Source: an optimization exercise on an open RTL-to-GDS flow (aim: small area and a short achievable clock period). Production flows keep margins and buffers that such runs may drop. At most, simulation tests tie the RTL to the original design; equivalence was not proved. Some runs may be left out. An edit can pass the tests and still lose a function that they never use. The RTL of run 8 was laid out without a check of its function. Power is estimated from default activity; no workload was simulated.

### design/flow/config.mk
export PLATFORM = sky130hd
export DESIGN_NAME = core
export DESIGN_NICKNAME = core
export VERILOG_FILES = /design/flow/design.v
export SDC_FILE = /design/flow/constraint.sdc
export NUM_CORES = 4
export LEC_CHECK = 0
export CAP_MARGIN = 20
export CORE_MARGIN = 2
export CORE_UTILIZATION = 40
export SLEW_MARGIN = 20
### design/flow/run.sh
#!/bin/bash
# synth_recipe.tcl (not shown) runs the flow's synth.tcl, then flattens the netlist and writes it again
# the make line also repeats each setting of config.mk as NAME=value (left out here)
make -C /OpenROAD-flow-scripts/flow DESIGN_CONFIG=/design/flow/config.mk WORK_HOME=/design/flow/orfs CLKGATE_MAP_FILE= SYNTH_SCRIPT=/design/flow/synth_recipe.tcl finish
### design/flow/design.v
module core(input clock,
	    input reset,
	    input [31:0] IF_instruction,
	    output [31:0] pc_register,
	    output [31:0] dmem_address,
	    output [31:0] dmem_write_data,
	    output dmem_write_enable,
	    output dmem_read_enable,
	    input [31:0] dmem_read_data,
	    output wb_enable,
	    output [4:0] wb_register,
	    output [31:0] wb_data);
	integer i;
	reg [31:0] pc;
	reg        id_jr, id_beq, id_we, id_load, id_store, id_use_imm;
	reg [1:0]  id_alu;           
	reg [4:0]  id_dst;
	reg [15:0] id_imm;
	reg [31:0] id_pc;
	reg [31:1] id_sel1, id_sel2;  
	reg        id_byp1, id_byp2;  
	reg        ex_we, ex_load, ex_store, ex_use_imm;
	reg [1:0]  ex_alu;
	reg [4:0]  ex_dst;
	reg [15:0] ex_imm;
	reg [31:0] ex_a, ex_b;
	reg        mem_we, mem_re, mem_dwe;
	reg [4:0]  mem_dst;
	reg [31:0] mem_res, mem_sd;
	reg        wb_en;
	reg [4:0]  wb_reg;
	reg [31:0] wb_val;
	reg [31:0] rf [1:31];
	reg [31:1] rf_valid;
	reg [31:1] rf_wen;
	always @(*) begin
		for (i = 1; i < 32; i = i + 1)
			rf_wen[i] = wb_en & (wb_reg == i);
	end
	always @(posedge clock) begin
		for (i = 1; i < 32; i = i + 1)
			if (rf_wen[i]) rf[i] <= wb_val;
	end
	always @(posedge clock or posedge reset) begin
		if (reset) rf_valid <= 0;
		else rf_valid <= rf_valid | rf_wen;
	end
	wire [5:0] f_op = IF_instruction[31:26];
	wire [5:0] f_fn = IF_instruction[5:0];
	wire [4:0] f_rs = IF_instruction[25:21];
	wire [4:0] f_rt = IF_instruction[20:16];
	wire [4:0] f_rd = IF_instruction[15:11];
	wire f_rtype = (f_op == 6'h0);
	wire f_add  = f_rtype & (f_fn == 6'b100000);
	wire f_and  = f_rtype & (f_fn == 6'b100100);
	wire f_sub  = f_rtype & (f_fn == 6'b100010);
	wire f_xor  = f_rtype & (f_fn == 6'b100110);
	wire f_jr   = f_rtype & (f_fn == 6'b001000);
	wire f_addi = (f_op == 6'b001000);
	wire f_andi = (f_op == 6'b001100);
	wire f_beq  = (f_op == 6'b000100);
	wire f_lw   = (f_op == 6'b100011);
	wire f_sw   = (f_op == 6'b101011);
	wire f_itype = f_addi | f_andi | f_lw | f_sw;
	wire f_we = f_add | f_and | f_sub | f_xor | f_addi | f_andi | f_lw;
	wire [31:1] rf_valid_next = rf_valid | rf_wen;
	reg [31:1] f_keep;
	reg [31:1] f_sel1, f_sel2;
	always @(*) begin
		for (i = 1; i < 32; i = i + 1) begin
			f_keep[i] = rf_valid_next[i] & ~(mem_we & (mem_dst == i));
			f_sel1[i] = (f_rs == i) & f_keep[i];
			f_sel2[i] = (f_rt == i) & f_keep[i];
		end
	end
	wire f_byp1 = mem_we & (mem_dst == f_rs) & (f_rs != 5'd0);
	wire f_byp2 = mem_we & (mem_dst == f_rt) & (f_rt != 5'd0);
	always @(posedge clock or posedge reset) begin
		if (reset) begin
			id_jr <= 0;
			id_beq <= 0;
			id_we <= 0;
			id_load <= 0;
			id_store <= 0;
		end else begin
			id_jr <= f_jr;
			id_beq <= f_beq;
			id_we <= f_we;
			id_load <= f_lw;
			id_store <= f_sw;
		end
	end
	always @(posedge clock) begin
		id_use_imm <= f_itype;
		id_alu <= {f_and | f_andi | f_xor, f_sub | f_xor};
		id_dst <= f_itype ? f_rt : f_rd;
		id_imm <= IF_instruction[15:0];
		id_pc <= pc;
		id_sel1 <= f_sel1;
		id_sel2 <= f_sel2;
		id_byp1 <= f_byp1;
		id_byp2 <= f_byp2;
	end
	reg [31:0] rd1, rd2;
	always @(*) begin
		rd1 = id_byp1 ? wb_val : 32'h0;
		rd2 = id_byp2 ? wb_val : 32'h0;
		for (i = 1; i < 32; i = i + 1) begin
			rd1 = rd1 | (id_sel1[i] ? rf[i] : 32'h0);
			rd2 = rd2 | (id_sel2[i] ? rf[i] : 32'h0);
		end
	end
	wire [31:0] br_target = id_pc + {{14{id_imm[15]}}, id_imm, 2'b00};
	wire taken = id_beq & (rd1 == rd2);
	always @(posedge clock or posedge reset) begin
		if (reset) pc <= 0;
		else if (id_jr) pc <= rd1;
		else if (taken) pc <= br_target;
		else pc <= pc + 32'd4;
	end
	always @(posedge clock or posedge reset) begin
		if (reset) begin
			ex_we <= 0;
			ex_load <= 0;
			ex_store <= 0;
		end else begin
			ex_we <= id_we;
			ex_load <= id_load;
			ex_store <= id_store;
		end
	end
	always @(posedge clock) begin
		ex_use_imm <= id_use_imm;
		ex_alu <= id_alu;
		ex_dst <= id_dst;
		ex_imm <= id_imm;
		ex_a <= rd1;
		ex_b <= rd2;
	end
	wire [31:0] opb = ex_use_imm ? {{16{ex_imm[15]}}, ex_imm} : ex_b;
	wire [31:0] opb_x = opb ^ {32{ex_alu[0]}};
	wire [32:0] sum = {ex_a, 1'b1} + {opb_x, ex_alu[0]};
	wire [31:0] res = ex_alu[1] ? (ex_alu[0] ? (ex_a ^ opb) : (ex_a & opb)) : sum[32:1];
	always @(posedge clock or posedge reset) begin
		if (reset) begin
			mem_we <= 0;
			mem_re <= 0;
			mem_dwe <= 0;
		end else begin
			mem_we <= ex_we;
			mem_re <= ex_we & ex_load;
			mem_dwe <= ex_store;
		end
	end
	always @(posedge clock) begin
		mem_dst <= ex_dst;
		mem_res <= res;
		mem_sd <= ex_b;
	end
	assign dmem_address = mem_res;
	assign dmem_write_data = mem_sd;
	assign dmem_write_enable = mem_dwe;
	assign dmem_read_enable = mem_re;
	always @(posedge clock or posedge reset) begin
		if (reset) wb_en <= 0;
		else wb_en <= mem_we;
	end
	always @(posedge clock) begin
		wb_reg <= mem_dst;
		wb_val <= mem_re ? dmem_read_data : mem_res;
	end
	assign wb_enable = wb_en;
	assign wb_register = wb_reg;
	assign wb_data = wb_val;
	assign pc_register = pc;
endmodule
### design/flow/constraint.sdc
create_clock -name core_clock -period 11.0 [get_ports {clock}]
set_input_delay 2.2000 -clock core_clock [delete_from_list [all_inputs] [get_ports {clock}]]
set_output_delay 2.2000 -clock core_clock [all_outputs]
set_load 0.01 [all_outputs]
==> results.tsv, run 1 <==
metric	value	unit
rrSetupSlack	5900	ps
post-cts-setup-buffers	0	
relSlewSlack	18.2	%
synthFlopType	edfxtp_1	
p_sw	0.00277	W
detail_route.wl_per_cell	41.1	µm
skew	34.1	ps
fin_nets	4496	
synth_top_area_share	52.4	%
grtUsageTotal	34.8	%
vdd_drop_max	145	µV
clkTransAtPathRegs	60	ps
cp.required	11620	ps
seqPwrFrac	49.6	%
die_h	381	µm
crit_path_max_fanout	52	
cp-end-kind	register	
maxCapViolCount	0	
synthesis.area	56900	µm²
num_rows	138	
synth_cell_type_count	71	
fin_crit_sh	46.3	%
synth_seq_cells	1381	
first_global_vias	43400	
die-area	145000	µm²
rsz0062_at_grt	false	
yosysMostFrequentCell	edfxtp_1	
routed_via_density	7.24	
die_w	381	µm
yosysTopAreaCell	edfxtp_1	
initial_core_util	40.2	%
coreArea	141000	µm²
clockBufferDepth	3	
synth_cells	4110	
p_int	0.00891	W
htree_num_levels	4	
tritoncts	built	
drcViolationCount	0	
worstHoldPathType	reg -> reg	
ys_seq_area_share	66.7	%
utilization	47.0	%
io_pins	202	
fmax	196	MHz
async_flop_share	5.43	%
drtAntennaViolNets	0	
tightest_slew	1230	ps
syn_to_final_growth	16.8	%
clock_sinks	1381	
cp.arrival	5720	ps
antenna_found_initial	9	
synth.avg_cell_area	13.8	µm²
ys_warn_count	2	
grt_pass1_wl	350	mm
numCtsBuffers	145	
drtIter0Drc	11000	
start_kind	register	
nFillCells	12100	
power_density	176	nW/µm²
cts_resized	0	
status	complete, no violations	
critical_path_class	reg -> reg	
grt_max_degree	61	
cts_root_buf	clkbuf_16	
largest_register_ff_count	992	
comb_power_share	7.4	%
portBuffers	201	
regMostFlops	rf	
min_period	5100	ps
==> run 1: worst paths after layout <==
check	depth (start not counted)	start	endpoint
min	0	ex_dst[3]$_DFF_P_	mem_dst[3]$_DFF_P_
max reg2reg	12	id_sel1[9]$_DFF_P_	pc[30]$_DFF_PP0_
max in group asynchronous	3	reset	id_jr$_DFF_PP0_
max	12	id_sel1[9]$_DFF_P_	pc[30]$_DFF_PP0_
min in group asynchronous	2	reset	rf_valid[13]$_DFF_PP0_
min reg2reg	0	ex_dst[3]$_DFF_P_	mem_dst[3]$_DFF_P_
==> run 1: cells in the final DEF (no fill, tap or decap), types with 38 or more instances in the layout <==
| cell | n |
|---|---|
| nand4_1 | 251 |
| a21oi_1 | 71 |
| ha_1 | 93 |
| nor2_1 | 88 |
| nor3_1 | 66 |
| clkbuf_16 | 149 |
| or2_2 | 38 |
| xnor2_1 | 72 |
| o21ai_0 | 81 |
| nand3_1 | 49 |
| mux2_2 | 59 |
| nor4_1 | 43 |
| buf_4 | 138 |
| dfrtp_1 | 73 |
| dfxtp_2 | 64 |
| xor2_1 | 77 |
| inv_1 | 57 |
| clkdlybuf4s50_1 | 201 |
| nand2_1 | 53 |
| dfxtp_1 | 243 |
| edfxtp_1 | 992 |
| a22oi_1 | 982 |
==> run 1: per-stage QoR <==
stage,instance area [µm²],power (W),instances,setup slack [ps],hold slack (ps)
after floorplan,56900,0.00639,4110,6890,310
after global placement,61600,0.00675,6078,6120,310
after detailed placement,61600,0.00675,6078,6140,315
after CTS,66400,0.0117,6346,6050,314
after global routing,66400,0.0120,6348,5840,331
final,66400,0.0117,6353,5900,308
==> run 1: routing by layer <==
layer | vias up | track usage [%] | wire [µm]
met5 | - | 1.19 | 290
met4 | 14 | 21.4 | 22900
met3 | 1629 | 16.5 | 45000
met2 | 5159 | 50.1 | 106000
met1 | 22000 | 41.9 | 86200
li1 | 17200 | - | -
==> run 1: critical path, cell delays in order (launching register included) <==
cell	delay [ps]
dfxtp_2	470
buf_4	440
a22oi_1	310
nand4_1	160
nor4_2	1030
xnor2_1	130
nor4_1	290
and3b_1	230
nand4b_1	90
or4b_2	640
buf_4	350
nor2_2	520
a41oi_1	200
==> run 1: kinds of logic (layout without fill, tap and decap cells) <==
kind of cell             Yosys count  count (layout)  share of synthesized area [%]
adder cells (fa/ha/maj)           94              94                           2.08
buffers and inverters            320             667                           2.30
other                              0               6                              0
multiplexers                      93              93                           1.77
AND/OR/NAND/NOR                  761             761                           7.79
XOR/XNOR                         149             149                           2.29
AO/OA/AOI/OAI                   1312            1312                           17.0
flip-flops                      1381            1381                           66.7
==> run 1: power groups by stage <==
stage	logic, W	clock network (W)	registers [W]
2_1_floorplan	0.000510	0	0.00588
3_3_place_gp	0.000853	0	0.00590
3_5_place_dp	0.000853	0	0.00590
4_1_cts	0.000861	0.00503	0.00579
5_1_grt	0.000939	0.00523	0.00580
6_report	0.000867	0.00501	0.00579
==> run 1: final cells by class <==
class	count	area, µm²	share of cell area (%)
Clock inverter	80	783	1.18
Inverter	59	224	0.337
Clock buffer	188	4050	6.09
Tap cell	1890	2360	3.56
Timing Repair Buffer	340	3060	4.60
Multi-Input combinational cell	2409	17900	26.9
Sequential cell	1381	38100	57.3
Antenna cell	6	15.0	0.0226
Figure 1. Met1 routing (run 1).
Cells faint in the background.
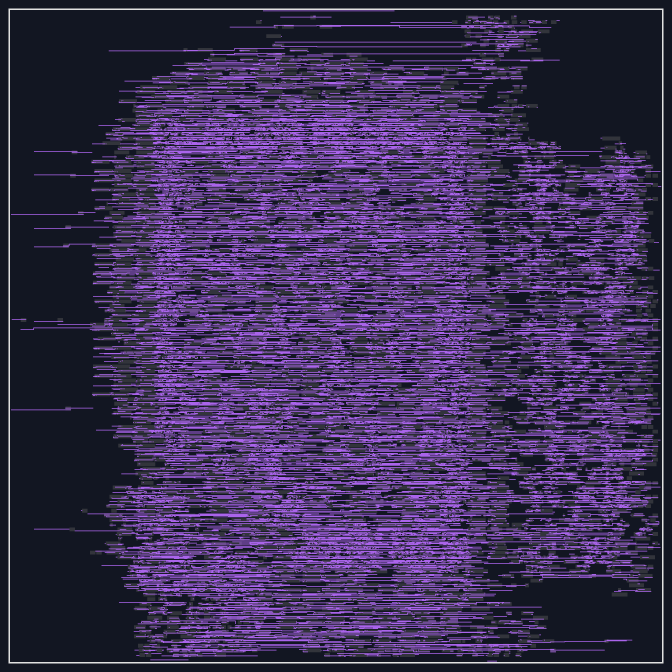
The layer carries 86.2 mm of wire. The wires run mostly horizontal. The layer holds 33% of the routed length. The longest straight run is 138 µm.
met1 usage: 41.9%
overall routed net length: 261 mm
total number of vias: 46000

Figure 2. The metal 2 layer (run 1).
The bar under the picture is 100 µm long.
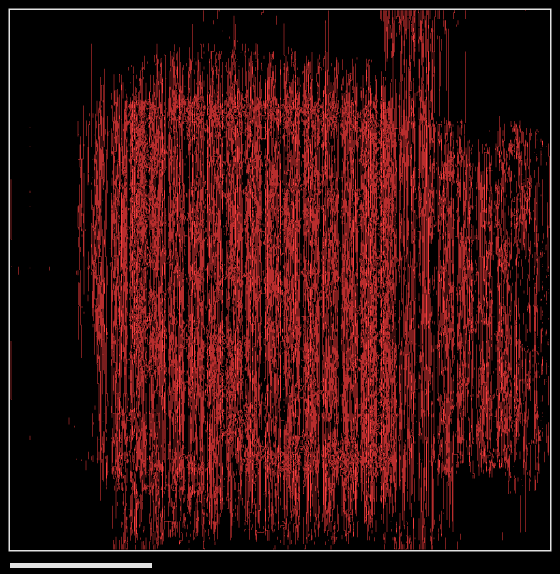
The layer holds 41% of the routed length. 3900 nets have wire on it.
GRT met2 Usage: 50.1%

Figure 3. Signal wires on met3 (run 1).
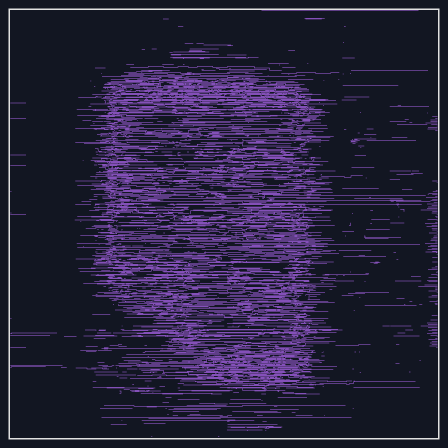
965 nets have wire on it. The longest straight run is 226 µm. The layer carries 45.0 mm of wire. The wires run mostly horizontal.
met3 Use GR: 16.5%

Figure 4. Met4 routing (run 1).
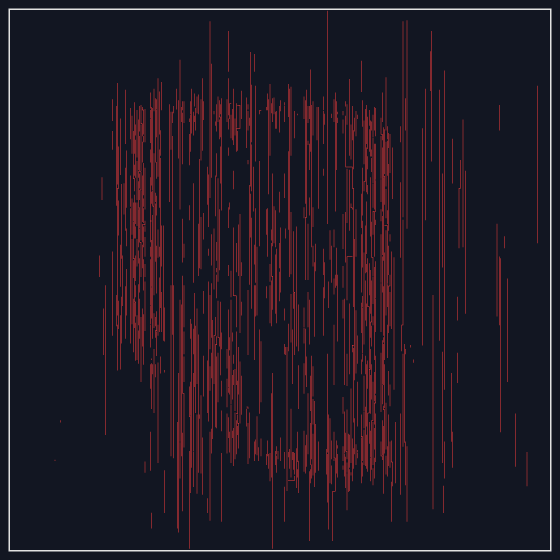

==> run 2: changes to the inputs <==
--- a/design/flow/design.v
+++ b/design/flow/design.v
@@ -19,3 +19,3 @@
 	reg [31:0] id_pc;
-	reg [31:1] id_sel1, id_sel2;  
+	reg [31:0] id_rd1, id_rd2;    
 	reg        id_byp1, id_byp2;  
@@ -65,10 +65,13 @@
 	wire f_we = f_add | f_and | f_sub | f_xor | f_addi | f_andi | f_lw;
-	wire [31:1] rf_valid_next = rf_valid | rf_wen;
 	reg [31:1] f_keep;
-	reg [31:1] f_sel1, f_sel2;
+	reg [31:0] f_rd1, f_rd2;
 	always @(*) begin
+		f_rd1 = (wb_en & (wb_reg == f_rs)) ? wb_val : 32'h0;
+		f_rd2 = (wb_en & (wb_reg == f_rt)) ? wb_val : 32'h0;
+		if (f_rs == 5'd0) f_rd1 = 32'h0;
+		if (f_rt == 5'd0) f_rd2 = 32'h0;
 		for (i = 1; i < 32; i = i + 1) begin
-			f_keep[i] = rf_valid_next[i] & ~(mem_we & (mem_dst == i));
-			f_sel1[i] = (f_rs == i) & f_keep[i];
-			f_sel2[i] = (f_rt == i) & f_keep[i];
+			f_keep[i] = rf_valid[i] & ~rf_wen[i];
+			f_rd1 = f_rd1 | (((f_rs == i) & f_keep[i]) ? rf[i] : 32'h0);
+			f_rd2 = f_rd2 | (((f_rt == i) & f_keep[i]) ? rf[i] : 32'h0);
 		end
@@ -98,4 +101,4 @@
 		id_pc <= pc;
-		id_sel1 <= f_sel1;
-		id_sel2 <= f_sel2;
+		id_rd1 <= f_rd1;
+		id_rd2 <= f_rd2;
 		id_byp1 <= f_byp1;
@@ -103,11 +106,4 @@
 	end
-	reg [31:0] rd1, rd2;
-	always @(*) begin
-		rd1 = id_byp1 ? wb_val : 32'h0;
-		rd2 = id_byp2 ? wb_val : 32'h0;
-		for (i = 1; i < 32; i = i + 1) begin
-			rd1 = rd1 | (id_sel1[i] ? rf[i] : 32'h0);
-			rd2 = rd2 | (id_sel2[i] ? rf[i] : 32'h0);
-		end
-	end
+	wire [31:0] rd1 = id_byp1 ? wb_val : id_rd1;
+	wire [31:0] rd2 = id_byp2 ? wb_val : id_rd2;
 	wire [31:0] br_target = id_pc + {{14{id_imm[15]}}, id_imm, 2'b00};
Figure 5. Met4 routing (run 2).
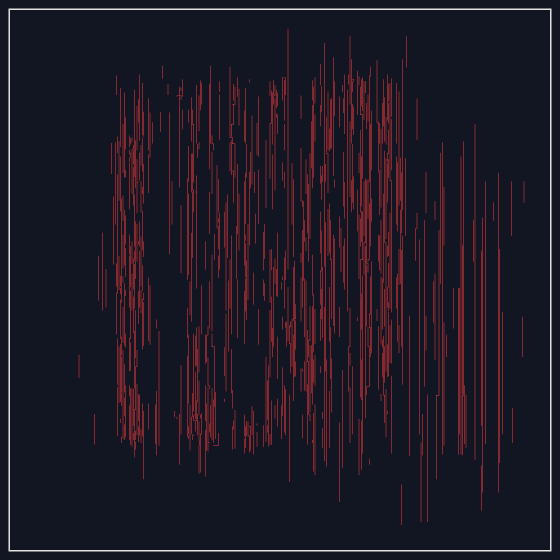
The wires run mostly vertical. The layer carries 21.2 mm of wire. The longest straight run is 239 µm. 224 nets have wire on it.
overall routed net length: 263 mm
total number of vias: 46600

Figure 6. Met1 routing (run 2).
Cells faint in the background.
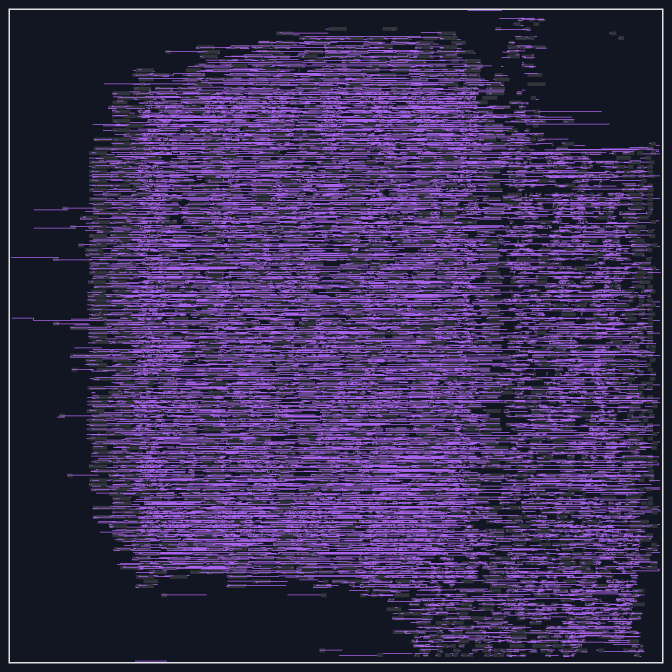
The layer carries 88.7 mm of wire. The wires run mostly horizontal. The layer holds 34% of the routed length. The longest straight run is 94.8 µm.

Figure 7. The metal 2 layer (run 2).
The bar under the picture is 100 µm long.
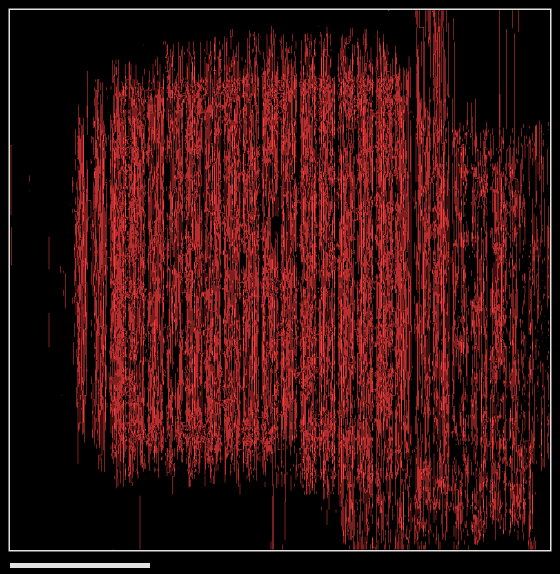
The wires run mostly vertical. The longest straight run is 161 µm. 4003 nets have wire on it. The layer holds 41% of the routed length. The layer carries 108 mm of wire.

==> run 2 against run 1 <==
  * Still clean
  * Global-route usage fell by 0.066 points
  * Core utilization up 0.19 points
  * Synthesized cell count rose by 3.9%
  * Via count grew 1.4%
  * Count of clock-buffer cells in the layout is 3 higher
  * Sequential share of layout area fell by 1.3 points
  * Synthesized area is 2.1% higher
  * Register-to-register slack better by 390 ps
  * Clock skew down 3.6 ps
  * Maximum frequency increased by 5.0%
  * Critical path depth down 4
  * Flip-flop and latch count increased by 2
  * Largest cell class unchanged
  * Largest power group unchanged
==> results.tsv, run 2 <==
metric	value	unit
status	complete, no violations	
drtAntennaViolNets	0	
grt_pass1_wl	355	mm
synth.avg_cell_area	13.6	µm²
async_flop_share	5.42	%
relSlewSlack	18.0	%
yosysMostFrequentCell	edfxtp_1	
clkTransAtPathRegs	60	ps
antenna_found_initial	7	
worstHoldPathType	reg -> reg	
initial_core_util	40.4	%
regMostFlops	rf	
coreArea	144000	µm²
cts_resized	0	
routed_via_density	7.14	
htree_num_levels	4	
regArea	38000	µm²
die_w	385	µm
synth_seq_cells	1383	
fin_crit_sh	44.1	%
yosysTopAreaCell	edfxtp_1	
critical_path_class	in -> reg	
drcViolationCount	0	
min_period	4850	ps
die-area	148000	µm²
r2r-end	pc[24]$_DFF_PP0_	
numCtsBuffers	143	
cp.arrival	5580	ps
num_rows	139	
rrSetupSlack	6290	ps
synth_cell_type_count	76	
mostFrequentLayoutCells	edfxtp_1, a22oi_1, dfxtp_1, clkdlybuf4s50_1, a22o_1	
syn_to_final_growth	16.8	%
clock_sinks	1383	
cp.required	11720	ps
rr_worst_depth	10	
drtIter0Drc	10300	
grtUsageTotal	34.7	%
power_density	172	nW/µm²
finalPower	0.0117	W
rsz0062_at_grt	false	
fin_nets	4677	
cp-end-kind	register	
tightest_slew	1230	ps
portBuffers	201	
maxCapViolCount	0	
skew	30.5	ps
hold_ws	323	ps
clockBufferDepth	3	
synth_top_area_share	51.3	%
first_global_vias	43900	
vdd_drop_max	144	µV
crit_path_max_fanout	28	
tritoncts	built	
multiInputGateArea	19200	µm²
largest_register_ff_count	992	
nFillCells	12500	
grt_max_degree	65	
whs_endpoint	mem_dst[4]$_DFF_P_	
synth_cells	4270	
run 2: cell types whose count changed in the layout (fill, tap and decap cells not counted), sizes merged, moves of 26 or more:
cell,previous run,this run
nor4,64,14
mux2,59,112
buf,138,165
a221oi,35,190
nand3,49,83
a22oi,982,587
nand4,251,168
nor3,66,108
nand2,53,173
a22o,26,190
xor2,77,103
a222oi,0,32
run 2: how the worst max path moves through the flow:
stage                             startpoint            endpoint  slack, ps
after global routing         id_byp1$_DFF_P_    pc[24]$_DFF_PP0_       6090
after global placement    IF_instruction[17]  id_rd2[30]$_DFF_P_       5700
final                     IF_instruction[19]  id_rd2[15]$_DFF_P_       6150
after detailed placement  IF_instruction[19]  id_rd2[16]$_DFF_P_       5650
after CTS                    id_byp1$_DFF_P_    pc[24]$_DFF_PP0_       6250
after floorplan           IF_instruction[17]  id_rd2[27]$_DFF_P_       6760
run 2: kinds of logic (layout without fill, tap and decap cells):
kind of cell / after synthesis / after routing / share of synthesized area, %
buffers and inverters: 331 / 690 / 2.29
adder cells (fa/ha/maj): 94 / 94 / 2.04
AO/OA/AOI/OAI: 1322 / 1322 / 17.3
multiplexers: 159 / 159 / 3.03
AND/OR/NAND/NOR: 801 / 801 / 7.24
XOR/XNOR: 180 / 180 / 2.71
flip-flops: 1383 / 1383 / 65.4
other: 0 / 4 / 0
run 2: critical path: stages:
cell and delay (ps):
clkdlybuf4s50_1 610, or3_1 560, nor3_2 790, buf_4 800, a22o_1 260, a221oi_1 50, nand4_1 130, or3_1 110
run 2: where the power goes:
| part | internal [W] | total, W | switching [W] |
|---|---|---|---|
| sequential | 0.00570 | 0.00583 | 0.000135 |
| clock | 0.00282 | 0.00491 | 0.00209 |
| combinational | 0.000426 | 0.000958 | 0.000532 |
run 2: metal layers:
layer | GRT usage (%) | wire, µm | up-vias
met1 | 41.9 | 88700 | 22400
met5 | 0.877 | 193 | -
li1 | - | - | 17800
met2 | 49.6 | 108000 | 5040
met3 | 16.7 | 45700 | 1377
met4 | 21.6 | 21200 | 11
run 2: through the flow:
stage | util, % | cells | instance area [µm²] | setup WS [ps]
floorplan | - | 4270 | 58100 | 6760
global placement | 43.9 | 6275 | 63100 | 5700
detailed placement | 43.9 | 6275 | 63100 | 5650
CTS | 47.2 | 6532 | 67800 | 6250
global route | 47.2 | 6533 | 67800 | 6090
finish | 47.2 | 6536 | 67900 | 6150
run 2: area by class of cell:
type	count	area share, %
inverter	67	0.384
sequential	1383	56.0
tap	1903	3.51
clock buffer	191	6.01
multi-input combinational	2556	28.4
clock inverter	66	0.924
timing repair buffer	366	4.79
antenna	4	0.0148
Figure 8. CTS result over the die (run 2).
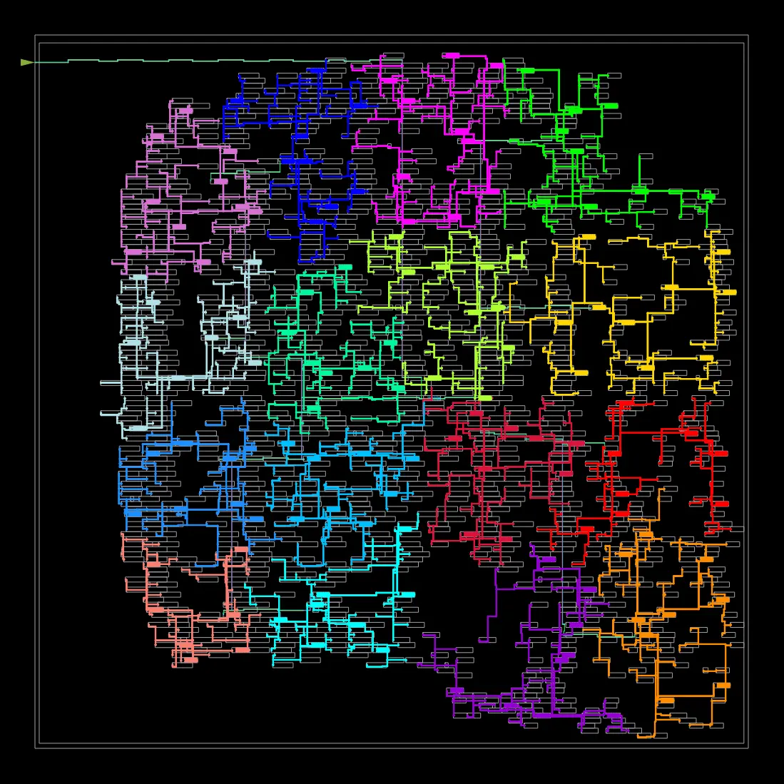

==> run 3: changes to the inputs <==
--- a/design/flow/design.v
+++ b/design/flow/design.v
@@ -20,8 +20,6 @@
 	reg [31:0] id_rd1, id_rd2;    
-	reg        id_byp1, id_byp2;  
-	reg        ex_we, ex_load, ex_store, ex_use_imm;
+	reg        ex_we, ex_load, ex_store, ex_cin;
 	reg [1:0]  ex_alu;
 	reg [4:0]  ex_dst;
-	reg [15:0] ex_imm;
-	reg [31:0] ex_a, ex_b;
+	reg [31:0] ex_p, ex_g, ex_sd;
 	reg        mem_we, mem_re, mem_dwe;
@@ -35,5 +33,6 @@
 	reg [31:1] rf_wen;
+	wire [31:0] mem_wd = mem_re ? dmem_read_data : mem_res;
 	always @(*) begin
 		for (i = 1; i < 32; i = i + 1)
-			rf_wen[i] = wb_en & (wb_reg == i);
+			rf_wen[i] = mem_we & (mem_dst == i);
 	end
@@ -41,3 +40,3 @@
 		for (i = 1; i < 32; i = i + 1)
-			if (rf_wen[i]) rf[i] <= wb_val;
+			if (rf_wen[i]) rf[i] <= mem_wd;
 	end
@@ -68,4 +67,4 @@
 	always @(*) begin
-		f_rd1 = (wb_en & (wb_reg == f_rs)) ? wb_val : 32'h0;
-		f_rd2 = (wb_en & (wb_reg == f_rt)) ? wb_val : 32'h0;
+		f_rd1 = (mem_we & (mem_dst == f_rs)) ? mem_wd : 32'h0;
+		f_rd2 = (mem_we & (mem_dst == f_rt)) ? mem_wd : 32'h0;
 		if (f_rs == 5'd0) f_rd1 = 32'h0;
@@ -78,4 +77,2 @@
 	end
-	wire f_byp1 = mem_we & (mem_dst == f_rs) & (f_rs != 5'd0);
-	wire f_byp2 = mem_we & (mem_dst == f_rt) & (f_rt != 5'd0);
 	always @(posedge clock or posedge reset) begin
@@ -103,7 +100,5 @@
 		id_rd2 <= f_rd2;
-		id_byp1 <= f_byp1;
-		id_byp2 <= f_byp2;
 	end
-	wire [31:0] rd1 = id_byp1 ? wb_val : id_rd1;
-	wire [31:0] rd2 = id_byp2 ? wb_val : id_rd2;
+	wire [31:0] rd1 = id_rd1;
+	wire [31:0] rd2 = id_rd2;
 	wire [31:0] br_target = id_pc + {{14{id_imm[15]}}, id_imm, 2'b00};
@@ -127,14 +122,34 @@
 	end
+	wire [31:0] opb = id_use_imm ? {{16{id_imm[15]}}, id_imm} : rd2;
+	wire [31:0] opb_x = opb ^ {32{id_alu[0] & ~id_alu[1]}};
 	always @(posedge clock) begin
-		ex_use_imm <= id_use_imm;
 		ex_alu <= id_alu;
 		ex_dst <= id_dst;
-		ex_imm <= id_imm;
-		ex_a <= rd1;
-		ex_b <= rd2;
+		ex_cin <= id_alu[0] & ~id_alu[1];
+		ex_p <= rd1 ^ opb_x;
+		ex_g <= rd1 & opb_x;
+		ex_sd <= rd2;
 	end
-	wire [31:0] opb = ex_use_imm ? {{16{ex_imm[15]}}, ex_imm} : ex_b;
-	wire [31:0] opb_x = opb ^ {32{ex_alu[0]}};
-	wire [32:0] sum = {ex_a, 1'b1} + {opb_x, ex_alu[0]};
-	wire [31:0] res = ex_alu[1] ? (ex_alu[0] ? (ex_a ^ opb) : (ex_a & opb)) : sum[32:1];
+	reg [31:0] kg [0:5];
+	reg [31:0] kp [0:5];
+	integer l;
+	always @(*) begin
+		kg[0] = ex_g;
+		kp[0] = ex_p;
+		kg[0][0] = ex_g[0] | (ex_p[0] & ex_cin);
+		for (l = 0; l < 5; l = l + 1) begin
+			for (i = 0; i < 32; i = i + 1) begin
+				if (i >= (1 << l)) begin
+					kg[l+1][i] = kg[l][i] | (kp[l][i] & kg[l][i - (1 << l)]);
+					kp[l+1][i] = kp[l][i] & kp[l][i - (1 << l)];
+				end else begin
+					kg[l+1][i] = kg[l][i];
+					kp[l+1][i] = kp[l][i];
+				end
+			end
+		end
+	end
+	wire [31:0] carry = {kg[5][30:0], ex_cin};
+	wire [31:0] sum = ex_p ^ carry;
+	wire [31:0] res = ex_alu[1] ? (ex_alu[0] ? ex_p : ex_g) : sum;
 	always @(posedge clock or posedge reset) begin
@@ -153,3 +168,3 @@
 		mem_res <= res;
-		mem_sd <= ex_b;
+		mem_sd <= ex_sd;
 	end
@@ -165,3 +180,3 @@
 		wb_reg <= mem_dst;
-		wb_val <= mem_re ? dmem_read_data : mem_res;
+		wb_val <= mem_wd;
 	end
==> design/flow/flow/run.sh (new file) <==
#!/bin/bash
set -euo pipefail
bash standard.sh SETUP_SLACK_MARGIN=7.5 finish > standard_flow.log 2>&1
==> design/flow/standard.sh (new file) <==
#!/bin/bash
# synth_recipe.tcl (not shown) runs the flow's synth.tcl, then flattens the netlist and writes it again
# the make line also repeats each setting of config.mk as NAME=value (left out here)
make -C /OpenROAD-flow-scripts/flow DESIGN_CONFIG=/design/flow/config.mk WORK_HOME=/design/flow/orfs CLKGATE_MAP_FILE= SYNTH_SCRIPT=/design/flow/synth_recipe.tcl "${@:-finish}"
removed: design/flow/run.sh
Figure 9. CTS result over the die (run 3).
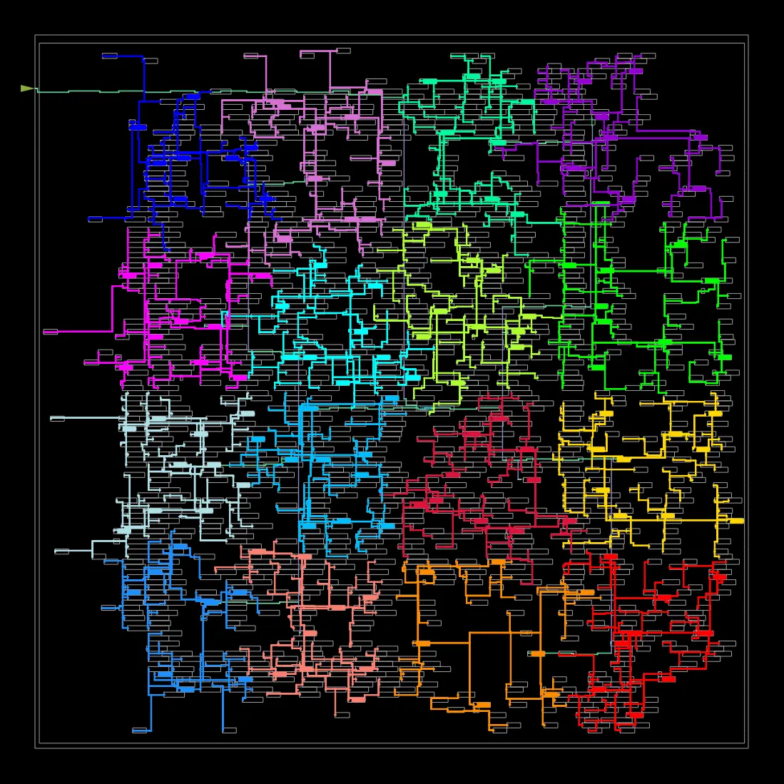
H-tree depth: 4
FFs & Latches: 1397
Root Driver: clkbuf_16

Figure 10. Met4 routing (run 3).
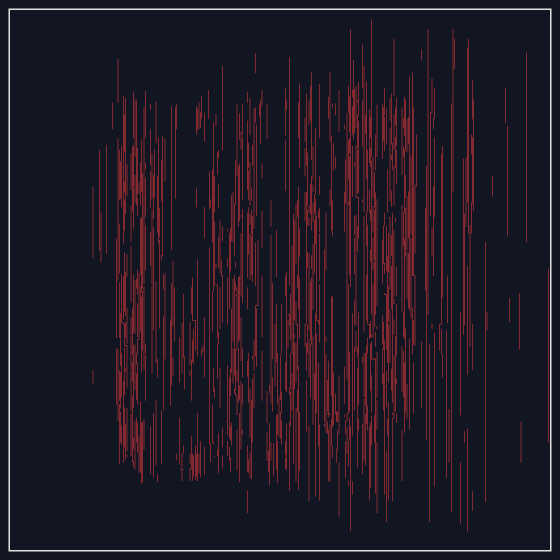
243 nets have wire on it. The longest straight run is 287 µm. The layer holds 9.0% of the routed length.
overall routed net length: 274 mm
total number of vias: 47300

Figure 11. Met1 routing (run 3).
Cells faint in the background.
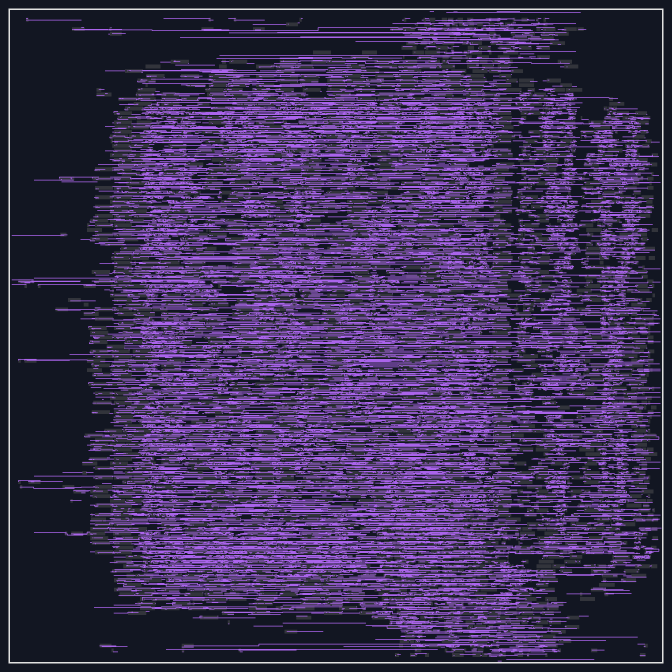
4389 nets have wire on it. The wires run mostly horizontal. The longest straight run is 169 µm. The layer holds 33% of the routed length. The layer carries 90.3 mm of wire.
met1 usage: 44.1%

==> run 3 against run 2 <==
  * Synthesized area down 2.8%
  * Die area down 2.8%
  * Synthesized cell count down 3.7%
  * Critical path depth up 4
  * Routed wire length up 4.0%
  * Non-clock buffer count up 120
  * Global-route usage up 1.3 points
  * Register-to-register slack better by 1000 ps
  * Core utilization up 2.6 points
  * Sequential power up 4.8%
  * Critical path type is now reg -> reg
  * Critical endpoint is now mem_res[30]$_DFF_P_
  * Largest power group unchanged
==> results.tsv, run 3 <==
metric	value	unit
status	complete, no violations	
critPathMostFrequentCell	o211ai_1	
synth_cells	4114	
die-area	144000	µm²
first_global_vias	43500	
drtIter0Drc	10700	
yosys.area_share.xor_xnor	1.92	%
syn_to_final_growth	23.3	%
num_rows	137	
grtUsageTotal	36.0	%
crit_path_max_fanout	4	
tritoncts	built	
worstHoldPathType	reg -> reg	
io_pins	202	
cp.required	11570	ps
synth.area.mux_share	1.42	%
grt_pass1_wl	360	mm
ys_seq_area_share	67.8	%
antenna_found_initial	11	
synth_top_area_share	52.8	%
fmax	270	MHz
comb_power_share	11.1	%
clock_power_share	40.6	%
die_h	380	µm
detail_route.wl_per_cell	42.1	µm
drcViolationCount	0	
clock_sinks	1397	
synth_cell_type_count	72	
dpl_worst_slack	5210	ps
yosysTopAreaCell	edfxtp_1	
cp.arrival	4280	ps
yosysMostFrequentCell	edfxtp_1	
worst_path_largest_cell_delay	890	ps
grt_max_degree	57	
cp_slowest_cell	o211ai_1	
portBuffers	201	
mostFrequentLayoutCells	edfxtp_1, a22oi_1, dfxtp_1, buf_4, nand4_1	
synthFlopType	edfxtp_1	
fin_nets	4622	
start_kind	register	
maxCapViolCount	0	
netSwitchingFraction	25.0	%
fin_crit_sh	33.7	%
postLayoutSetupSlackWorst	7300	ps
largest_register_ff_count	992	
async_flop_share	5.37	%
critical_path_class	reg -> reg	
synth_top_family_by_area	compound AO/OA/AOI/OAI gates	
synth.avg_cell_area	13.7	µm²
min_period	3700	ps
power_density	182	nW/µm²
numCtsBuffers	149	
layout_commonest_cell	edfxtp_1	
critical-path-top-delay-family	compound AO/OA/AOI/OAI gates	
rsz0062_at_grt	true	
ys_warn_count	4	
routed_via_density	7.28	
skew	34.8	ps
-- run 3: cell families after synthesis --
kind of cell | after synthesis
simple gates | 856
mux | 74
compound gates | 1298
xor+xnor | 124
flops | 1397
fa+ha+maj | 65
buf+inv | 300
-- run 3: timing repair --
item / 4_1_cts / 5_1_grt
resized for setup: 893 / 174
cloned: 1 / 9
setup buffers: 82 / 63
pin swaps: 21 / 37
endpoints found under the setup margin: 256 / 106
-- run 3: final timing paths --
| kind | start | endpoint | slack [ps] | cells after the start |
|---|---|---|---|---|
| max in group asynchronous | reset | pc[29]$_DFF_PP0_ | 7930 | 3 |
| min in group asynchronous | reset | rf_valid[17]$_DFF_PP0_ | 1850 | 2 |
| hold / removal | ex_sd[16]$_DFF_P_ | mem_sd[16]$_DFF_P_ | 320 | 0 |
| hold reg to reg | ex_sd[16]$_DFF_P_ | mem_sd[16]$_DFF_P_ | 320 | 0 |
| setup reg to reg | ex_cin$_DFF_P_ | mem_res[30]$_DFF_P_ | 7300 | 12 |
| setup / recovery | ex_cin$_DFF_P_ | mem_res[30]$_DFF_P_ | 7300 | 12 |
-- run 3: worst reg2reg max path: cells and delay by family (launching register included) --
| kind | cells | cell delay [ps] |
|---|---|---|
| flops | 1 | 310 |
| simple gates | 3 | 480 |
| fa+ha+maj | 2 | 320 |
| compound gates | 7 | 2350 |
-- run 3: metrics by stage --
| step | total power [W] | util, % | hold WS [ps] | area (µm²) | instances |
|---|---|---|---|---|---|
| after floorplan | 0.00687 | - | 310 | 58000 | 4114 |
| after global placement | 0.00743 | 44.3 | 310 | 62000 | 6061 |
| after detailed placement | 0.00745 | 44.3 | 312 | 62000 | 6061 |
| after CTS | 0.0126 | 48.6 | 322 | 68000 | 6417 |
| after global routing | 0.0130 | 49.8 | 330 | 69600 | 6494 |
| final | 0.0127 | 49.8 | 320 | 69600 | 6502 |
-- run 3: power groups by stage --
stage | clock network (W) | logic, W | registers (W)
floorplan | 0 | 0.000687 | 0.00618
global placement | 0 | 0.00120 | 0.00624
detailed placement | 0 | 0.00121 | 0.00624
CTS | 0.00515 | 0.00132 | 0.00610
global route | 0.00536 | 0.00151 | 0.00613
finish | 0.00514 | 0.00141 | 0.00611
-- run 3: cell type report --
cell class,count,area [µm²],share of cell area (%)
inverter,40,159,0.228
clock buffer,195,4180,6.00
tap,1876,2350,3.37
clock inverter,78,763,1.10
multi-input combinational,2417,18900,27.2
timing repair buffer,486,4860,6.98
antenna,13,32.5,0.0467
sequential,1397,38400,55.1
-- run 3: layer usage --
metal	up-vias	part of all wire, %	global-route usage [%]
li1	17600	-	-
met1	22800	33	44.1
met2	5314	41	51.4
met3	1579	17	15.9
met4	8	9.0	23.6
met5	-	0.037	0.132
Figure 12. The metal 2 layer (run 3).
The bar under the picture is 100 µm long.
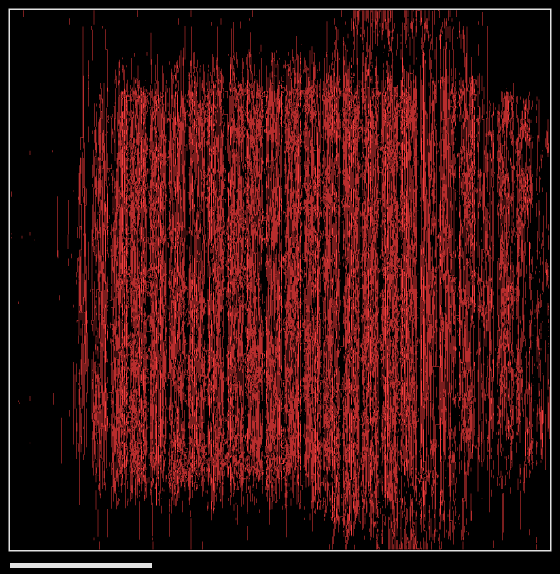

==> run 4: changes to the inputs <==
--- a/design/flow/design.v
+++ b/design/flow/design.v
@@ -16,3 +16,3 @@
 	reg [1:0]  id_alu;           
-	reg [4:0]  id_dst;
+	reg [4:0]  id_rt;
 	reg [15:0] id_imm;
@@ -50,3 +50,2 @@
 	wire [4:0] f_rt = IF_instruction[20:16];
-	wire [4:0] f_rd = IF_instruction[15:11];
 	wire f_rtype = (f_op == 6'h0);
@@ -95,3 +94,3 @@
 		id_alu <= {f_and | f_andi | f_xor, f_sub | f_xor};
-		id_dst <= f_itype ? f_rt : f_rd;
+		id_rt <= f_rt;
 		id_imm <= IF_instruction[15:0];
@@ -126,3 +125,3 @@
 		ex_alu <= id_alu;
-		ex_dst <= id_dst;
+		ex_dst <= id_use_imm ? id_rt : id_imm[15:11];
 		ex_cin <= id_alu[0] & ~id_alu[1];
Figure 13. The metal 2 layer (run 4).
The bar under the picture is 100 µm long.
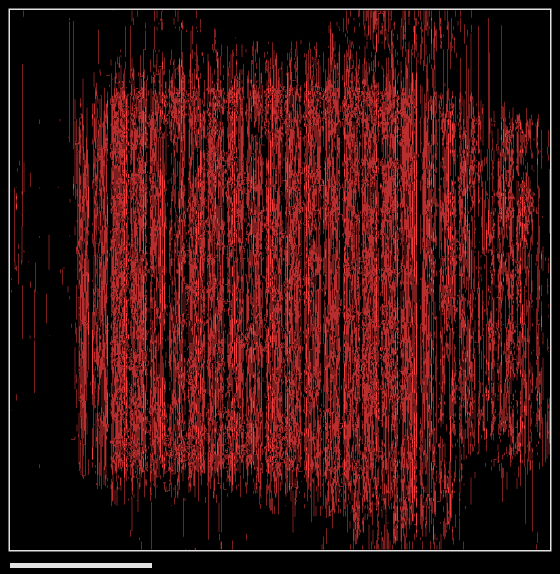
3940 nets have wire on it. The longest straight run is 138 µm. The wires run mostly vertical. The layer holds 41% of the routed length.

Figure 14. Signal wires on met3 (run 4).
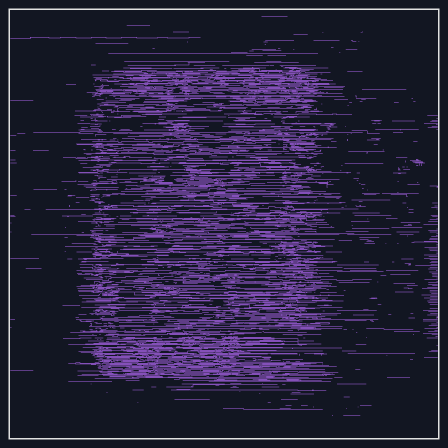
921 nets have wire on it. The longest straight run is 225 µm. The layer carries 44.1 mm of wire.

==> run 4 against run 3 <==
  * Worst hold slack improved by 2.5 ps
  * Sequential power barely moved
  * Still clean on timing, DRC and antenna
  * Via count fell by 1.6%
==> results.tsv, run 4 <==
metric	value	unit
worst_path_largest_cell_delay	440	ps
grtUsageTotal	35.4	%
initial_core_util	40.4	%
rsz0062_at_grt	true	
vdd_drop_max	128	µV
first_global_vias	43100	
die_h	380	µm
grt_max_degree	72	
clock_sinks	1397	
cp.required	8800	ps
worstSkewPairLatency	790	ps
finalNonFillerCells	6437	
place_inst	6055	
routed_via_density	7.24	
drtAntennaViolNets	0	
die_w	380	µm
maxCapViolCount	0	
utilization	49.3	%
r2r-end	id_rd2[15]$_DFF_P_	
stdcell_area	68800	µm²
cp-end-kind	primary output	
regMostFlops	rf	
synth_top_area_share	52.8	%
clockBufferDepth	3	
grt_pass1_wl	355	mm
die-area	144000	µm²
tightest_slew	1170	ps
coreArea	140000	µm²
yosysMostFrequentCell	edfxtp_1	
drt_wl_total	265	mm
skew	32.4	ps
rrSetupSlack	7590	ps
mostFrequentLayoutCells	edfxtp_1, a22oi_1, dfxtp_1, nand2_1, clkbuf_16	
p_int	0.00965	W
fin_nets	4548	
cp.depth	1	
async_flop_share	5.37	%
synthesis.area	56400	µm²
relSlewSlack	21.9	%
worstSetupEndpoint	pc_register[28]	
crit_buf_inv	1	
seqPwrFrac	47.7	%
worstHoldPathType	reg -> reg	
p_sw	0.00319	W
cts_root_buf	clkbuf_16	
yosysTopAreaCell	edfxtp_1	
dpl_cell_area	62200	µm²
synthTopCellsByCount	edfxtp_1, a22oi_1, dfxtp_1	
r2r-start	mem_dst[2]$_DFF_P_	
ys_warn_count	4	
syn_to_final_growth	22.0	%
critical-path-top-delay-family	flip-flops	
io_pins	202	
min_period	3550	ps
comb_power_share	10.6	%
status	complete, no violations	
drtIter0Drc	9993	
crit_path_max_fanout	5	
layout_commonest_cell	edfxtp_1	
path_cells	buf_6	
netSwitchingFraction	24.8	%
htree_num_levels	4	
cp.arrival	1350	ps
numCtsBuffers	151	
detail_route.wl_per_cell	41.2	µm
power_density	186	nW/µm²
synth_cell_type_count	76	
synthFlopType	edfxtp_1	
ys_seq_area_share	67.9	%
clkTransAtPathRegs	60	ps
start_kind	register	
fmax	282	MHz
fin_crit_sh	32.3	%
portBuffers	201	
rr_worst_depth	10	
drcViolationCount	0	
antenna_found_initial	9	
p_leak	24.5	nW
clock_power_share	41.7	%
cp_slowest_cell	dfrtp_2	
largest_register_ff_count	992	
critical_path_class	reg -> out	
hold_ws	323	ps
dr.pass1.iters	11	
synth_seq_cells	1397	
tritoncts	built	
synth.avg_cell_area	13.7	µm²
crit_start	pc[28]$_DFF_PP0_	
synth_cells	4107	
Figure 15. Met1 routing (run 4).
Cells faint in the background.
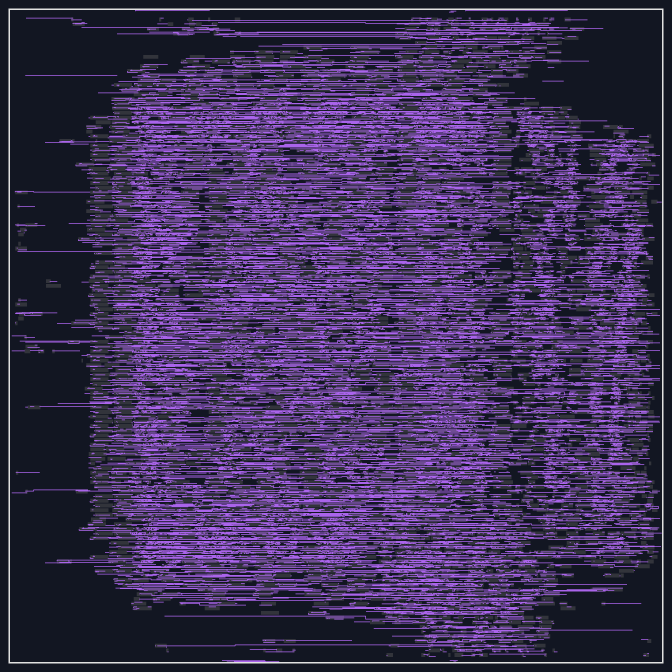
The longest straight run is 164 µm. The layer carries 90.2 mm of wire. The wires run mostly horizontal. The layer holds 34% of the routed length.
met1 usage: 43.7%
total number of vias: 46600

run 4: cell count changes after synthesis, sizes merged, moves of 14 or more:
cell,change
nor4,+14
a21oi,-29
or3,-14
nand2,+43
a22o,-22
a221oi,-22
inv,-14
nand4,-24
a22oi,+54
run 4: worst min path at each step:
stage,endpoint,startpoint,depth (start not counted)
3_5_place_dp,mem_sd[13]$_DFF_P_,ex_sd[13]$_DFF_P_,0
6_report,mem_sd[21]$_DFF_P_,ex_sd[21]$_DFF_P_,0
2_1_floorplan,mem_dst[0]$_DFF_P_,ex_dst[0]$_DFF_P_,0
3_3_place_gp,mem_dst[1]$_DFF_P_,ex_dst[1]$_DFF_P_,0
4_1_cts,mem_sd[27]$_DFF_P_,ex_sd[27]$_DFF_P_,0
5_1_grt,mem_sd[27]$_DFF_P_,ex_sd[27]$_DFF_P_,0
run 4: worst register-to-register path: stages (launching register included):
cell and delay, ps:
dfxtp_1 570, nor2b_1 300, nand3_2 440, o21ai_2 460
nor3_4 80, buf_12 180, a22o_1 500, a221oi_1 240
nand3_1 120, nor4_1 290, nand2_1 100
run 4: cells by family after synthesis:
family	synth area share, %
DFF	67.9
AOI/OAI and AO/OA	17.3
and+or+nand+nor	8.00
buffers and inverters	1.95
xor gates and xnor gates	1.88
muxes	1.51
adders and majority gates	1.46
run 4: per-layer routing:
layer,wire (µm),track usage [%]
met3,44100,15.2
met5,21,0
met2,110000,51.3
met1,90200,43.7
met4,21000,21.1
run 4: area by class of cell:
cell class              count  area (µm²)
repair buffers            413        3930
clock buffers             198        4240
clock inverters            84         990
diodes                     15        37.5
well taps                1876        2350
fillers                 12000       70900
flip-flops and latches   1397       38400
multi-input cells        2428       18800
inverters                  26         103
run 4: per-stage QoR:
| step | power [W] | setup WS (ps) |
|---|---|---|
| 2_1_floorplan | 0.00689 | 7280 |
| 3_3_place_gp | 0.00746 | 5210 |
| 3_5_place_dp | 0.00747 | 5140 |
| 4_1_cts | 0.0128 | 7400 |
| 5_1_grt | 0.0132 | 7410 |
| 6_report | 0.0128 | 7450 |
run 4: power groups by stage:
stage / Sequential [W] / Combinational [W] / Clock [W]
after floorplan: 0.00619 / 0.000700 / 0
after global placement: 0.00625 / 0.00120 / 0
after detailed placement: 0.00626 / 0.00121 / 0
after CTS: 0.00611 / 0.00132 / 0.00537
after global routing: 0.00613 / 0.00147 / 0.00558
final: 0.00612 / 0.00137 / 0.00535
run 4: repair_timing:
action / in CTS / in global routing
endpoints found under the setup margin: 201 / 102
gates resized for setup: 847 / 131
pin swaps: 9 / 15
setup buffers: 65 / 18
endpoints found under the hold margin: 0 / 0
gates cloned: 1 / 1
Figure 16. CTS result over the die (run 4).
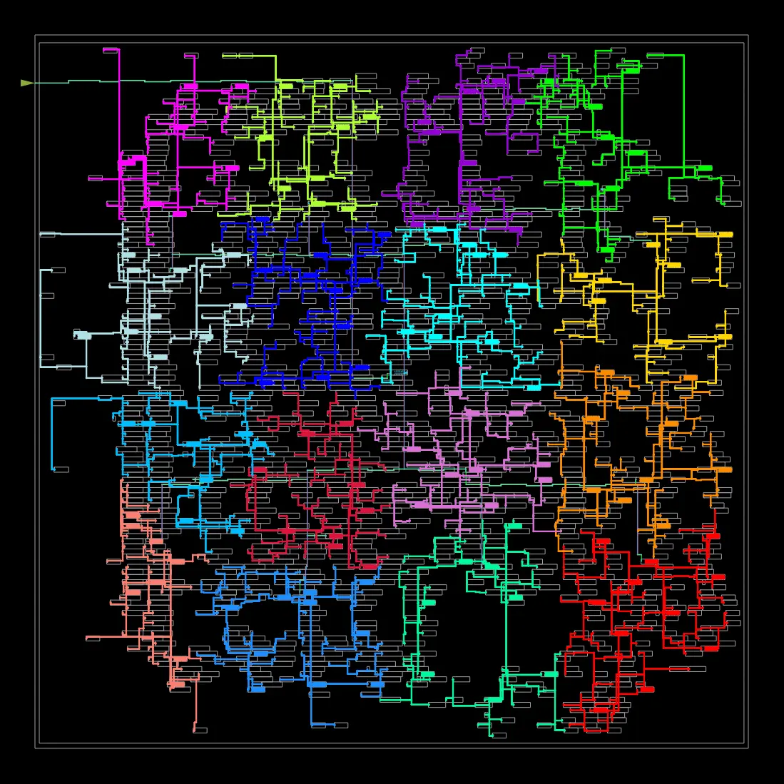

==> run 5: changes to the inputs <==
==> design/flow/run.sh (new file) <==
#!/bin/bash
# synth_recipe.tcl (not shown) runs the flow's synth.tcl, then flattens the netlist and writes it again
# the make line also repeats each setting of config.mk as NAME=value (left out here)
make -C /OpenROAD-flow-scripts/flow DESIGN_CONFIG=/design/flow/config.mk WORK_HOME=/design/flow/orfs CLKGATE_MAP_FILE= SYNTH_SCRIPT=/design/flow/synth_recipe.tcl finish
removed: design/flow/flow/run.sh
removed: design/flow/standard.sh
Figure 17. CTS result over the die (run 5).
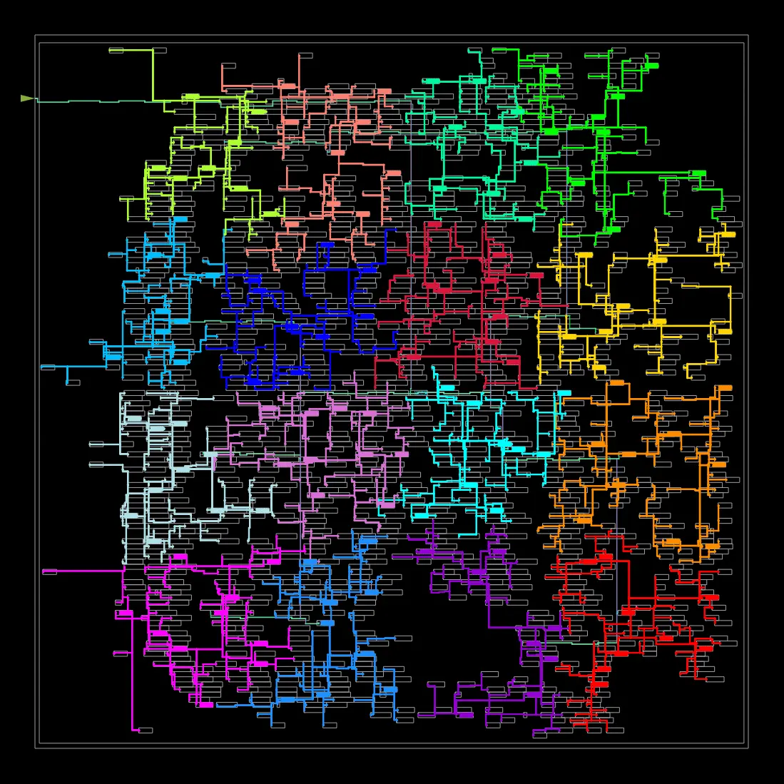
Num CTS Buffers: 148
CTS sink count: 1397

Figure 18. Met1 routing (run 5).
Cells faint in the background.
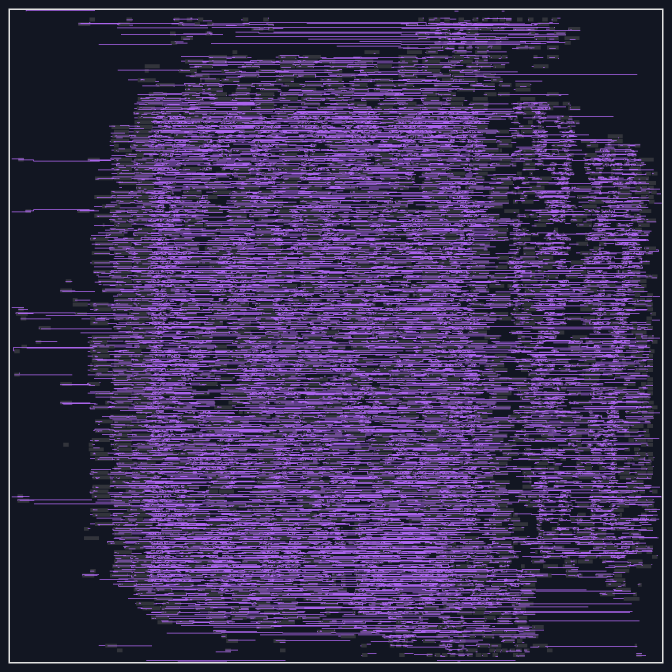
The longest straight run is 168 µm. The wires run mostly horizontal. 4211 nets have wire on it.
overall routed net length: 261 mm
met1 usage: 43.3%
total number of vias: 45900

==> run 5 against run 4 <==
  * Critical path type is now in -> reg
  * First-iteration DRC count up 5.1%
  * Sequential share of layout area up 2.1 points
  * Via count down 1.5%
  * Still clean
  * Critical endpoint is now id_rd2[28]$_DFF_P_
==> results.tsv, run 5 <==
metric	value	unit
dp_hpwl	141	mm
routed_via_density	7.23	
drtIter0Drc	10500	
dpl_worst_slack	5560	ps
die-area	144000	µm²
antenna_found_initial	12	
cts_hold_buf	0	
first_global_vias	42800	
worstSkewPairLatency	790	ps
drcViolationCount	0	
rsz0062_at_grt	false	
vdd_drop_max	170	µV
clkTransAtPathRegs	70	ps
synth.avg_cell_area	13.7	µm²
die_w	380	µm
mostFrequentLayoutCells	edfxtp_1, a22oi_1, dfxtp_1, nand2_1, clkdlybuf4s50_1	
power_density	188	nW/µm²
detail_route.wl_per_cell	41.1	µm
gp_congestion	0.942	
min_period	4950	ps
path_cells	clkdlybuf4s50_1 -> nand3b_1 -> nor3_2 -> buf_4 -> a22o_1 -> a221oi_1 -> nand3_1 -> nor4_1 -> nand2_1	
ys_warn_count	4	
cp_slowest_cell	nor3_2	
tritoncts	built	
die_h	380	µm
start_kind	input pin	
nFillCells	12100	
relSlewSlack	6.76	%
regMostFlops	rf	
cts_root_buf	clkbuf_16	
yosysMostFrequentCell	edfxtp_1	
grt_pass1_wl	351	mm
hold_viol	0	
synth_top_family_by_area	compound AO/OA/AOI/OAI gates	
critical_path_class	in -> reg	
finalNonFillerCells	6343	
setup_viol	0	
synth.area.mux_share	1.51	%
cts_resized	0	
rr_worst_depth	11	
yosysTopAreaCell	edfxtp_1	
worstHoldPathType	reg -> reg	
synthAdderAreaFrac	1.46	%
cp.required	11720	ps
yosys.area_share.xor_xnor	1.88	%
clockBufferDepth	3	
synthesis.area	56400	µm²
postLayoutSetupSlackWorst	6050	ps
synthSimpleGateAreaFrac	8.00	%
cp.arrival	5670	ps
finalPower	0.0124	W
place_inst	6064	
skew	27.4	ps
utilization	47.4	%
synth_seq_cells	1397	
p_leak	22.7	nW
post-cts-setup-buffers	0	
num_rows	137	
fin_nets	4469	
coreArea	140000	µm²
tightest_slew	1400	ps
multiInputGateArea	17600	µm²
grtUsageTotal	35.0	%
fin_crit_sh	45.0	%
initial_core_util	40.4	%
async_flop_share	5.37	%
io_pins	202	
regArea	38300	µm²
min_path_cells	0	
tns	0	ps
grt_max_degree	62	
maxCapViolCount	0	
dr.pass1.iters	14	
synth_cells	4107	
cp-end-kind	register	
worst_path_largest_cell_delay	910	ps
layout-drive-gt1-share	13.0	%
htree_num_levels	4	
fmax	202	MHz
synthTopCellsByCount	edfxtp_1, a22oi_1, dfxtp_1	
drtAntennaViolNets	0	
portBuffers	201	
synthFlopType	edfxtp_1	
synth_compound_area_share	17.3	%
synth_top_area_share	52.8	%
syn_to_final_growth	17.4	%
layout_commonest_cell	edfxtp_1	
synth_edf_count	992	
largest_register_ff_count	992	
crit_path_max_fanout	27	
ys_seq_area_share	67.9	%
synth_cell_type_count	76	
status	complete, no violations	
Figure 19. Signal wires on met3 (run 5).
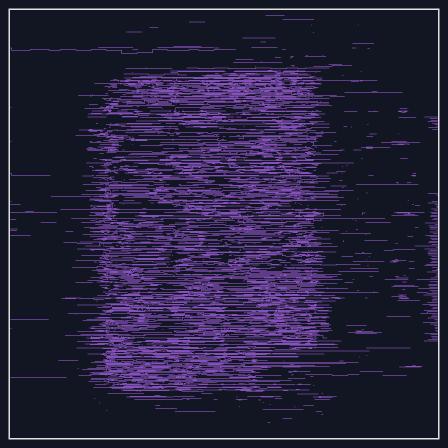
The layer carries 45.0 mm of wire. The wires run mostly horizontal. 909 nets have wire on it. The longest straight run is 248 µm.
met3 Use GR: 15.5%

-- run 5: worst max-delay path, delay by kind of cell --
family | cells | cell delay, ps
AOI/OAI and AO/OA | 2 | 290
and+or+nand+nor | 5 | 1530
buffers and inverters | 2 | 1580
-- run 5: final cells by class --
type / instances / share of cell area (%)
repair buffers: 337 / 4.58
flip-flops and latches: 1397 / 57.8
diodes: 6 / 0.0227
clock inverters: 93 / 1.24
multi-input cells: 2428 / 26.5
clock buffers: 180 / 6.15
well taps: 1876 / 3.54
inverters: 26 / 0.153
-- run 5: stage by stage --
stage,area (µm²),hold WS [ps]
4_1_cts,66200,307
3_3_place_gp,61300,311
3_5_place_dp,61300,312
5_1_grt,66200,327
6_report,66200,320
2_1_floorplan,56400,310
-- run 5: cells by family (layout without fill, tap and decap cells) --
| logic type | count (synthesis) | in the layout |
|---|---|---|
| fa+ha+maj | 65 | 65 |
| simple gates | 874 | 874 |
| buf+inv | 282 | 636 |
| mux | 79 | 79 |
| other cells | 0 | 6 |
| compound gates | 1289 | 1289 |
| xor+xnor | 121 | 121 |
| flops | 1397 | 1397 |
-- run 5: power breakdown --
part	internal, W	total, W	switching, W	leakage, nW
clock network	0.00289	0.00506	0.00217	2.38
registers	0.00592	0.00615	0.000229	12.9
logic	0.000504	0.00121	0.000710	7.47
-- run 5: per-layer routing --
| metal | track usage, % | vias up | wire (µm) | part of all wire (%) |
|---|---|---|---|---|
| li1 | - | 17200 | - | - |
| met1 | 43.3 | 22000 | 87800 | 34 |
| met2 | 50.0 | 5165 | 106000 | 41 |
| met3 | 15.5 | 1490 | 45000 | 17 |
| met4 | 21.6 | 8 | 21700 | 8.3 |
| met5 | 0.595 | - | 131 | 0.050 |
-- run 5: worst paths after layout --
path / from / to / slack [ps]
setup / recovery: IF_instruction[17] / id_rd2[28]$_DFF_P_ / 6050
hold / removal: ex_sd[14]$_DFF_P_ / mem_sd[14]$_DFF_P_ / 320
setup reg to reg: mem_dst[1]$_DFF_P_ / id_rd1[19]$_DFF_P_ / 6730
hold reg to reg: ex_sd[14]$_DFF_P_ / mem_sd[14]$_DFF_P_ / 320
max in group asynchronous: reset / pc[23]$_DFF_PP0_ / 8110
min in group asynchronous: reset / wb_en$_DFF_PP0_ / 1840
Figure 20. The metal 2 layer (run 5).
The bar under the picture is 100 µm long.
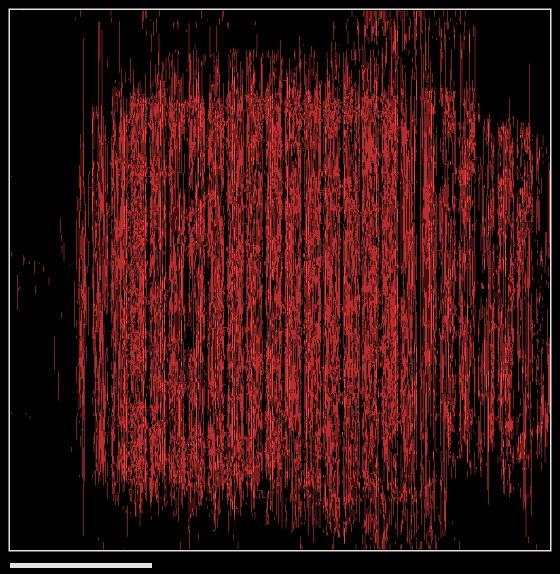

==> run 6: changes to the inputs <==
--- a/design/flow/design.v
+++ b/design/flow/design.v
@@ -16,6 +16,6 @@
 	reg [1:0]  id_alu;           
-	reg [4:0]  id_rt;
+	reg [4:0]  id_dst;
 	reg [15:0] id_imm;
 	reg [31:0] id_pc;
-	reg [31:0] id_rd1, id_rd2;    
+	reg [31:1] id_sel1, id_sel2;  
 	reg        ex_we, ex_load, ex_store, ex_cin;
@@ -33,2 +33,3 @@
 	reg [31:1] rf_wen;
+	wire [31:1] rf_valid_next = rf_valid | rf_wen;
 	wire [31:0] mem_wd = mem_re ? dmem_read_data : mem_res;
@@ -44,3 +45,3 @@
 		if (reset) rf_valid <= 0;
-		else rf_valid <= rf_valid | rf_wen;
+		else rf_valid <= rf_valid_next;
 	end
@@ -50,2 +51,3 @@
 	wire [4:0] f_rt = IF_instruction[20:16];
+	wire [4:0] f_rd = IF_instruction[15:11];
 	wire f_rtype = (f_op == 6'h0);
@@ -63,13 +65,7 @@
 	wire f_we = f_add | f_and | f_sub | f_xor | f_addi | f_andi | f_lw;
-	reg [31:1] f_keep;
-	reg [31:0] f_rd1, f_rd2;
+	reg [31:1] f_sel1, f_sel2;
 	always @(*) begin
-		f_rd1 = (mem_we & (mem_dst == f_rs)) ? mem_wd : 32'h0;
-		f_rd2 = (mem_we & (mem_dst == f_rt)) ? mem_wd : 32'h0;
-		if (f_rs == 5'd0) f_rd1 = 32'h0;
-		if (f_rt == 5'd0) f_rd2 = 32'h0;
 		for (i = 1; i < 32; i = i + 1) begin
-			f_keep[i] = rf_valid[i] & ~rf_wen[i];
-			f_rd1 = f_rd1 | (((f_rs == i) & f_keep[i]) ? rf[i] : 32'h0);
-			f_rd2 = f_rd2 | (((f_rt == i) & f_keep[i]) ? rf[i] : 32'h0);
+			f_sel1[i] = (f_rs == i) & rf_valid_next[i];
+			f_sel2[i] = (f_rt == i) & rf_valid_next[i];
 		end
@@ -94,10 +90,17 @@
 		id_alu <= {f_and | f_andi | f_xor, f_sub | f_xor};
-		id_rt <= f_rt;
+		id_dst <= f_itype ? f_rt : f_rd;
 		id_imm <= IF_instruction[15:0];
 		id_pc <= pc;
-		id_rd1 <= f_rd1;
-		id_rd2 <= f_rd2;
+		id_sel1 <= f_sel1;
+		id_sel2 <= f_sel2;
 	end
-	wire [31:0] rd1 = id_rd1;
-	wire [31:0] rd2 = id_rd2;
+	reg [31:0] rd1, rd2;
+	always @(*) begin
+		rd1 = 32'h0;
+		rd2 = 32'h0;
+		for (i = 1; i < 32; i = i + 1) begin
+			rd1 = rd1 | (id_sel1[i] ? rf[i] : 32'h0);
+			rd2 = rd2 | (id_sel2[i] ? rf[i] : 32'h0);
+		end
+	end
 	wire [31:0] br_target = id_pc + {{14{id_imm[15]}}, id_imm, 2'b00};
@@ -125,3 +128,3 @@
 		ex_alu <= id_alu;
-		ex_dst <= id_use_imm ? id_rt : id_imm[15:11];
+		ex_dst <= id_dst;
 		ex_cin <= id_alu[0] & ~id_alu[1];
==> design/flow/flow/run.sh (new file) <==
#!/bin/bash
set -euo pipefail
bash standard.sh SETUP_SLACK_MARGIN=7.5 finish > standard_flow.log 2>&1
==> design/flow/standard.sh (new file) <==
#!/bin/bash
# synth_recipe.tcl (not shown) runs the flow's synth.tcl, then flattens the netlist and writes it again
# the make line also repeats each setting of config.mk as NAME=value (left out here)
make -C /OpenROAD-flow-scripts/flow DESIGN_CONFIG=/design/flow/config.mk WORK_HOME=/design/flow/orfs CLKGATE_MAP_FILE= SYNTH_SCRIPT=/design/flow/synth_recipe.tcl "${@:-finish}"
removed: design/flow/run.sh
Figure 21. The metal 2 layer (run 6).
The bar under the picture is 100 µm long.
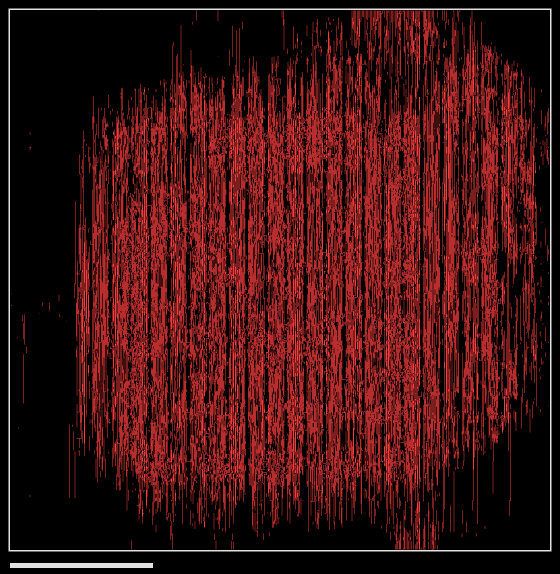
The wires run mostly vertical. 3930 nets have wire on it. The longest straight run is 128 µm. The layer holds 39% of the routed length. The layer carries 110 mm of wire.
overall routed net length: 279 mm
total number of vias: 47500
GRT met2 Usage: 52.3%

Figure 22. Met1 routing (run 6).
Cells faint in the background.
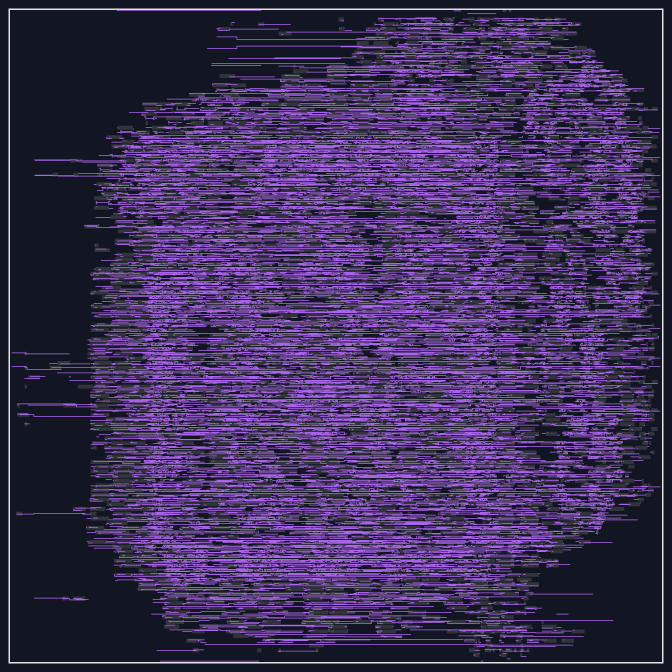
The layer holds 32% of the routed length. The wires run mostly horizontal. The longest straight run is 163 µm. 4260 nets have wire on it.
met1 usage: 44.3%

Figure 23. Met4 routing (run 6).
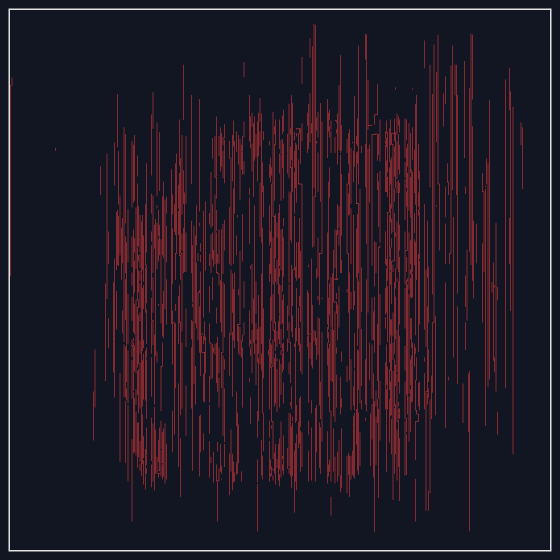
The wires run mostly vertical. The longest straight run is 242 µm. 353 nets have wire on it.

==> run 6 against run 5 <==
  * Still clean
  * Clock skew rose by 18 ps
  * Cell count shrank 0.93%
  * Largest cell class unchanged
  * Synthesized cell count is 3.8% lower
  * Via count rose by 3.6%
  * First-iteration DRC count grew 14%
  * Critical path type is now reg -> reg
==> results.tsv, run 6 <==
metric	value	unit
highest_layer	met5	
worstHoldPathType	reg -> reg	
synth_compound_area_share	17.1	%
synthTopCellsByCount	edfxtp_1, a22oi_1, dfxtp_1	
clkTransAtPathRegs	60	ps
detail_route.wl_per_cell	44.3	µm
utilization	49.4	%
yosysTopAreaCell	edfxtp_1	
worstSkewPairLatency	840	ps
num_rows	136	
grt_pass1_wl	366	mm
antenna_found_initial	30	
skew	45.1	ps
synthFlopType	edfxtp_1	
layout_commonest_cell	edfxtp_1	
status	complete, no violations	
clockBufferDepth	3	
synthAdderAreaFrac	1.48	%
wl_met2	110	mm
crit_path_max_fanout	32	
tns	0	ps
synth_edf_count	992	
initial_core_util	40.4	%
coreArea	138000	µm²
clock_power_share	40.3	%
routed_via_density	7.56	
cp.arrival	4520	ps
critical_path_class	reg -> reg	
cts_root_buf	clkbuf_16	
synthesis.area	55600	µm²
clock_sinks	1395	
regArea	38500	µm²
synth_top_area_share	53.6	%
netSwitchingFraction	25.2	%
hold_viol	0	
min_path_cells	0	
synthSimpleGateAreaFrac	7.19	%
met1_length	88.9	mm
fin_nets	4478	
comb_power_share	11.4	%
power_density	185	nW/µm²
rr_worst_depth	13	
seqPwrFrac	48.3	%
drtIter0Drc	12000	
yosys.area_share.xor_xnor	1.89	%
drcViolationCount	0	
p_leak	24.4	nW
synth_seq_cells	1395	
multiInputGateArea	16800	µm²
nFillCells	11600	
yosysMostFrequentCell	edfxtp_1	
hold_ws	325	ps
first_global_vias	43500	
syn_to_final_growth	22.3	%
rsz0062_at_grt	true	
die_w	377	µm
wl_met3	50.2	mm
maxCapViolCount	0	
cp.required	11680	ps
layout-drive-gt1-share	21.1	%
fmax	261	MHz
grt_max_degree	53	
synth_cells	3952	
gp_congestion	0.948	
dr.pass1.iters	13	
numCtsBuffers	146	
p_int	0.00939	W
grtUsageTotal	37.9	%
async_flop_share	5.38	%
mostFrequentLayoutCells	edfxtp_1, a22oi_1, dfxtp_1, nand3_1, buf_4	
io_pins	202	
die_h	377	µm
tightest_slew	1250	ps
[run 6: cell types whose count changed in the layout (fill, tap and decap cells not counted), moves of 51 or more]
cell | previous run | this run
clkdlybuf4s50_1 | 201 | 65
nand2_1 | 207 | 85
nand3_1 | 116 | 223
dfxtp_1 | 329 | 226
buf_2 | 0 | 86
nand4_1 | 156 | 70
a22oi_1 | 707 | 635
buf_12 | 0 | 58
or4_4 | 0 | 58
buf_6 | 0 | 57
dfxtp_2 | 1 | 57
nor3_1 | 40 | 96
nor3_2 | 53 | 2
[run 6: cells by family after synthesis]
logic type / after synthesis
muxes: 67
AOI/OAI and AO/OA: 1227
DFF: 1395
and+or+nand+nor: 777
adders and majority gates: 65
xor gates and xnor gates: 120
buffers and inverters: 301
[run 6: power by group through the flow]
stage	sequential [W]	combinational, W	clock [W]
after detailed placement	0.00621	0.00123	0
after global routing	0.00608	0.00153	0.00526
final	0.00606	0.00143	0.00506
after CTS	0.00606	0.00137	0.00506
after global placement	0.00621	0.00123	0
after floorplan	0.00617	0.000681	0
[run 6: critical path: stages (launching register included)]
cell      delay (ps)
dfxtp_2          320
buf_8            260
a222oi_1         490
nand3_1          140
or4_4            620
xor2_2           200
nor4_4           400
nand4_1          310
nor3_4           240
buf_12           170
buf_12           120
buf_16           140
mux2i_1          190
o21ai_1           70
[run 6: cell type report]
cell class,count,area share [%]
antenna,24,0.0884
clock buffer,191,5.86
clock inverter,76,1.22
inverter,60,0.337
multi-input combinational,2256,24.8
sequential,1395,56.6
tap,1794,3.30
timing repair buffer,488,7.77
[run 6: per-stage QoR]
| step | instances | setup slack (ps) | area [µm²] | total power, W |
|---|---|---|---|---|
| 2_1_floorplan | 3952 | 7580 | 55600 | 0.00685 |
| 3_3_place_gp | 5809 | 6010 | 59900 | 0.00744 |
| 3_5_place_dp | 5809 | 6060 | 59900 | 0.00744 |
| 4_1_cts | 6229 | 7350 | 67400 | 0.0125 |
| 5_1_grt | 6261 | 7210 | 67900 | 0.0129 |
| 6_report | 6284 | 7160 | 68000 | 0.0126 |
[run 6: path summary, 6_finish.rpt]
check	to	slack, ps	startpoint
worst min-delay path	ex_dst[2]$_DFF_P_	330	id_dst[2]$_DFF_P_
min in group asynchronous	pc[16]$_DFF_PP0_	1880	reset
worst max register to register	pc[1]$_DFFE_PP0P_	7160	id_sel1[9]$_DFF_P_
max in group asynchronous	rf_valid[22]$_DFF_PP0_	7990	reset
worst min register to register	ex_dst[2]$_DFF_P_	330	id_dst[2]$_DFF_P_
worst max-delay path	pc[1]$_DFFE_PP0P_	7160	id_sel1[9]$_DFF_P_
[run 6: layer usage]
metal / GRT usage, % / vias up
met5: 0.480 / -
met4: 27.8 / 32
met3: 20.3 / 2005
met2: 52.3 / 5771
met1: 44.3 / 22700
li1: - / 17000
[run 6: timing repair]
item                                   CTS  global route
gates resized for setup                916            43
endpoints found under the hold margin    0             0
hold buffers                             0             0
cloned                                  21             2
setup buffers                          132            29
setup endpoints to repair              173            82
pin swaps                               50            42
Figure 24. CTS result over the die (run 6).
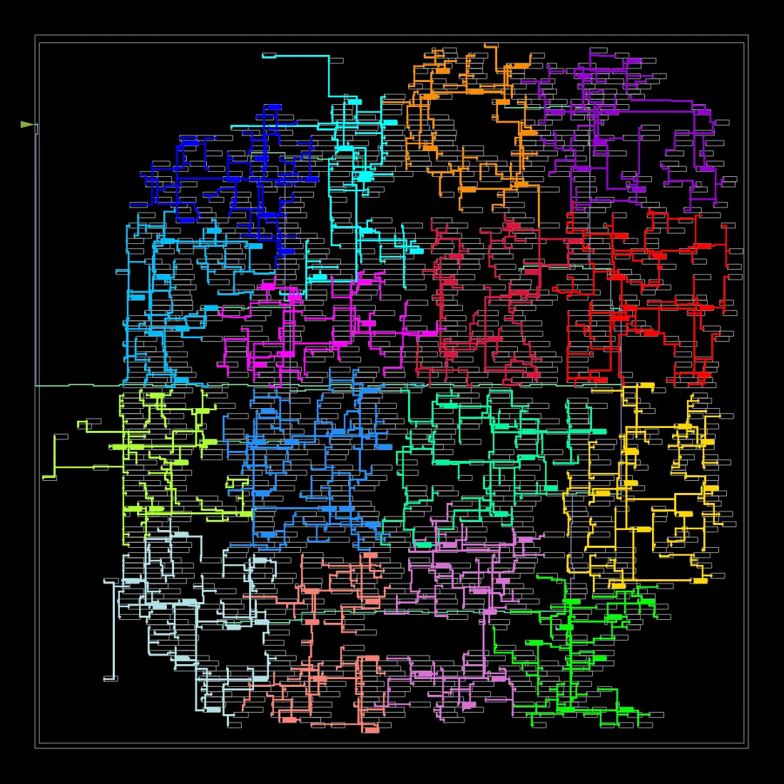

==> run 7: changes to the inputs <==
--- a/design/flow/design.v
+++ b/design/flow/design.v
@@ -16,3 +16,3 @@
 	reg [1:0]  id_alu;           
-	reg [4:0]  id_dst;
+	reg [4:0]  id_rt;
 	reg [15:0] id_imm;
@@ -90,3 +90,3 @@
 		id_alu <= {f_and | f_andi | f_xor, f_sub | f_xor};
-		id_dst <= f_itype ? f_rt : f_rd;
+		id_rt <= f_rt;
 		id_imm <= IF_instruction[15:0];
@@ -128,3 +128,3 @@
 		ex_alu <= id_alu;
-		ex_dst <= id_dst;
+		ex_dst <= id_use_imm ? id_rt : id_imm[15:11];
 		ex_cin <= id_alu[0] & ~id_alu[1];
Figure 25. CTS result over the die (run 7).
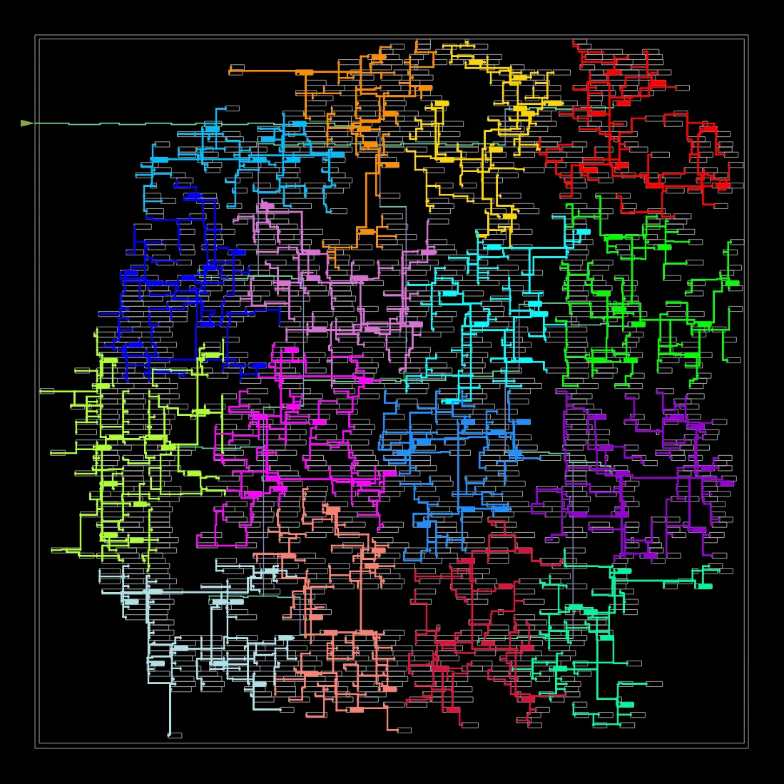
FFs & Latches: 1395
CTS sink count: 1395

Figure 26. The metal 2 layer (run 7).
The bar under the picture is 100 µm long.
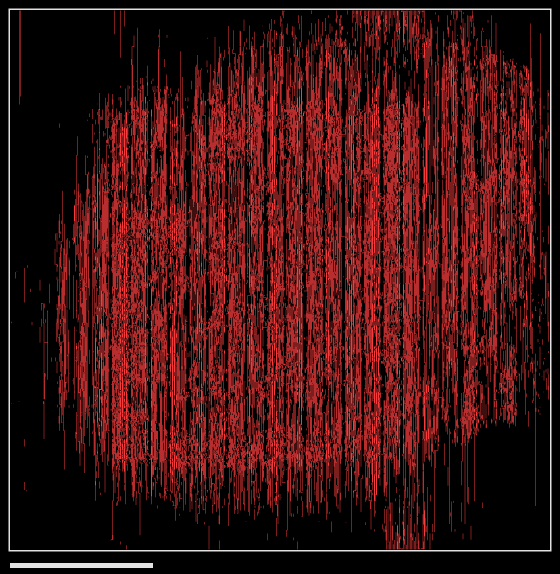
The longest straight run is 172 µm. 4045 nets have wire on it. The layer carries 110 mm of wire. The layer holds 40% of the routed length.
total number of vias: 46400
GRT met2 Usage: 52.8%
overall routed net length: 273 mm

Figure 27. Met1 routing (run 7).
Cells faint in the background.
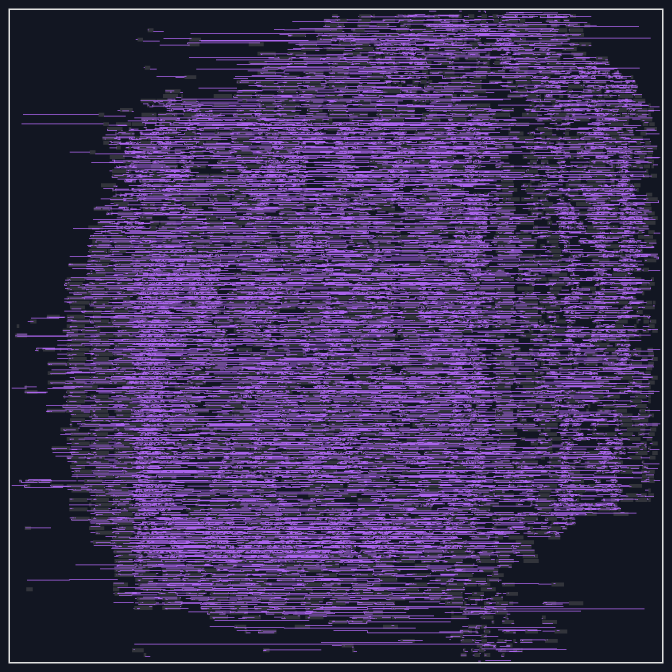
4285 nets have wire on it. The wires run mostly horizontal.

==> run 7 against run 6 <==
  * Still clean
  * Worst setup slack improved by 97 ps
  * Sequential power about the same
  * Total power increased by 3.1%
  * Cell count increased by 2.1%
  * Clock power increased by 5.9%
  * Synthesized area increased by 0.43%
  * Combinational power increased by 5%
  * Critical path depth unchanged
  * Via count decreased by 2.3%
  * Cell area increased by 2.5%
  * Clock skew increased by 3.3 ps
  * Worst hold slack about the same
  * Largest cell class unchanged
==> results.tsv, run 7 <==
metric	value	unit
status	complete, no violations	
met3_usage	17.5	%
crit_buf_inv	4	
synth_seq_cells	1395	
num_rows	137	
regMostFlops	rf	
drcViolationCount	0	
dpl_cell_area	60300	µm²
cp.arrival	4420	ps
setup_viol	0	
worst_path_largest_cell_delay	650	ps
ys_seq_area_share	68.5	%
p_leak	25.2	nW
synthTopCellsByCount	edfxtp_1, a22oi_1, dfxtp_1	
hold_viol	0	
synth_cells	3942	
cp-end-kind	register	
critical_path_class	reg -> reg	
r2r-end	pc[17]$_DFF_PP0_	
cts_hold_buf	0	
min_path_cells	0	
fmax	267	MHz
grt_pass1_wl	361	mm
gp_congestion	0.971	
die_h	378	µm
power_density	186	nW/µm²
tns	0	ps
cp_slowest_cell	or4_4	
async_flop_share	5.38	%
io_pins	202	
relSlewSlack	26.0	%
grt-busiest-layer	met2	
tritoncts	built	
rr_worst_depth	13	
dp_hpwl	146	mm
synthesis.area	55800	µm²
fin_nets	4540	
die_w	378	µm
synth.avg_cell_area	14.2	µm²
ys_warn_count	4	
start_kind	register	
skew	48.4	ps
crit_path_max_fanout	19	
yosysTopAreaCell	edfxtp_1	
rrSetupSlack	7260	ps
synthFlopType	edfxtp_1	
grt_max_degree	52	
htree_num_levels	4	
vdd_drop_max	164	µV
r2r-start	id_sel2[2]$_DFF_P_	
hp-start	ex_sd[22]$_DFF_P_	
stdcell_area	69700	µm²
detail_route.wl_per_cell	42.5	µm
largest_register_ff_count	992	
place_inst	5891	
[run 7: area by class of cell]
class	count	area [µm²]
Inverter	61	233
Tap cell	1876	2350
Timing Repair Buffer	549	5970
Clock inverter	93	1190
Clock buffer	184	4050
Antenna cell	5	12.5
Fill cell	11700	69300
Sequential cell	1395	38500
Multi-Input combinational cell	2252	17300
[run 7: cell families after synthesis]
family | share of synthesized area [%]
AO/OA/AOI/OAI | 17.3
XOR/XNOR | 1.84
adder cells (fa/ha/maj) | 1.47
buffers and inverters | 2.25
flip-flops | 68.5
multiplexers | 1.32
AND/OR/NAND/NOR | 7.29
[run 7: metrics by stage]
stage / utilization (%) / hold WS (ps) / total power [W] / setup slack [ps]
2_1_floorplan: - / 310 / 0.00688 / 7820
4_1_cts: 49.1 / 327 / 0.0129 / 7320
6_report: 50.1 / 325 / 0.0129 / 7260
3_5_place_dp: 43.3 / 313 / 0.00749 / 5970
3_3_place_gp: 43.3 / 311 / 0.00748 / 5990
5_1_grt: 50.1 / 331 / 0.0133 / 7270
[run 7: worst max-delay path by stage]
stage	from	end	cells after the start
2_1_floorplan	IF_instruction[26]	id_alu[0]$_DFF_P_	4
3_3_place_gp	id_sel2[14]$_DFF_P_	pc[30]$_DFF_PP0_	12
3_5_place_dp	id_sel2[14]$_DFF_P_	pc[30]$_DFF_PP0_	12
4_1_cts	pc[6]$_DFF_PP0_	pc_register[6]	1
5_1_grt	id_sel2[29]$_DFF_P_	pc[17]$_DFF_PP0_	16
6_report	id_sel2[2]$_DFF_P_	pc[17]$_DFF_PP0_	13
[run 7: report_power, final]
part | switching [W] | internal (W) | leakage [nW]
Sequential | 0.000150 | 0.00592 | 12.9
Clock | 0.00228 | 0.00308 | 2.52
Combinational | 0.000880 | 0.000624 | 9.82
[run 7: metal layers]
layer  up-vias  wire [µm]  share of wire [%]
li1      17100          -                  -
met4        22      25100                9.2
met1     22400      90800                 33
met2      5178     110000                 40
met5         -        536               0.20
met3      1627      46100                 17
[run 7: what timing repair did]
action | in CTS | in global routing
endpoints found under the setup margin | 173 | 93
hold endpoints to repair | 0 | 0
pin swaps | 68 | 80
cloned | 15 | 7
buffers inserted | 139 | 81
gates resized for setup | 980 | 125
Figure 28. Signal wires on met3 (run 7).
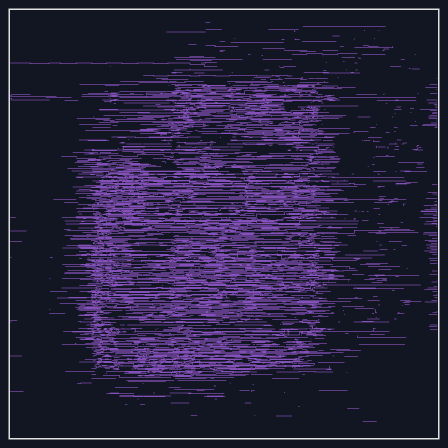

--- run 8 (changed files replaced; the others as in run 7) ---
removed: design/flow/flow/run.sh
removed: design/flow/standard.sh
==> design/flow/design.v <==
module adder(input [31:0] a, 
	     input [31:0] b,
	     output [31:0] result);
	assign result = (a + b);
endmodule
module bit_shift_left(input [31:0] in, input [31:0] n, output [31:0] out);
	assign out = in << n;
endmodule
module sign_ext(input [15:0] in, output[31:0] out);
	assign out = {{16{in[15]}}, {in[15:0]}};
endmodule
module mux_two_inputs(input sel, 
		      input [31:0] in_1, 
		      input [31:0] in_2,
		      output [31:0] out);
	assign out = (sel) ? in_2 : in_1;
endmodule
module program_counter(input clock, 
		       input reset, 
		       input jump_enable,
		       input [31:0] jump_address,
		       output  [31:0] pc_value);
	reg [31:0] register_pc;
	wire [31:0] pc_plus_four; 
	always @(posedge clock or posedge reset) begin
		if(reset) begin
			register_pc <= 0;
		end 
		else begin
			register_pc <= (jump_enable) ? jump_address : pc_plus_four;
		end
	end
	assign pc_plus_four = register_pc + 32'd4;
	assign pc_value = register_pc;
endmodule
module pipeline_register_IF_ID(input clock,
			       input reset,
			       input [31:0] IF_instruction, 
			       input [31:0] IF_pc_register,
			       output reg [31:0] ID_instruction,
			       output reg [31:0] ID_pc_register);
	always @(posedge clock or posedge reset) begin
		if(reset) begin
			ID_instruction <= 0;
			ID_pc_register <= 0;
		end
		else begin
			ID_instruction <= IF_instruction;
			ID_pc_register <= IF_pc_register;
		end
	end
endmodule
module pipeline_register_ID_EX(input clock,
			       input reset,
			       input [4:0] ID_rs, 
			       input [4:0] ID_rt, 
			       input [4:0] ID_rd,
			       input [4:0] ID_sa,
			       input [31:0] ID_imm,
			       input [31:0] ID_read_data_1, 
			       input [31:0] ID_read_data_2,
			       input [1:0] ID_alu_operand_source,
			       input [5:0] ID_alu_control,
			       input ID_dm_write_enable,
			       input ID_rm_write_data_source,
			       input ID_rm_write_enable,
			       output reg [4:0] EX_rs, 
			       output reg [4:0] EX_rt, 
			       output reg [4:0] EX_rd,
			       output reg [4:0] EX_sa,
			       output reg [31:0] EX_imm,
			       output reg [31:0] EX_write_data_1,
			       output reg [31:0] EX_write_data_2,
			       output reg [1:0] EX_alu_operand_source,
			       output reg [5:0] EX_alu_control,
			       output reg EX_dm_write_enable,
			       output reg EX_rm_write_data_source,
			       output reg EX_rm_write_enable);
	always @(posedge clock or posedge reset) begin
		if(reset) begin
			EX_rs <= 0;
			EX_rt <= 0;
			EX_rd <= 0;
			EX_sa <= 0;
			EX_imm <= 0;
			EX_write_data_1 <= 0;
			EX_write_data_2 <= 0;
			EX_alu_operand_source <= 0;
			EX_alu_control <= 0;
			EX_dm_write_enable <= 0;
			EX_rm_write_data_source <= 0;
			EX_rm_write_enable <= 0;
		end
		else begin
			EX_rs <= ID_rs;
			EX_rt <= ID_rt;
			EX_rd <= ID_rd;
			EX_sa <= ID_sa;
			EX_imm <= ID_imm;
			EX_write_data_1 <= ID_read_data_1;
			EX_write_data_2 <= ID_read_data_2;
			EX_alu_operand_source <= ID_alu_operand_source;
			EX_alu_control <= ID_alu_control;
			EX_dm_write_enable <= ID_dm_write_enable;
			EX_rm_write_data_source <= ID_rm_write_data_source;
			EX_rm_write_enable <= ID_rm_write_enable;
		end	
	end
endmodule
module pipeline_register_EX_MEM(input clock,
				input reset, 
				input [31:0] EX_alu_result,
				input [31:0] EX_read_data_2,
				input [4:0] EX_write_reg_1,
				input EX_dm_write_enable,
				input EX_rm_write_data_source,
				input EX_rm_write_enable,
				output reg [31:0] MEM_alu_result,
				output reg [31:0] MEM_read_data_2,
				output reg [4:0] MEM_write_reg_1,
				output reg MEM_dm_write_enable,
				output reg MEM_rm_write_data_source,
				output reg MEM_rm_write_enable);
	always @(posedge clock or posedge reset) begin
		if(reset) begin
			MEM_alu_result <= 0;
			MEM_read_data_2 <= 0;
			MEM_write_reg_1 <= 0;
			MEM_dm_write_enable <= 0;
			MEM_rm_write_data_source <= 0;
			MEM_rm_write_enable <= 0;
		end
		else begin
			MEM_alu_result <= EX_alu_result;
			MEM_read_data_2 <= EX_read_data_2;
			MEM_write_reg_1 <= EX_write_reg_1;
			MEM_dm_write_enable <= EX_dm_write_enable;
			MEM_rm_write_data_source <= EX_rm_write_data_source;
			MEM_rm_write_enable <= EX_rm_write_enable;
		end
	end
endmodule
module pipeline_register_MEM_WB(input clock,
				input reset,
				input [4:0] MEM_write_reg_1,
				input [31:0] MEM_alu_result,
				input [31:0] MEM_dm_read_data,
				input MEM_rm_write_data_source,
				input MEM_rm_write_enable,
				output reg [4:0] WB_write_reg_1,
				output reg [31:0] WB_alu_result,
				output reg [31:0] WB_dm_read_data,
				output reg WB_rm_write_data_source,
				output reg WB_rm_write_enable);
	always @(posedge clock or posedge reset) begin
		if(reset) begin
			WB_write_reg_1 <= 0;
			WB_alu_result <= 0;
			WB_dm_read_data <= 0;
			WB_rm_write_data_source <= 0;
			WB_rm_write_enable <= 0;
		end 
		else begin
			WB_write_reg_1 <= MEM_write_reg_1;
			WB_alu_result <= MEM_alu_result;
			WB_dm_read_data <= MEM_dm_read_data;
			WB_rm_write_data_source <= MEM_rm_write_data_source;
			WB_rm_write_enable <= MEM_rm_write_enable;
		end
	end
endmodule
module alu(input [31:0] operand_a,
	input [31:0] operand_b,
	input [5:0] control,
	output reg signed [31:0] result,
	output operands_are_equal,
	output result_is_zero);
	wire [31:0] result_wire;
	always @(*) begin 
		case(control) 
			6'd1: result = operand_a + operand_b;
			6'd2: result = operand_a & operand_b;
			6'd3:  result = operand_a | operand_b;
			6'd4: result = operand_a - operand_b;
			6'd5: result = operand_a ^ operand_b;
			default: result = 32'h0;
		endcase
	end
	assign operands_are_equal = (operand_a == operand_b) ? 1 : 0;
	assign result_is_zero = (result == 0) ? 1 : 0;
endmodule
module control_unit(input [5:0] instruction_opcode,
		    input [5:0] instruction_func,
		    output reg pc_jump_enable,
		    output reg pc_conditional_branch,
		    output reg [1:0] alu_operand_source,
		    output reg [5:0] alu_control,
		    output reg dm_write_enable, 
		    output reg rm_write_data_source,
		    output reg rm_write_enable); 
	always @(*) begin
		pc_jump_enable = 0;
		pc_conditional_branch = 0;
		alu_operand_source = 2'b01;
		alu_control = 6'd0;
		dm_write_enable = 0;
		rm_write_data_source = 1'b0;
		rm_write_enable = 0;
		case(instruction_opcode) 
			6'h0: decode_r_type_instruction();
			6'b001000: decode_i_type_instruction_addi();
			6'b001100: decode_i_type_instruction_andi();
			6'b000100: decode_i_type_instruction_beq();
			6'b101011: decode_i_type_instruction_sw();
			6'b100011: decode_i_type_instruction_lw();
			default: ;
		endcase
	end
	task decode_r_type_instruction;
		begin	
			case(instruction_func)
				6'b100000: begin
					dm_write_enable = 0;
					pc_jump_enable = 0;
					rm_write_enable = 1;
					alu_control = 6'd1;
				end
				6'b100100: begin 
					dm_write_enable = 0;
					pc_jump_enable = 0;
					rm_write_enable = 1;
					alu_control = 6'd2;
				end
				6'b001000: begin
					dm_write_enable = 0;
					pc_jump_enable = 1;
					pc_conditional_branch = 0;
					rm_write_enable = 0;
					alu_control = 6'd1;
				end
				6'b100010: begin
					dm_write_enable = 0;
					pc_jump_enable = 0;
					rm_write_enable = 1;
				       	alu_control = 6'd4;
				end
				6'b100110: begin 
					dm_write_enable = 0;
					pc_jump_enable = 0;
					rm_write_enable = 1;
					alu_control = 6'd5;
				end
				6'b000000: begin
					dm_write_enable = 0;
					pc_jump_enable = 0;
					rm_write_enable = 0;
					alu_control = 6'd0;
				end
				default: ;
			endcase
		end
	endtask
	task decode_i_type_instruction_addi;
		begin
			dm_write_enable = 0;
			pc_jump_enable = 0;
			rm_write_enable = 1;
			rm_write_data_source = 1'b0;
			alu_operand_source = 2'b10;
			alu_control = 6'd1;
		end
	endtask
	task decode_i_type_instruction_andi;
		begin
			dm_write_enable = 0;
			pc_jump_enable = 0;
			rm_write_enable = 1;
			rm_write_data_source = 1'b0;
			alu_operand_source = 2'b10;
			alu_control = 6'd2;
		end
	endtask
	task decode_i_type_instruction_beq;
		begin
			dm_write_enable = 0;
			pc_jump_enable = 1;
			pc_conditional_branch = 1;
			rm_write_enable = 0;
			rm_write_data_source = 1'b0;
			alu_operand_source = 2'b10;
			alu_control = 6'd0;
		end
	endtask
	task decode_i_type_instruction_sw;
		begin
			dm_write_enable = 1;
			pc_jump_enable = 0;
			rm_write_enable = 0;
			alu_operand_source = 2'b10;
			alu_control = 6'd1;
		end
	endtask
	task decode_i_type_instruction_lw;
		begin
			dm_write_enable = 0;
			pc_jump_enable = 0;
			rm_write_enable = 1;
			rm_write_data_source = 1'b1;
			alu_operand_source = 2'b10;
			alu_control = 6'd1;
		end
	endtask
endmodule
module registers_memory(input clock,
			input reset,
			input [4:0] read_reg_1,
		        input [4:0] read_reg_2, 
			input [4:0] write_reg,
			input [31:0] write_data,
			input write_enable, 
			output [31:0] read_data_1,
			output [31:0] read_data_2);	
	reg [31:0] registers [1:31];
	parameter REGISTERS_N = 32;
	parameter REGISTER_RZERO = 0;
	integer i;
	always @(negedge clock) begin
		if(reset) begin
			for(i=1; i < REGISTERS_N; i=i+1) begin
				registers[i] <= 0;
			end	
		end
		else begin 
			if(write_enable && write_reg != REGISTER_RZERO) begin
				registers[write_reg] <= write_data;
			end
		end
	end
	assign read_data_1 = (read_reg_1 == REGISTER_RZERO) ? 32'h0000_0000 : registers[read_reg_1];
	assign read_data_2 = (read_reg_2 == REGISTER_RZERO) ? 32'h0000_0000 : registers[read_reg_2];
endmodule
module core(input clock,
	    input reset,
	    input [31:0] IF_instruction,
	    output [31:0] pc_register,
	    output [31:0] dmem_address,
	    output [31:0] dmem_write_data,
	    output dmem_write_enable,
	    output dmem_read_enable,
	    input [31:0] dmem_read_data,
	    output wb_enable,
	    output [4:0] wb_register,
	    output [31:0] wb_data);
	wire pc_jump_enable;
	wire cu_pc_jump_enable;
        wire [31:0] pc_jump_address;
	program_counter pc(clock,
	       		   reset, 
			   pc_jump_enable, 
			   pc_jump_address, 
			   pc_register);
	wire [31:0] ID_instruction;
	wire [31:0] ID_pc_register;
	pipeline_register_IF_ID IF_ID(clock,
				      reset,
				      IF_instruction,
				      pc_register,
				      ID_instruction,
				      ID_pc_register);
	wire [4:0] rm_read_reg_1 = ID_instruction[25:21];
	wire [4:0] rm_read_reg_2 = ID_instruction[20:16];
	wire [4:0] rm_write_reg_1;
	wire [31:0] rm_write_data;
	wire rm_write_enable;
	wire [31:0] rm_read_data_1;
	wire [31:0] rm_read_data_2;
	registers_memory rm(clock, 
			    reset,
	       		    rm_read_reg_1,
	       		    rm_read_reg_2,
	       		    rm_write_reg_1,
	       		    rm_write_data, 
			    rm_write_enable, 
			    rm_read_data_1, 
			    rm_read_data_2);
	wire [1:0] cu_alu_operand_source;
	wire [5:0] cu_alu_control;
	wire cu_dm_write_enable;
	wire cu_rm_write_data_source;
	wire cu_rm_write_enable;
	wire cu_pc_conditional_branch_sel;
	control_unit cu(ID_instruction[31:26],
			ID_instruction[5:0],
			cu_pc_jump_enable,
			cu_pc_conditional_branch_sel,
			cu_alu_operand_source,
			cu_alu_control, 
			cu_dm_write_enable,
			cu_rm_write_data_source,
			cu_rm_write_enable);
	assign pc_jump_enable = cu_pc_jump_enable &
				(~cu_pc_conditional_branch_sel | (rm_read_data_1 == rm_read_data_2));
	wire [31:0] ID_imm;
	sign_ext se16to32b(ID_instruction[15:0],
	       		   ID_imm);
	wire [31:0] pc_branch_address;
	wire [31:0] ID_imm_shifted;
	bit_shift_left bsl(ID_imm, 
			   2, 
			   ID_imm_shifted);
	adder pcadd(ID_pc_register,  
		    ID_imm_shifted,
		    pc_branch_address);
	mux_two_inputs m1(cu_pc_conditional_branch_sel,
			  rm_read_data_1,
			  pc_branch_address,
			  pc_jump_address);
	wire [4:0] EX_rs;
	wire [4:0] EX_rt;
	wire [4:0] EX_rd;
	wire [4:0] EX_sa;
	wire [31:0] EX_imm;
	wire [31:0] EX_rm_read_data_1;
	wire [31:0] EX_rm_read_data_2;
	wire [1:0] EX_alu_operand_source;
	wire [5:0] EX_alu_control;
	wire EX_dm_write_enable;
	wire EX_rm_write_data_source;
	wire EX_rm_write_enable;
	pipeline_register_ID_EX ID_EX(clock,
				      reset,
				      ID_instruction[25:21],
				      ID_instruction[20:16],
				      ID_instruction[15:11],
				      ID_instruction[10:6],
				      ID_imm,
				      rm_read_data_1,
				      rm_read_data_2,
				      cu_alu_operand_source,
				      cu_alu_control,
				      cu_dm_write_enable,
				      cu_rm_write_data_source,
				      cu_rm_write_enable,
				      EX_rs,
				      EX_rt,
				      EX_rd,
				      EX_sa,
				      EX_imm,
				      EX_rm_read_data_1,
				      EX_rm_read_data_2,
				      EX_alu_operand_source,
				      EX_alu_control,
				      EX_dm_write_enable,
				      EX_rm_write_data_source,
				      EX_rm_write_enable);
	reg [31:0] alu_operand_a;
	reg [31:0] alu_operand_b;
	reg [4:0] dst_register;
	wire [31:0] alu_result;
	wire operands_are_equal;
	wire result_is_zero;
	always @(*) begin
		case(EX_alu_operand_source) 
			2'b10: begin
				alu_operand_a = EX_rm_read_data_1;
				alu_operand_b = EX_imm;
				dst_register = EX_rt;
			end
			default: begin
				alu_operand_a = EX_rm_read_data_1;
				alu_operand_b = EX_rm_read_data_2;
				dst_register = EX_rd;
			end
		endcase
	end
	alu alu32b(alu_operand_a,
	       	   alu_operand_b,
	           EX_alu_control, 
		   alu_result, 
		   operands_are_equal, 
		   result_is_zero);
	wire [31:0] MEM_alu_result;
	wire [31:0] MEM_rm_read_data_2;
	wire [4:0] MEM_rm_write_reg_1;
	wire MEM_dm_write_enable;
	wire MEM_rm_write_data_source;
	wire MEM_rm_write_enable;
	pipeline_register_EX_MEM EX_MEM(clock,
					reset,
					alu_result,
					EX_rm_read_data_2,
					dst_register,
					EX_dm_write_enable,
					EX_rm_write_data_source,
					EX_rm_write_enable,
					MEM_alu_result,
					MEM_rm_read_data_2,
					MEM_rm_write_reg_1,
					MEM_dm_write_enable,
					MEM_rm_write_data_source,
					MEM_rm_write_enable);	
	wire [31:0] dm_read_data = dmem_read_data;
	assign dmem_address = MEM_alu_result;
	assign dmem_write_data = MEM_rm_read_data_2;
	assign dmem_write_enable = MEM_dm_write_enable;
	assign dmem_read_enable = MEM_rm_write_enable & MEM_rm_write_data_source;
	wire [31:0] WB_alu_result;
	wire [31:0] WB_dm_read_data;
	wire [4:0] WB_rm_write_reg_1;
	wire WB_rm_write_data_source;
	wire WB_rm_write_enable;
	pipeline_register_MEM_WB MEM_WB(clock,
					reset,
					MEM_rm_write_reg_1,
					MEM_alu_result,
					dm_read_data,
					MEM_rm_write_data_source,
					MEM_rm_write_enable,
					WB_rm_write_reg_1,
					WB_alu_result,
					WB_dm_read_data,
					WB_rm_write_data_source,
					WB_rm_write_enable);
	assign rm_write_enable = WB_rm_write_enable;
	assign wb_enable = WB_rm_write_enable;
	assign wb_register = WB_rm_write_reg_1;
	assign wb_data = rm_write_data;
	assign rm_write_reg_1 = WB_rm_write_reg_1;
	mux_two_inputs m2(WB_rm_write_data_source,
			  WB_alu_result,
			  WB_dm_read_data,
			  rm_write_data);
endmodule
==> design/flow/run.sh <==
#!/bin/bash
# synth_recipe.tcl (not shown) runs the flow's synth.tcl, then flattens the netlist and writes it again
# the make line also repeats each setting of config.mk as NAME=value (left out here)
make -C /OpenROAD-flow-scripts/flow DESIGN_CONFIG=/design/flow/config.mk WORK_HOME=/design/flow/orfs CLKGATE_MAP_FILE= SYNTH_SCRIPT=/design/flow/synth_recipe.tcl finish
Figure 29. Signal wires on met3 (run 8).
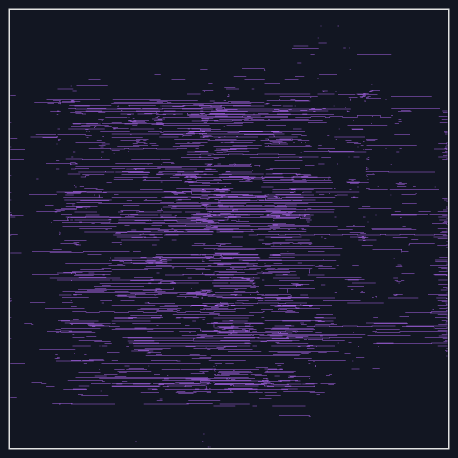
The layer carries 28.1 mm of wire. The wires run mostly horizontal.
met3 Use GR: 8.87%
overall routed net length: 233 mm
total number of vias: 50800

Figure 30. CTS result over the die (run 8).
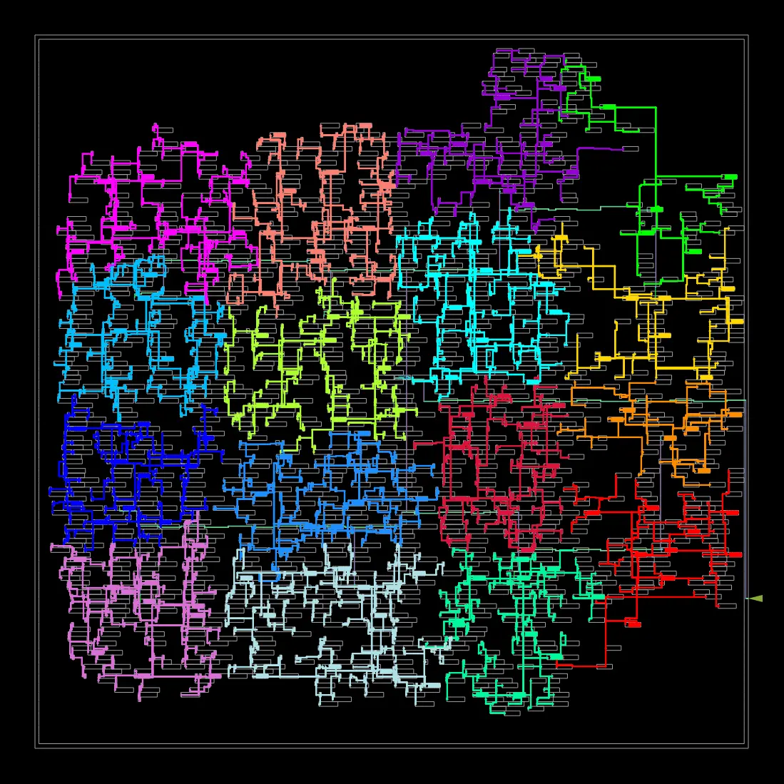
Num CTS Buffers: 156
FFs & Latches: 1353
CTS sink count: 1353

Figure 31. Met4 routing (run 8).
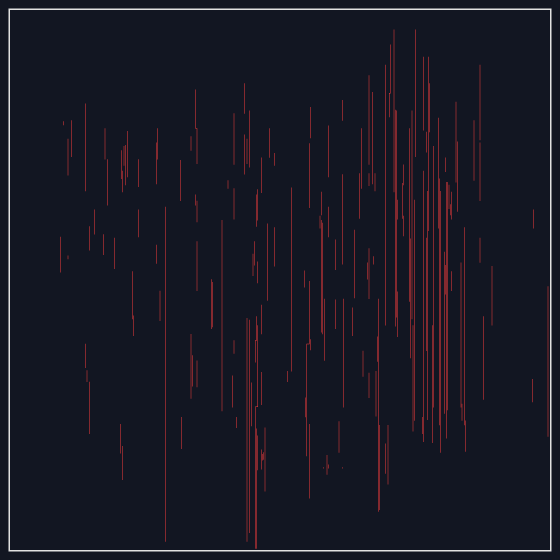
The layer holds 3.9% of the routed length. The wires run mostly vertical. 120 nets have wire on it. The longest straight run is 258 µm. The layer carries 9040 µm of wire.

==> run 8 against run 7 <==
  * Sequential power fell by 2%
  * Total power rose by 11%
  * Clock power rose by 26%
  * Via count rose by 9.6%
  * Routed wire length fell by 15%
  * Synthesized area rose by 22%
  * Clock skew rose by 6.5 ps
  * Cell count rose by 36%
  * Worst setup slack got worse by 6500 ps
  * Largest power group is now clock
==> results.tsv, run 8 <==
metric	value	unit
dpl_cell_area	73200	µm²
grt_max_degree	114	
stdcell_area	82200	µm²
cp.arrival	10900	ps
status	complete, no violations	
critical-path-top-delay-family	compound AO/OA/AOI/OAI gates	
largest_register_ff_count	1021	
routed_via_density	5.84	
gp_congestion	0.914	
coreArea	169000	µm²
worstHoldPathType	reg -> reg	
crit_path_max_fanout	26	
hold_ws	345	ps
cts_root_buf	clkbuf_16	
drtIter0Drc	6711	
grt_pass1_wl	334	mm
tns	0	ps
regMostFlops	rm.registers	
hold_viol	0	
skew	54.9	ps
tightest_slew	1140	ps
rrSetupSlack	800	ps
r2r-end	pc.register_pc[22]$_DFF_PP0_	
clockBufferDepth	3	
layout-drive-gt1-share	14.3	%
utilization	48.7	%
antenna_found_initial	7	
vdd_drop_max	142	µV
fin_nets	6555	
synthesis.area	67900	µm²
drtAntennaViolNets	0	
power_density	175	nW/µm²
die_w	416	µm
yosysTopAreaCell	edfxtp_1	
place_inst	7404	
crit_buf_inv	2	
io_pins	202	
yosysMostFrequentCell	nor2_1	
synth_cells	5211	
p_leak	34.6	nW
min_path_cells	0	
detail_route.wl_per_cell	26.7	µm
initial_core_util	40.2	%
synth_edf_count	1021	
r2r-start	rm.registers[30][20]$_SDFFCE_NN0P_	
worst_path_largest_cell_delay	790	ps
cp_slowest_cell	nor2_4	
synthTopCellsByArea	edfxtp_1, mux4_2, dfrtp_1	
syn_to_final_growth	21.1	%
clkTransAtPathRegs	60	ps
portBuffers	201	
die-area	173000	µm²
grt-ovfl-total	0	
tritoncts	built	
hp-start	ID_EX.EX_rm_write_enable$_DFF_PP0_	
ys_seq_area_share	57.4	%
drv_slew	0	
cp.required	11700	ps
post-cts-setup-buffers	0	
start_kind	register	
first_global_vias	52000	
whs_endpoint	EX_MEM.MEM_rm_write_enable$_DFF_PP0_	
ys_warn_count	9	
async_flop_share	24.5	%
synth_cell_type_count	69	
synth_top_area_share	45.2	%
grtUsageTotal	26.5	%
layout_commonest_cell	inv_1	
crit_start	rm.registers[30][20]$_SDFFCE_NN0P_	
path_cells	mux4_2 -> a22o_1 -> a31oi_1 -> o211ai_1 -> xor2_1 -> nor4_1 -> nand3_1 -> nor4_1 -> buf_4 -> nor2_4 -> buf_4 -> mux2i_1	
die_h	416	µm
synthTopCellsByCount	nor2_1, edfxtp_1, mux4_2	
synth.avg_cell_area	13.0	µm²
rr_worst_depth	12	
dp_hpwl	155	mm
cts_resized	0	
rsz0062_at_grt	false	
num_rows	151	
setup_viol	0	
finalNonFillerCells	8712	
cts_hold_buf	0	
synth_seq_cells	1353	
worstSkewPairLatency	810	ps
htree_num_levels	4	
synthFlopType	edfxtp_1	
dr.pass1.iters	5	
mostFrequentLayoutCells	inv_1, nor2_1, edfxtp_1, mux4_2, mux2i_1	
drcViolationCount	0	
cp-end-kind	register	
critical_path_class	reg -> reg	
maxCapViolCount	0	
relSlewSlack	23.0	%
run 8: cell count changes after synthesis, moves of 96 or more:
cell,delta
a221oi_1,-96
nand3_1,-149
dfrtp_1,+257
nor2_1,+965
a22o_1,-127
dfxtp_1,-328
mux2i_1,+342
a22oi_1,-411
mux4_2,+394
clkbuf_1,+167
nand2_1,+134
run 8: worst max-delay path by stage:
stage                                                    end  slack, ps  cells after the start
after floorplan            rm.registers[13][0]$_SDFFCE_NN0P_        750                      3
after global placement    rm.registers[19][20]$_SDFFCE_NN0P_        510                      6
after detailed placement  rm.registers[19][23]$_SDFFCE_NN0P_        530                      6
after CTS                       pc.register_pc[24]$_DFF_PP0_        980                     12
after global routing            pc.register_pc[24]$_DFF_PP0_        780                     12
final                           pc.register_pc[22]$_DFF_PP0_        800                     12
run 8: cell families after synthesis:
group                    Yosys count  share of synthesized area [%]
XOR/XNOR                         134                           1.73
AND/OR/NAND/NOR                 1591                           9.73
adder cells (fa/ha/maj)          125                           2.33
flip-flops                      1353                           57.4
AO/OA/AOI/OAI                    651                           6.46
buffers and inverters            577                           3.55
multiplexers                     779                           18.8
other                              1                        0.00552
run 8: layer usage:
metal,wire length [µm],share of wire (%),vias to the layer above,GRT usage [%]
li1,-,-,21700,-
met4,9040,3.9,4,12.7
met2,106000,46,3015,40.3
met1,89100,38,25800,34.3
met3,28100,12,393,8.87
met5,28,0.012,-,0
run 8: power by group:
part | internal, W | leakage (nW) | switching [W] | total, W
registers | 0.00576 | 14.8 | 0.000194 | 0.00595
logic | 0.000670 | 11.8 | 0.00105 | 0.00172
clock network | 0.00354 | 7.99 | 0.00320 | 0.00673
total | 0.00997 | 34.6 | 0.00444 | 0.0144
run 8: cell type report:
cell class,instances,area (µm²)
flip-flops and latches,1353,39000
clock buffers,187,4280
diodes,1,2.50
inverters,144,548
clock inverters,1121,4720
fillers,14900,86700
well taps,2218,2780
repair buffers,379,3710
multi-input cells,3309,27200
run 8: per-stage QoR:
stage / setup WS (ps) / power [W]
2_1_floorplan: 750 / 0.00752
3_3_place_gp: 514 / 0.00821
3_5_place_dp: 528 / 0.00824
4_1_cts: 979 / 0.0145
5_1_grt: 781 / 0.0151
6_report: 798 / 0.0144

-- what the ideal ports hide --
No port has a modelled driver above. Below, the same layouts with a new extraction and two added sets of constraints.
Step 1 assumes that a clkbuf_16 drives the clock port and a buf_2 every other input.
Step 2, shift: input delay + t, output delay - t, t = (earliest + latest rising clock arrival at the registers) / 2. This alone moves slack from input paths to output paths.
a / b / c = ideal / step 1 / step 2; a / b = the first two.
run | t (ns) | setup slack, ns | worst hold slack (ns) | worst setup path at the end
run 1 | 0.871 | 5.902 / 5.902 / 5.902 | 0.308 / 0.308 / 0.308 | register to register
run 2 | 0.861 | 6.147 / 6.206 / 5.345 | 0.323 / 0.323 / 0.323 | input to register
run 3 | 0.867 | 7.298 / 7.298 / 6.522 | 0.320 / 0.320 / 0.320 | input to register
run 4 | 0.851 | 7.449 / 7.370 / 6.642 | 0.323 / 0.323 / 0.323 | input to register
run 5 | 0.866 | 6.048 / 6.110 / 5.244 | 0.320 / 0.320 / 0.320 | input to register
run 6 | 0.891 | 7.164 / 7.164 / 6.531 | 0.325 / 0.325 / 0.325 | input to register
run 7 | 0.892 | 7.261 / 7.261 / 6.629 | 0.325 / 0.325 / 0.325 | input to register
After both steps setup and hold are still met in every run listed. The setup slack of run 4, which loses most, moves by -0.079 ns with the drivers and by -0.807 ns with both steps.
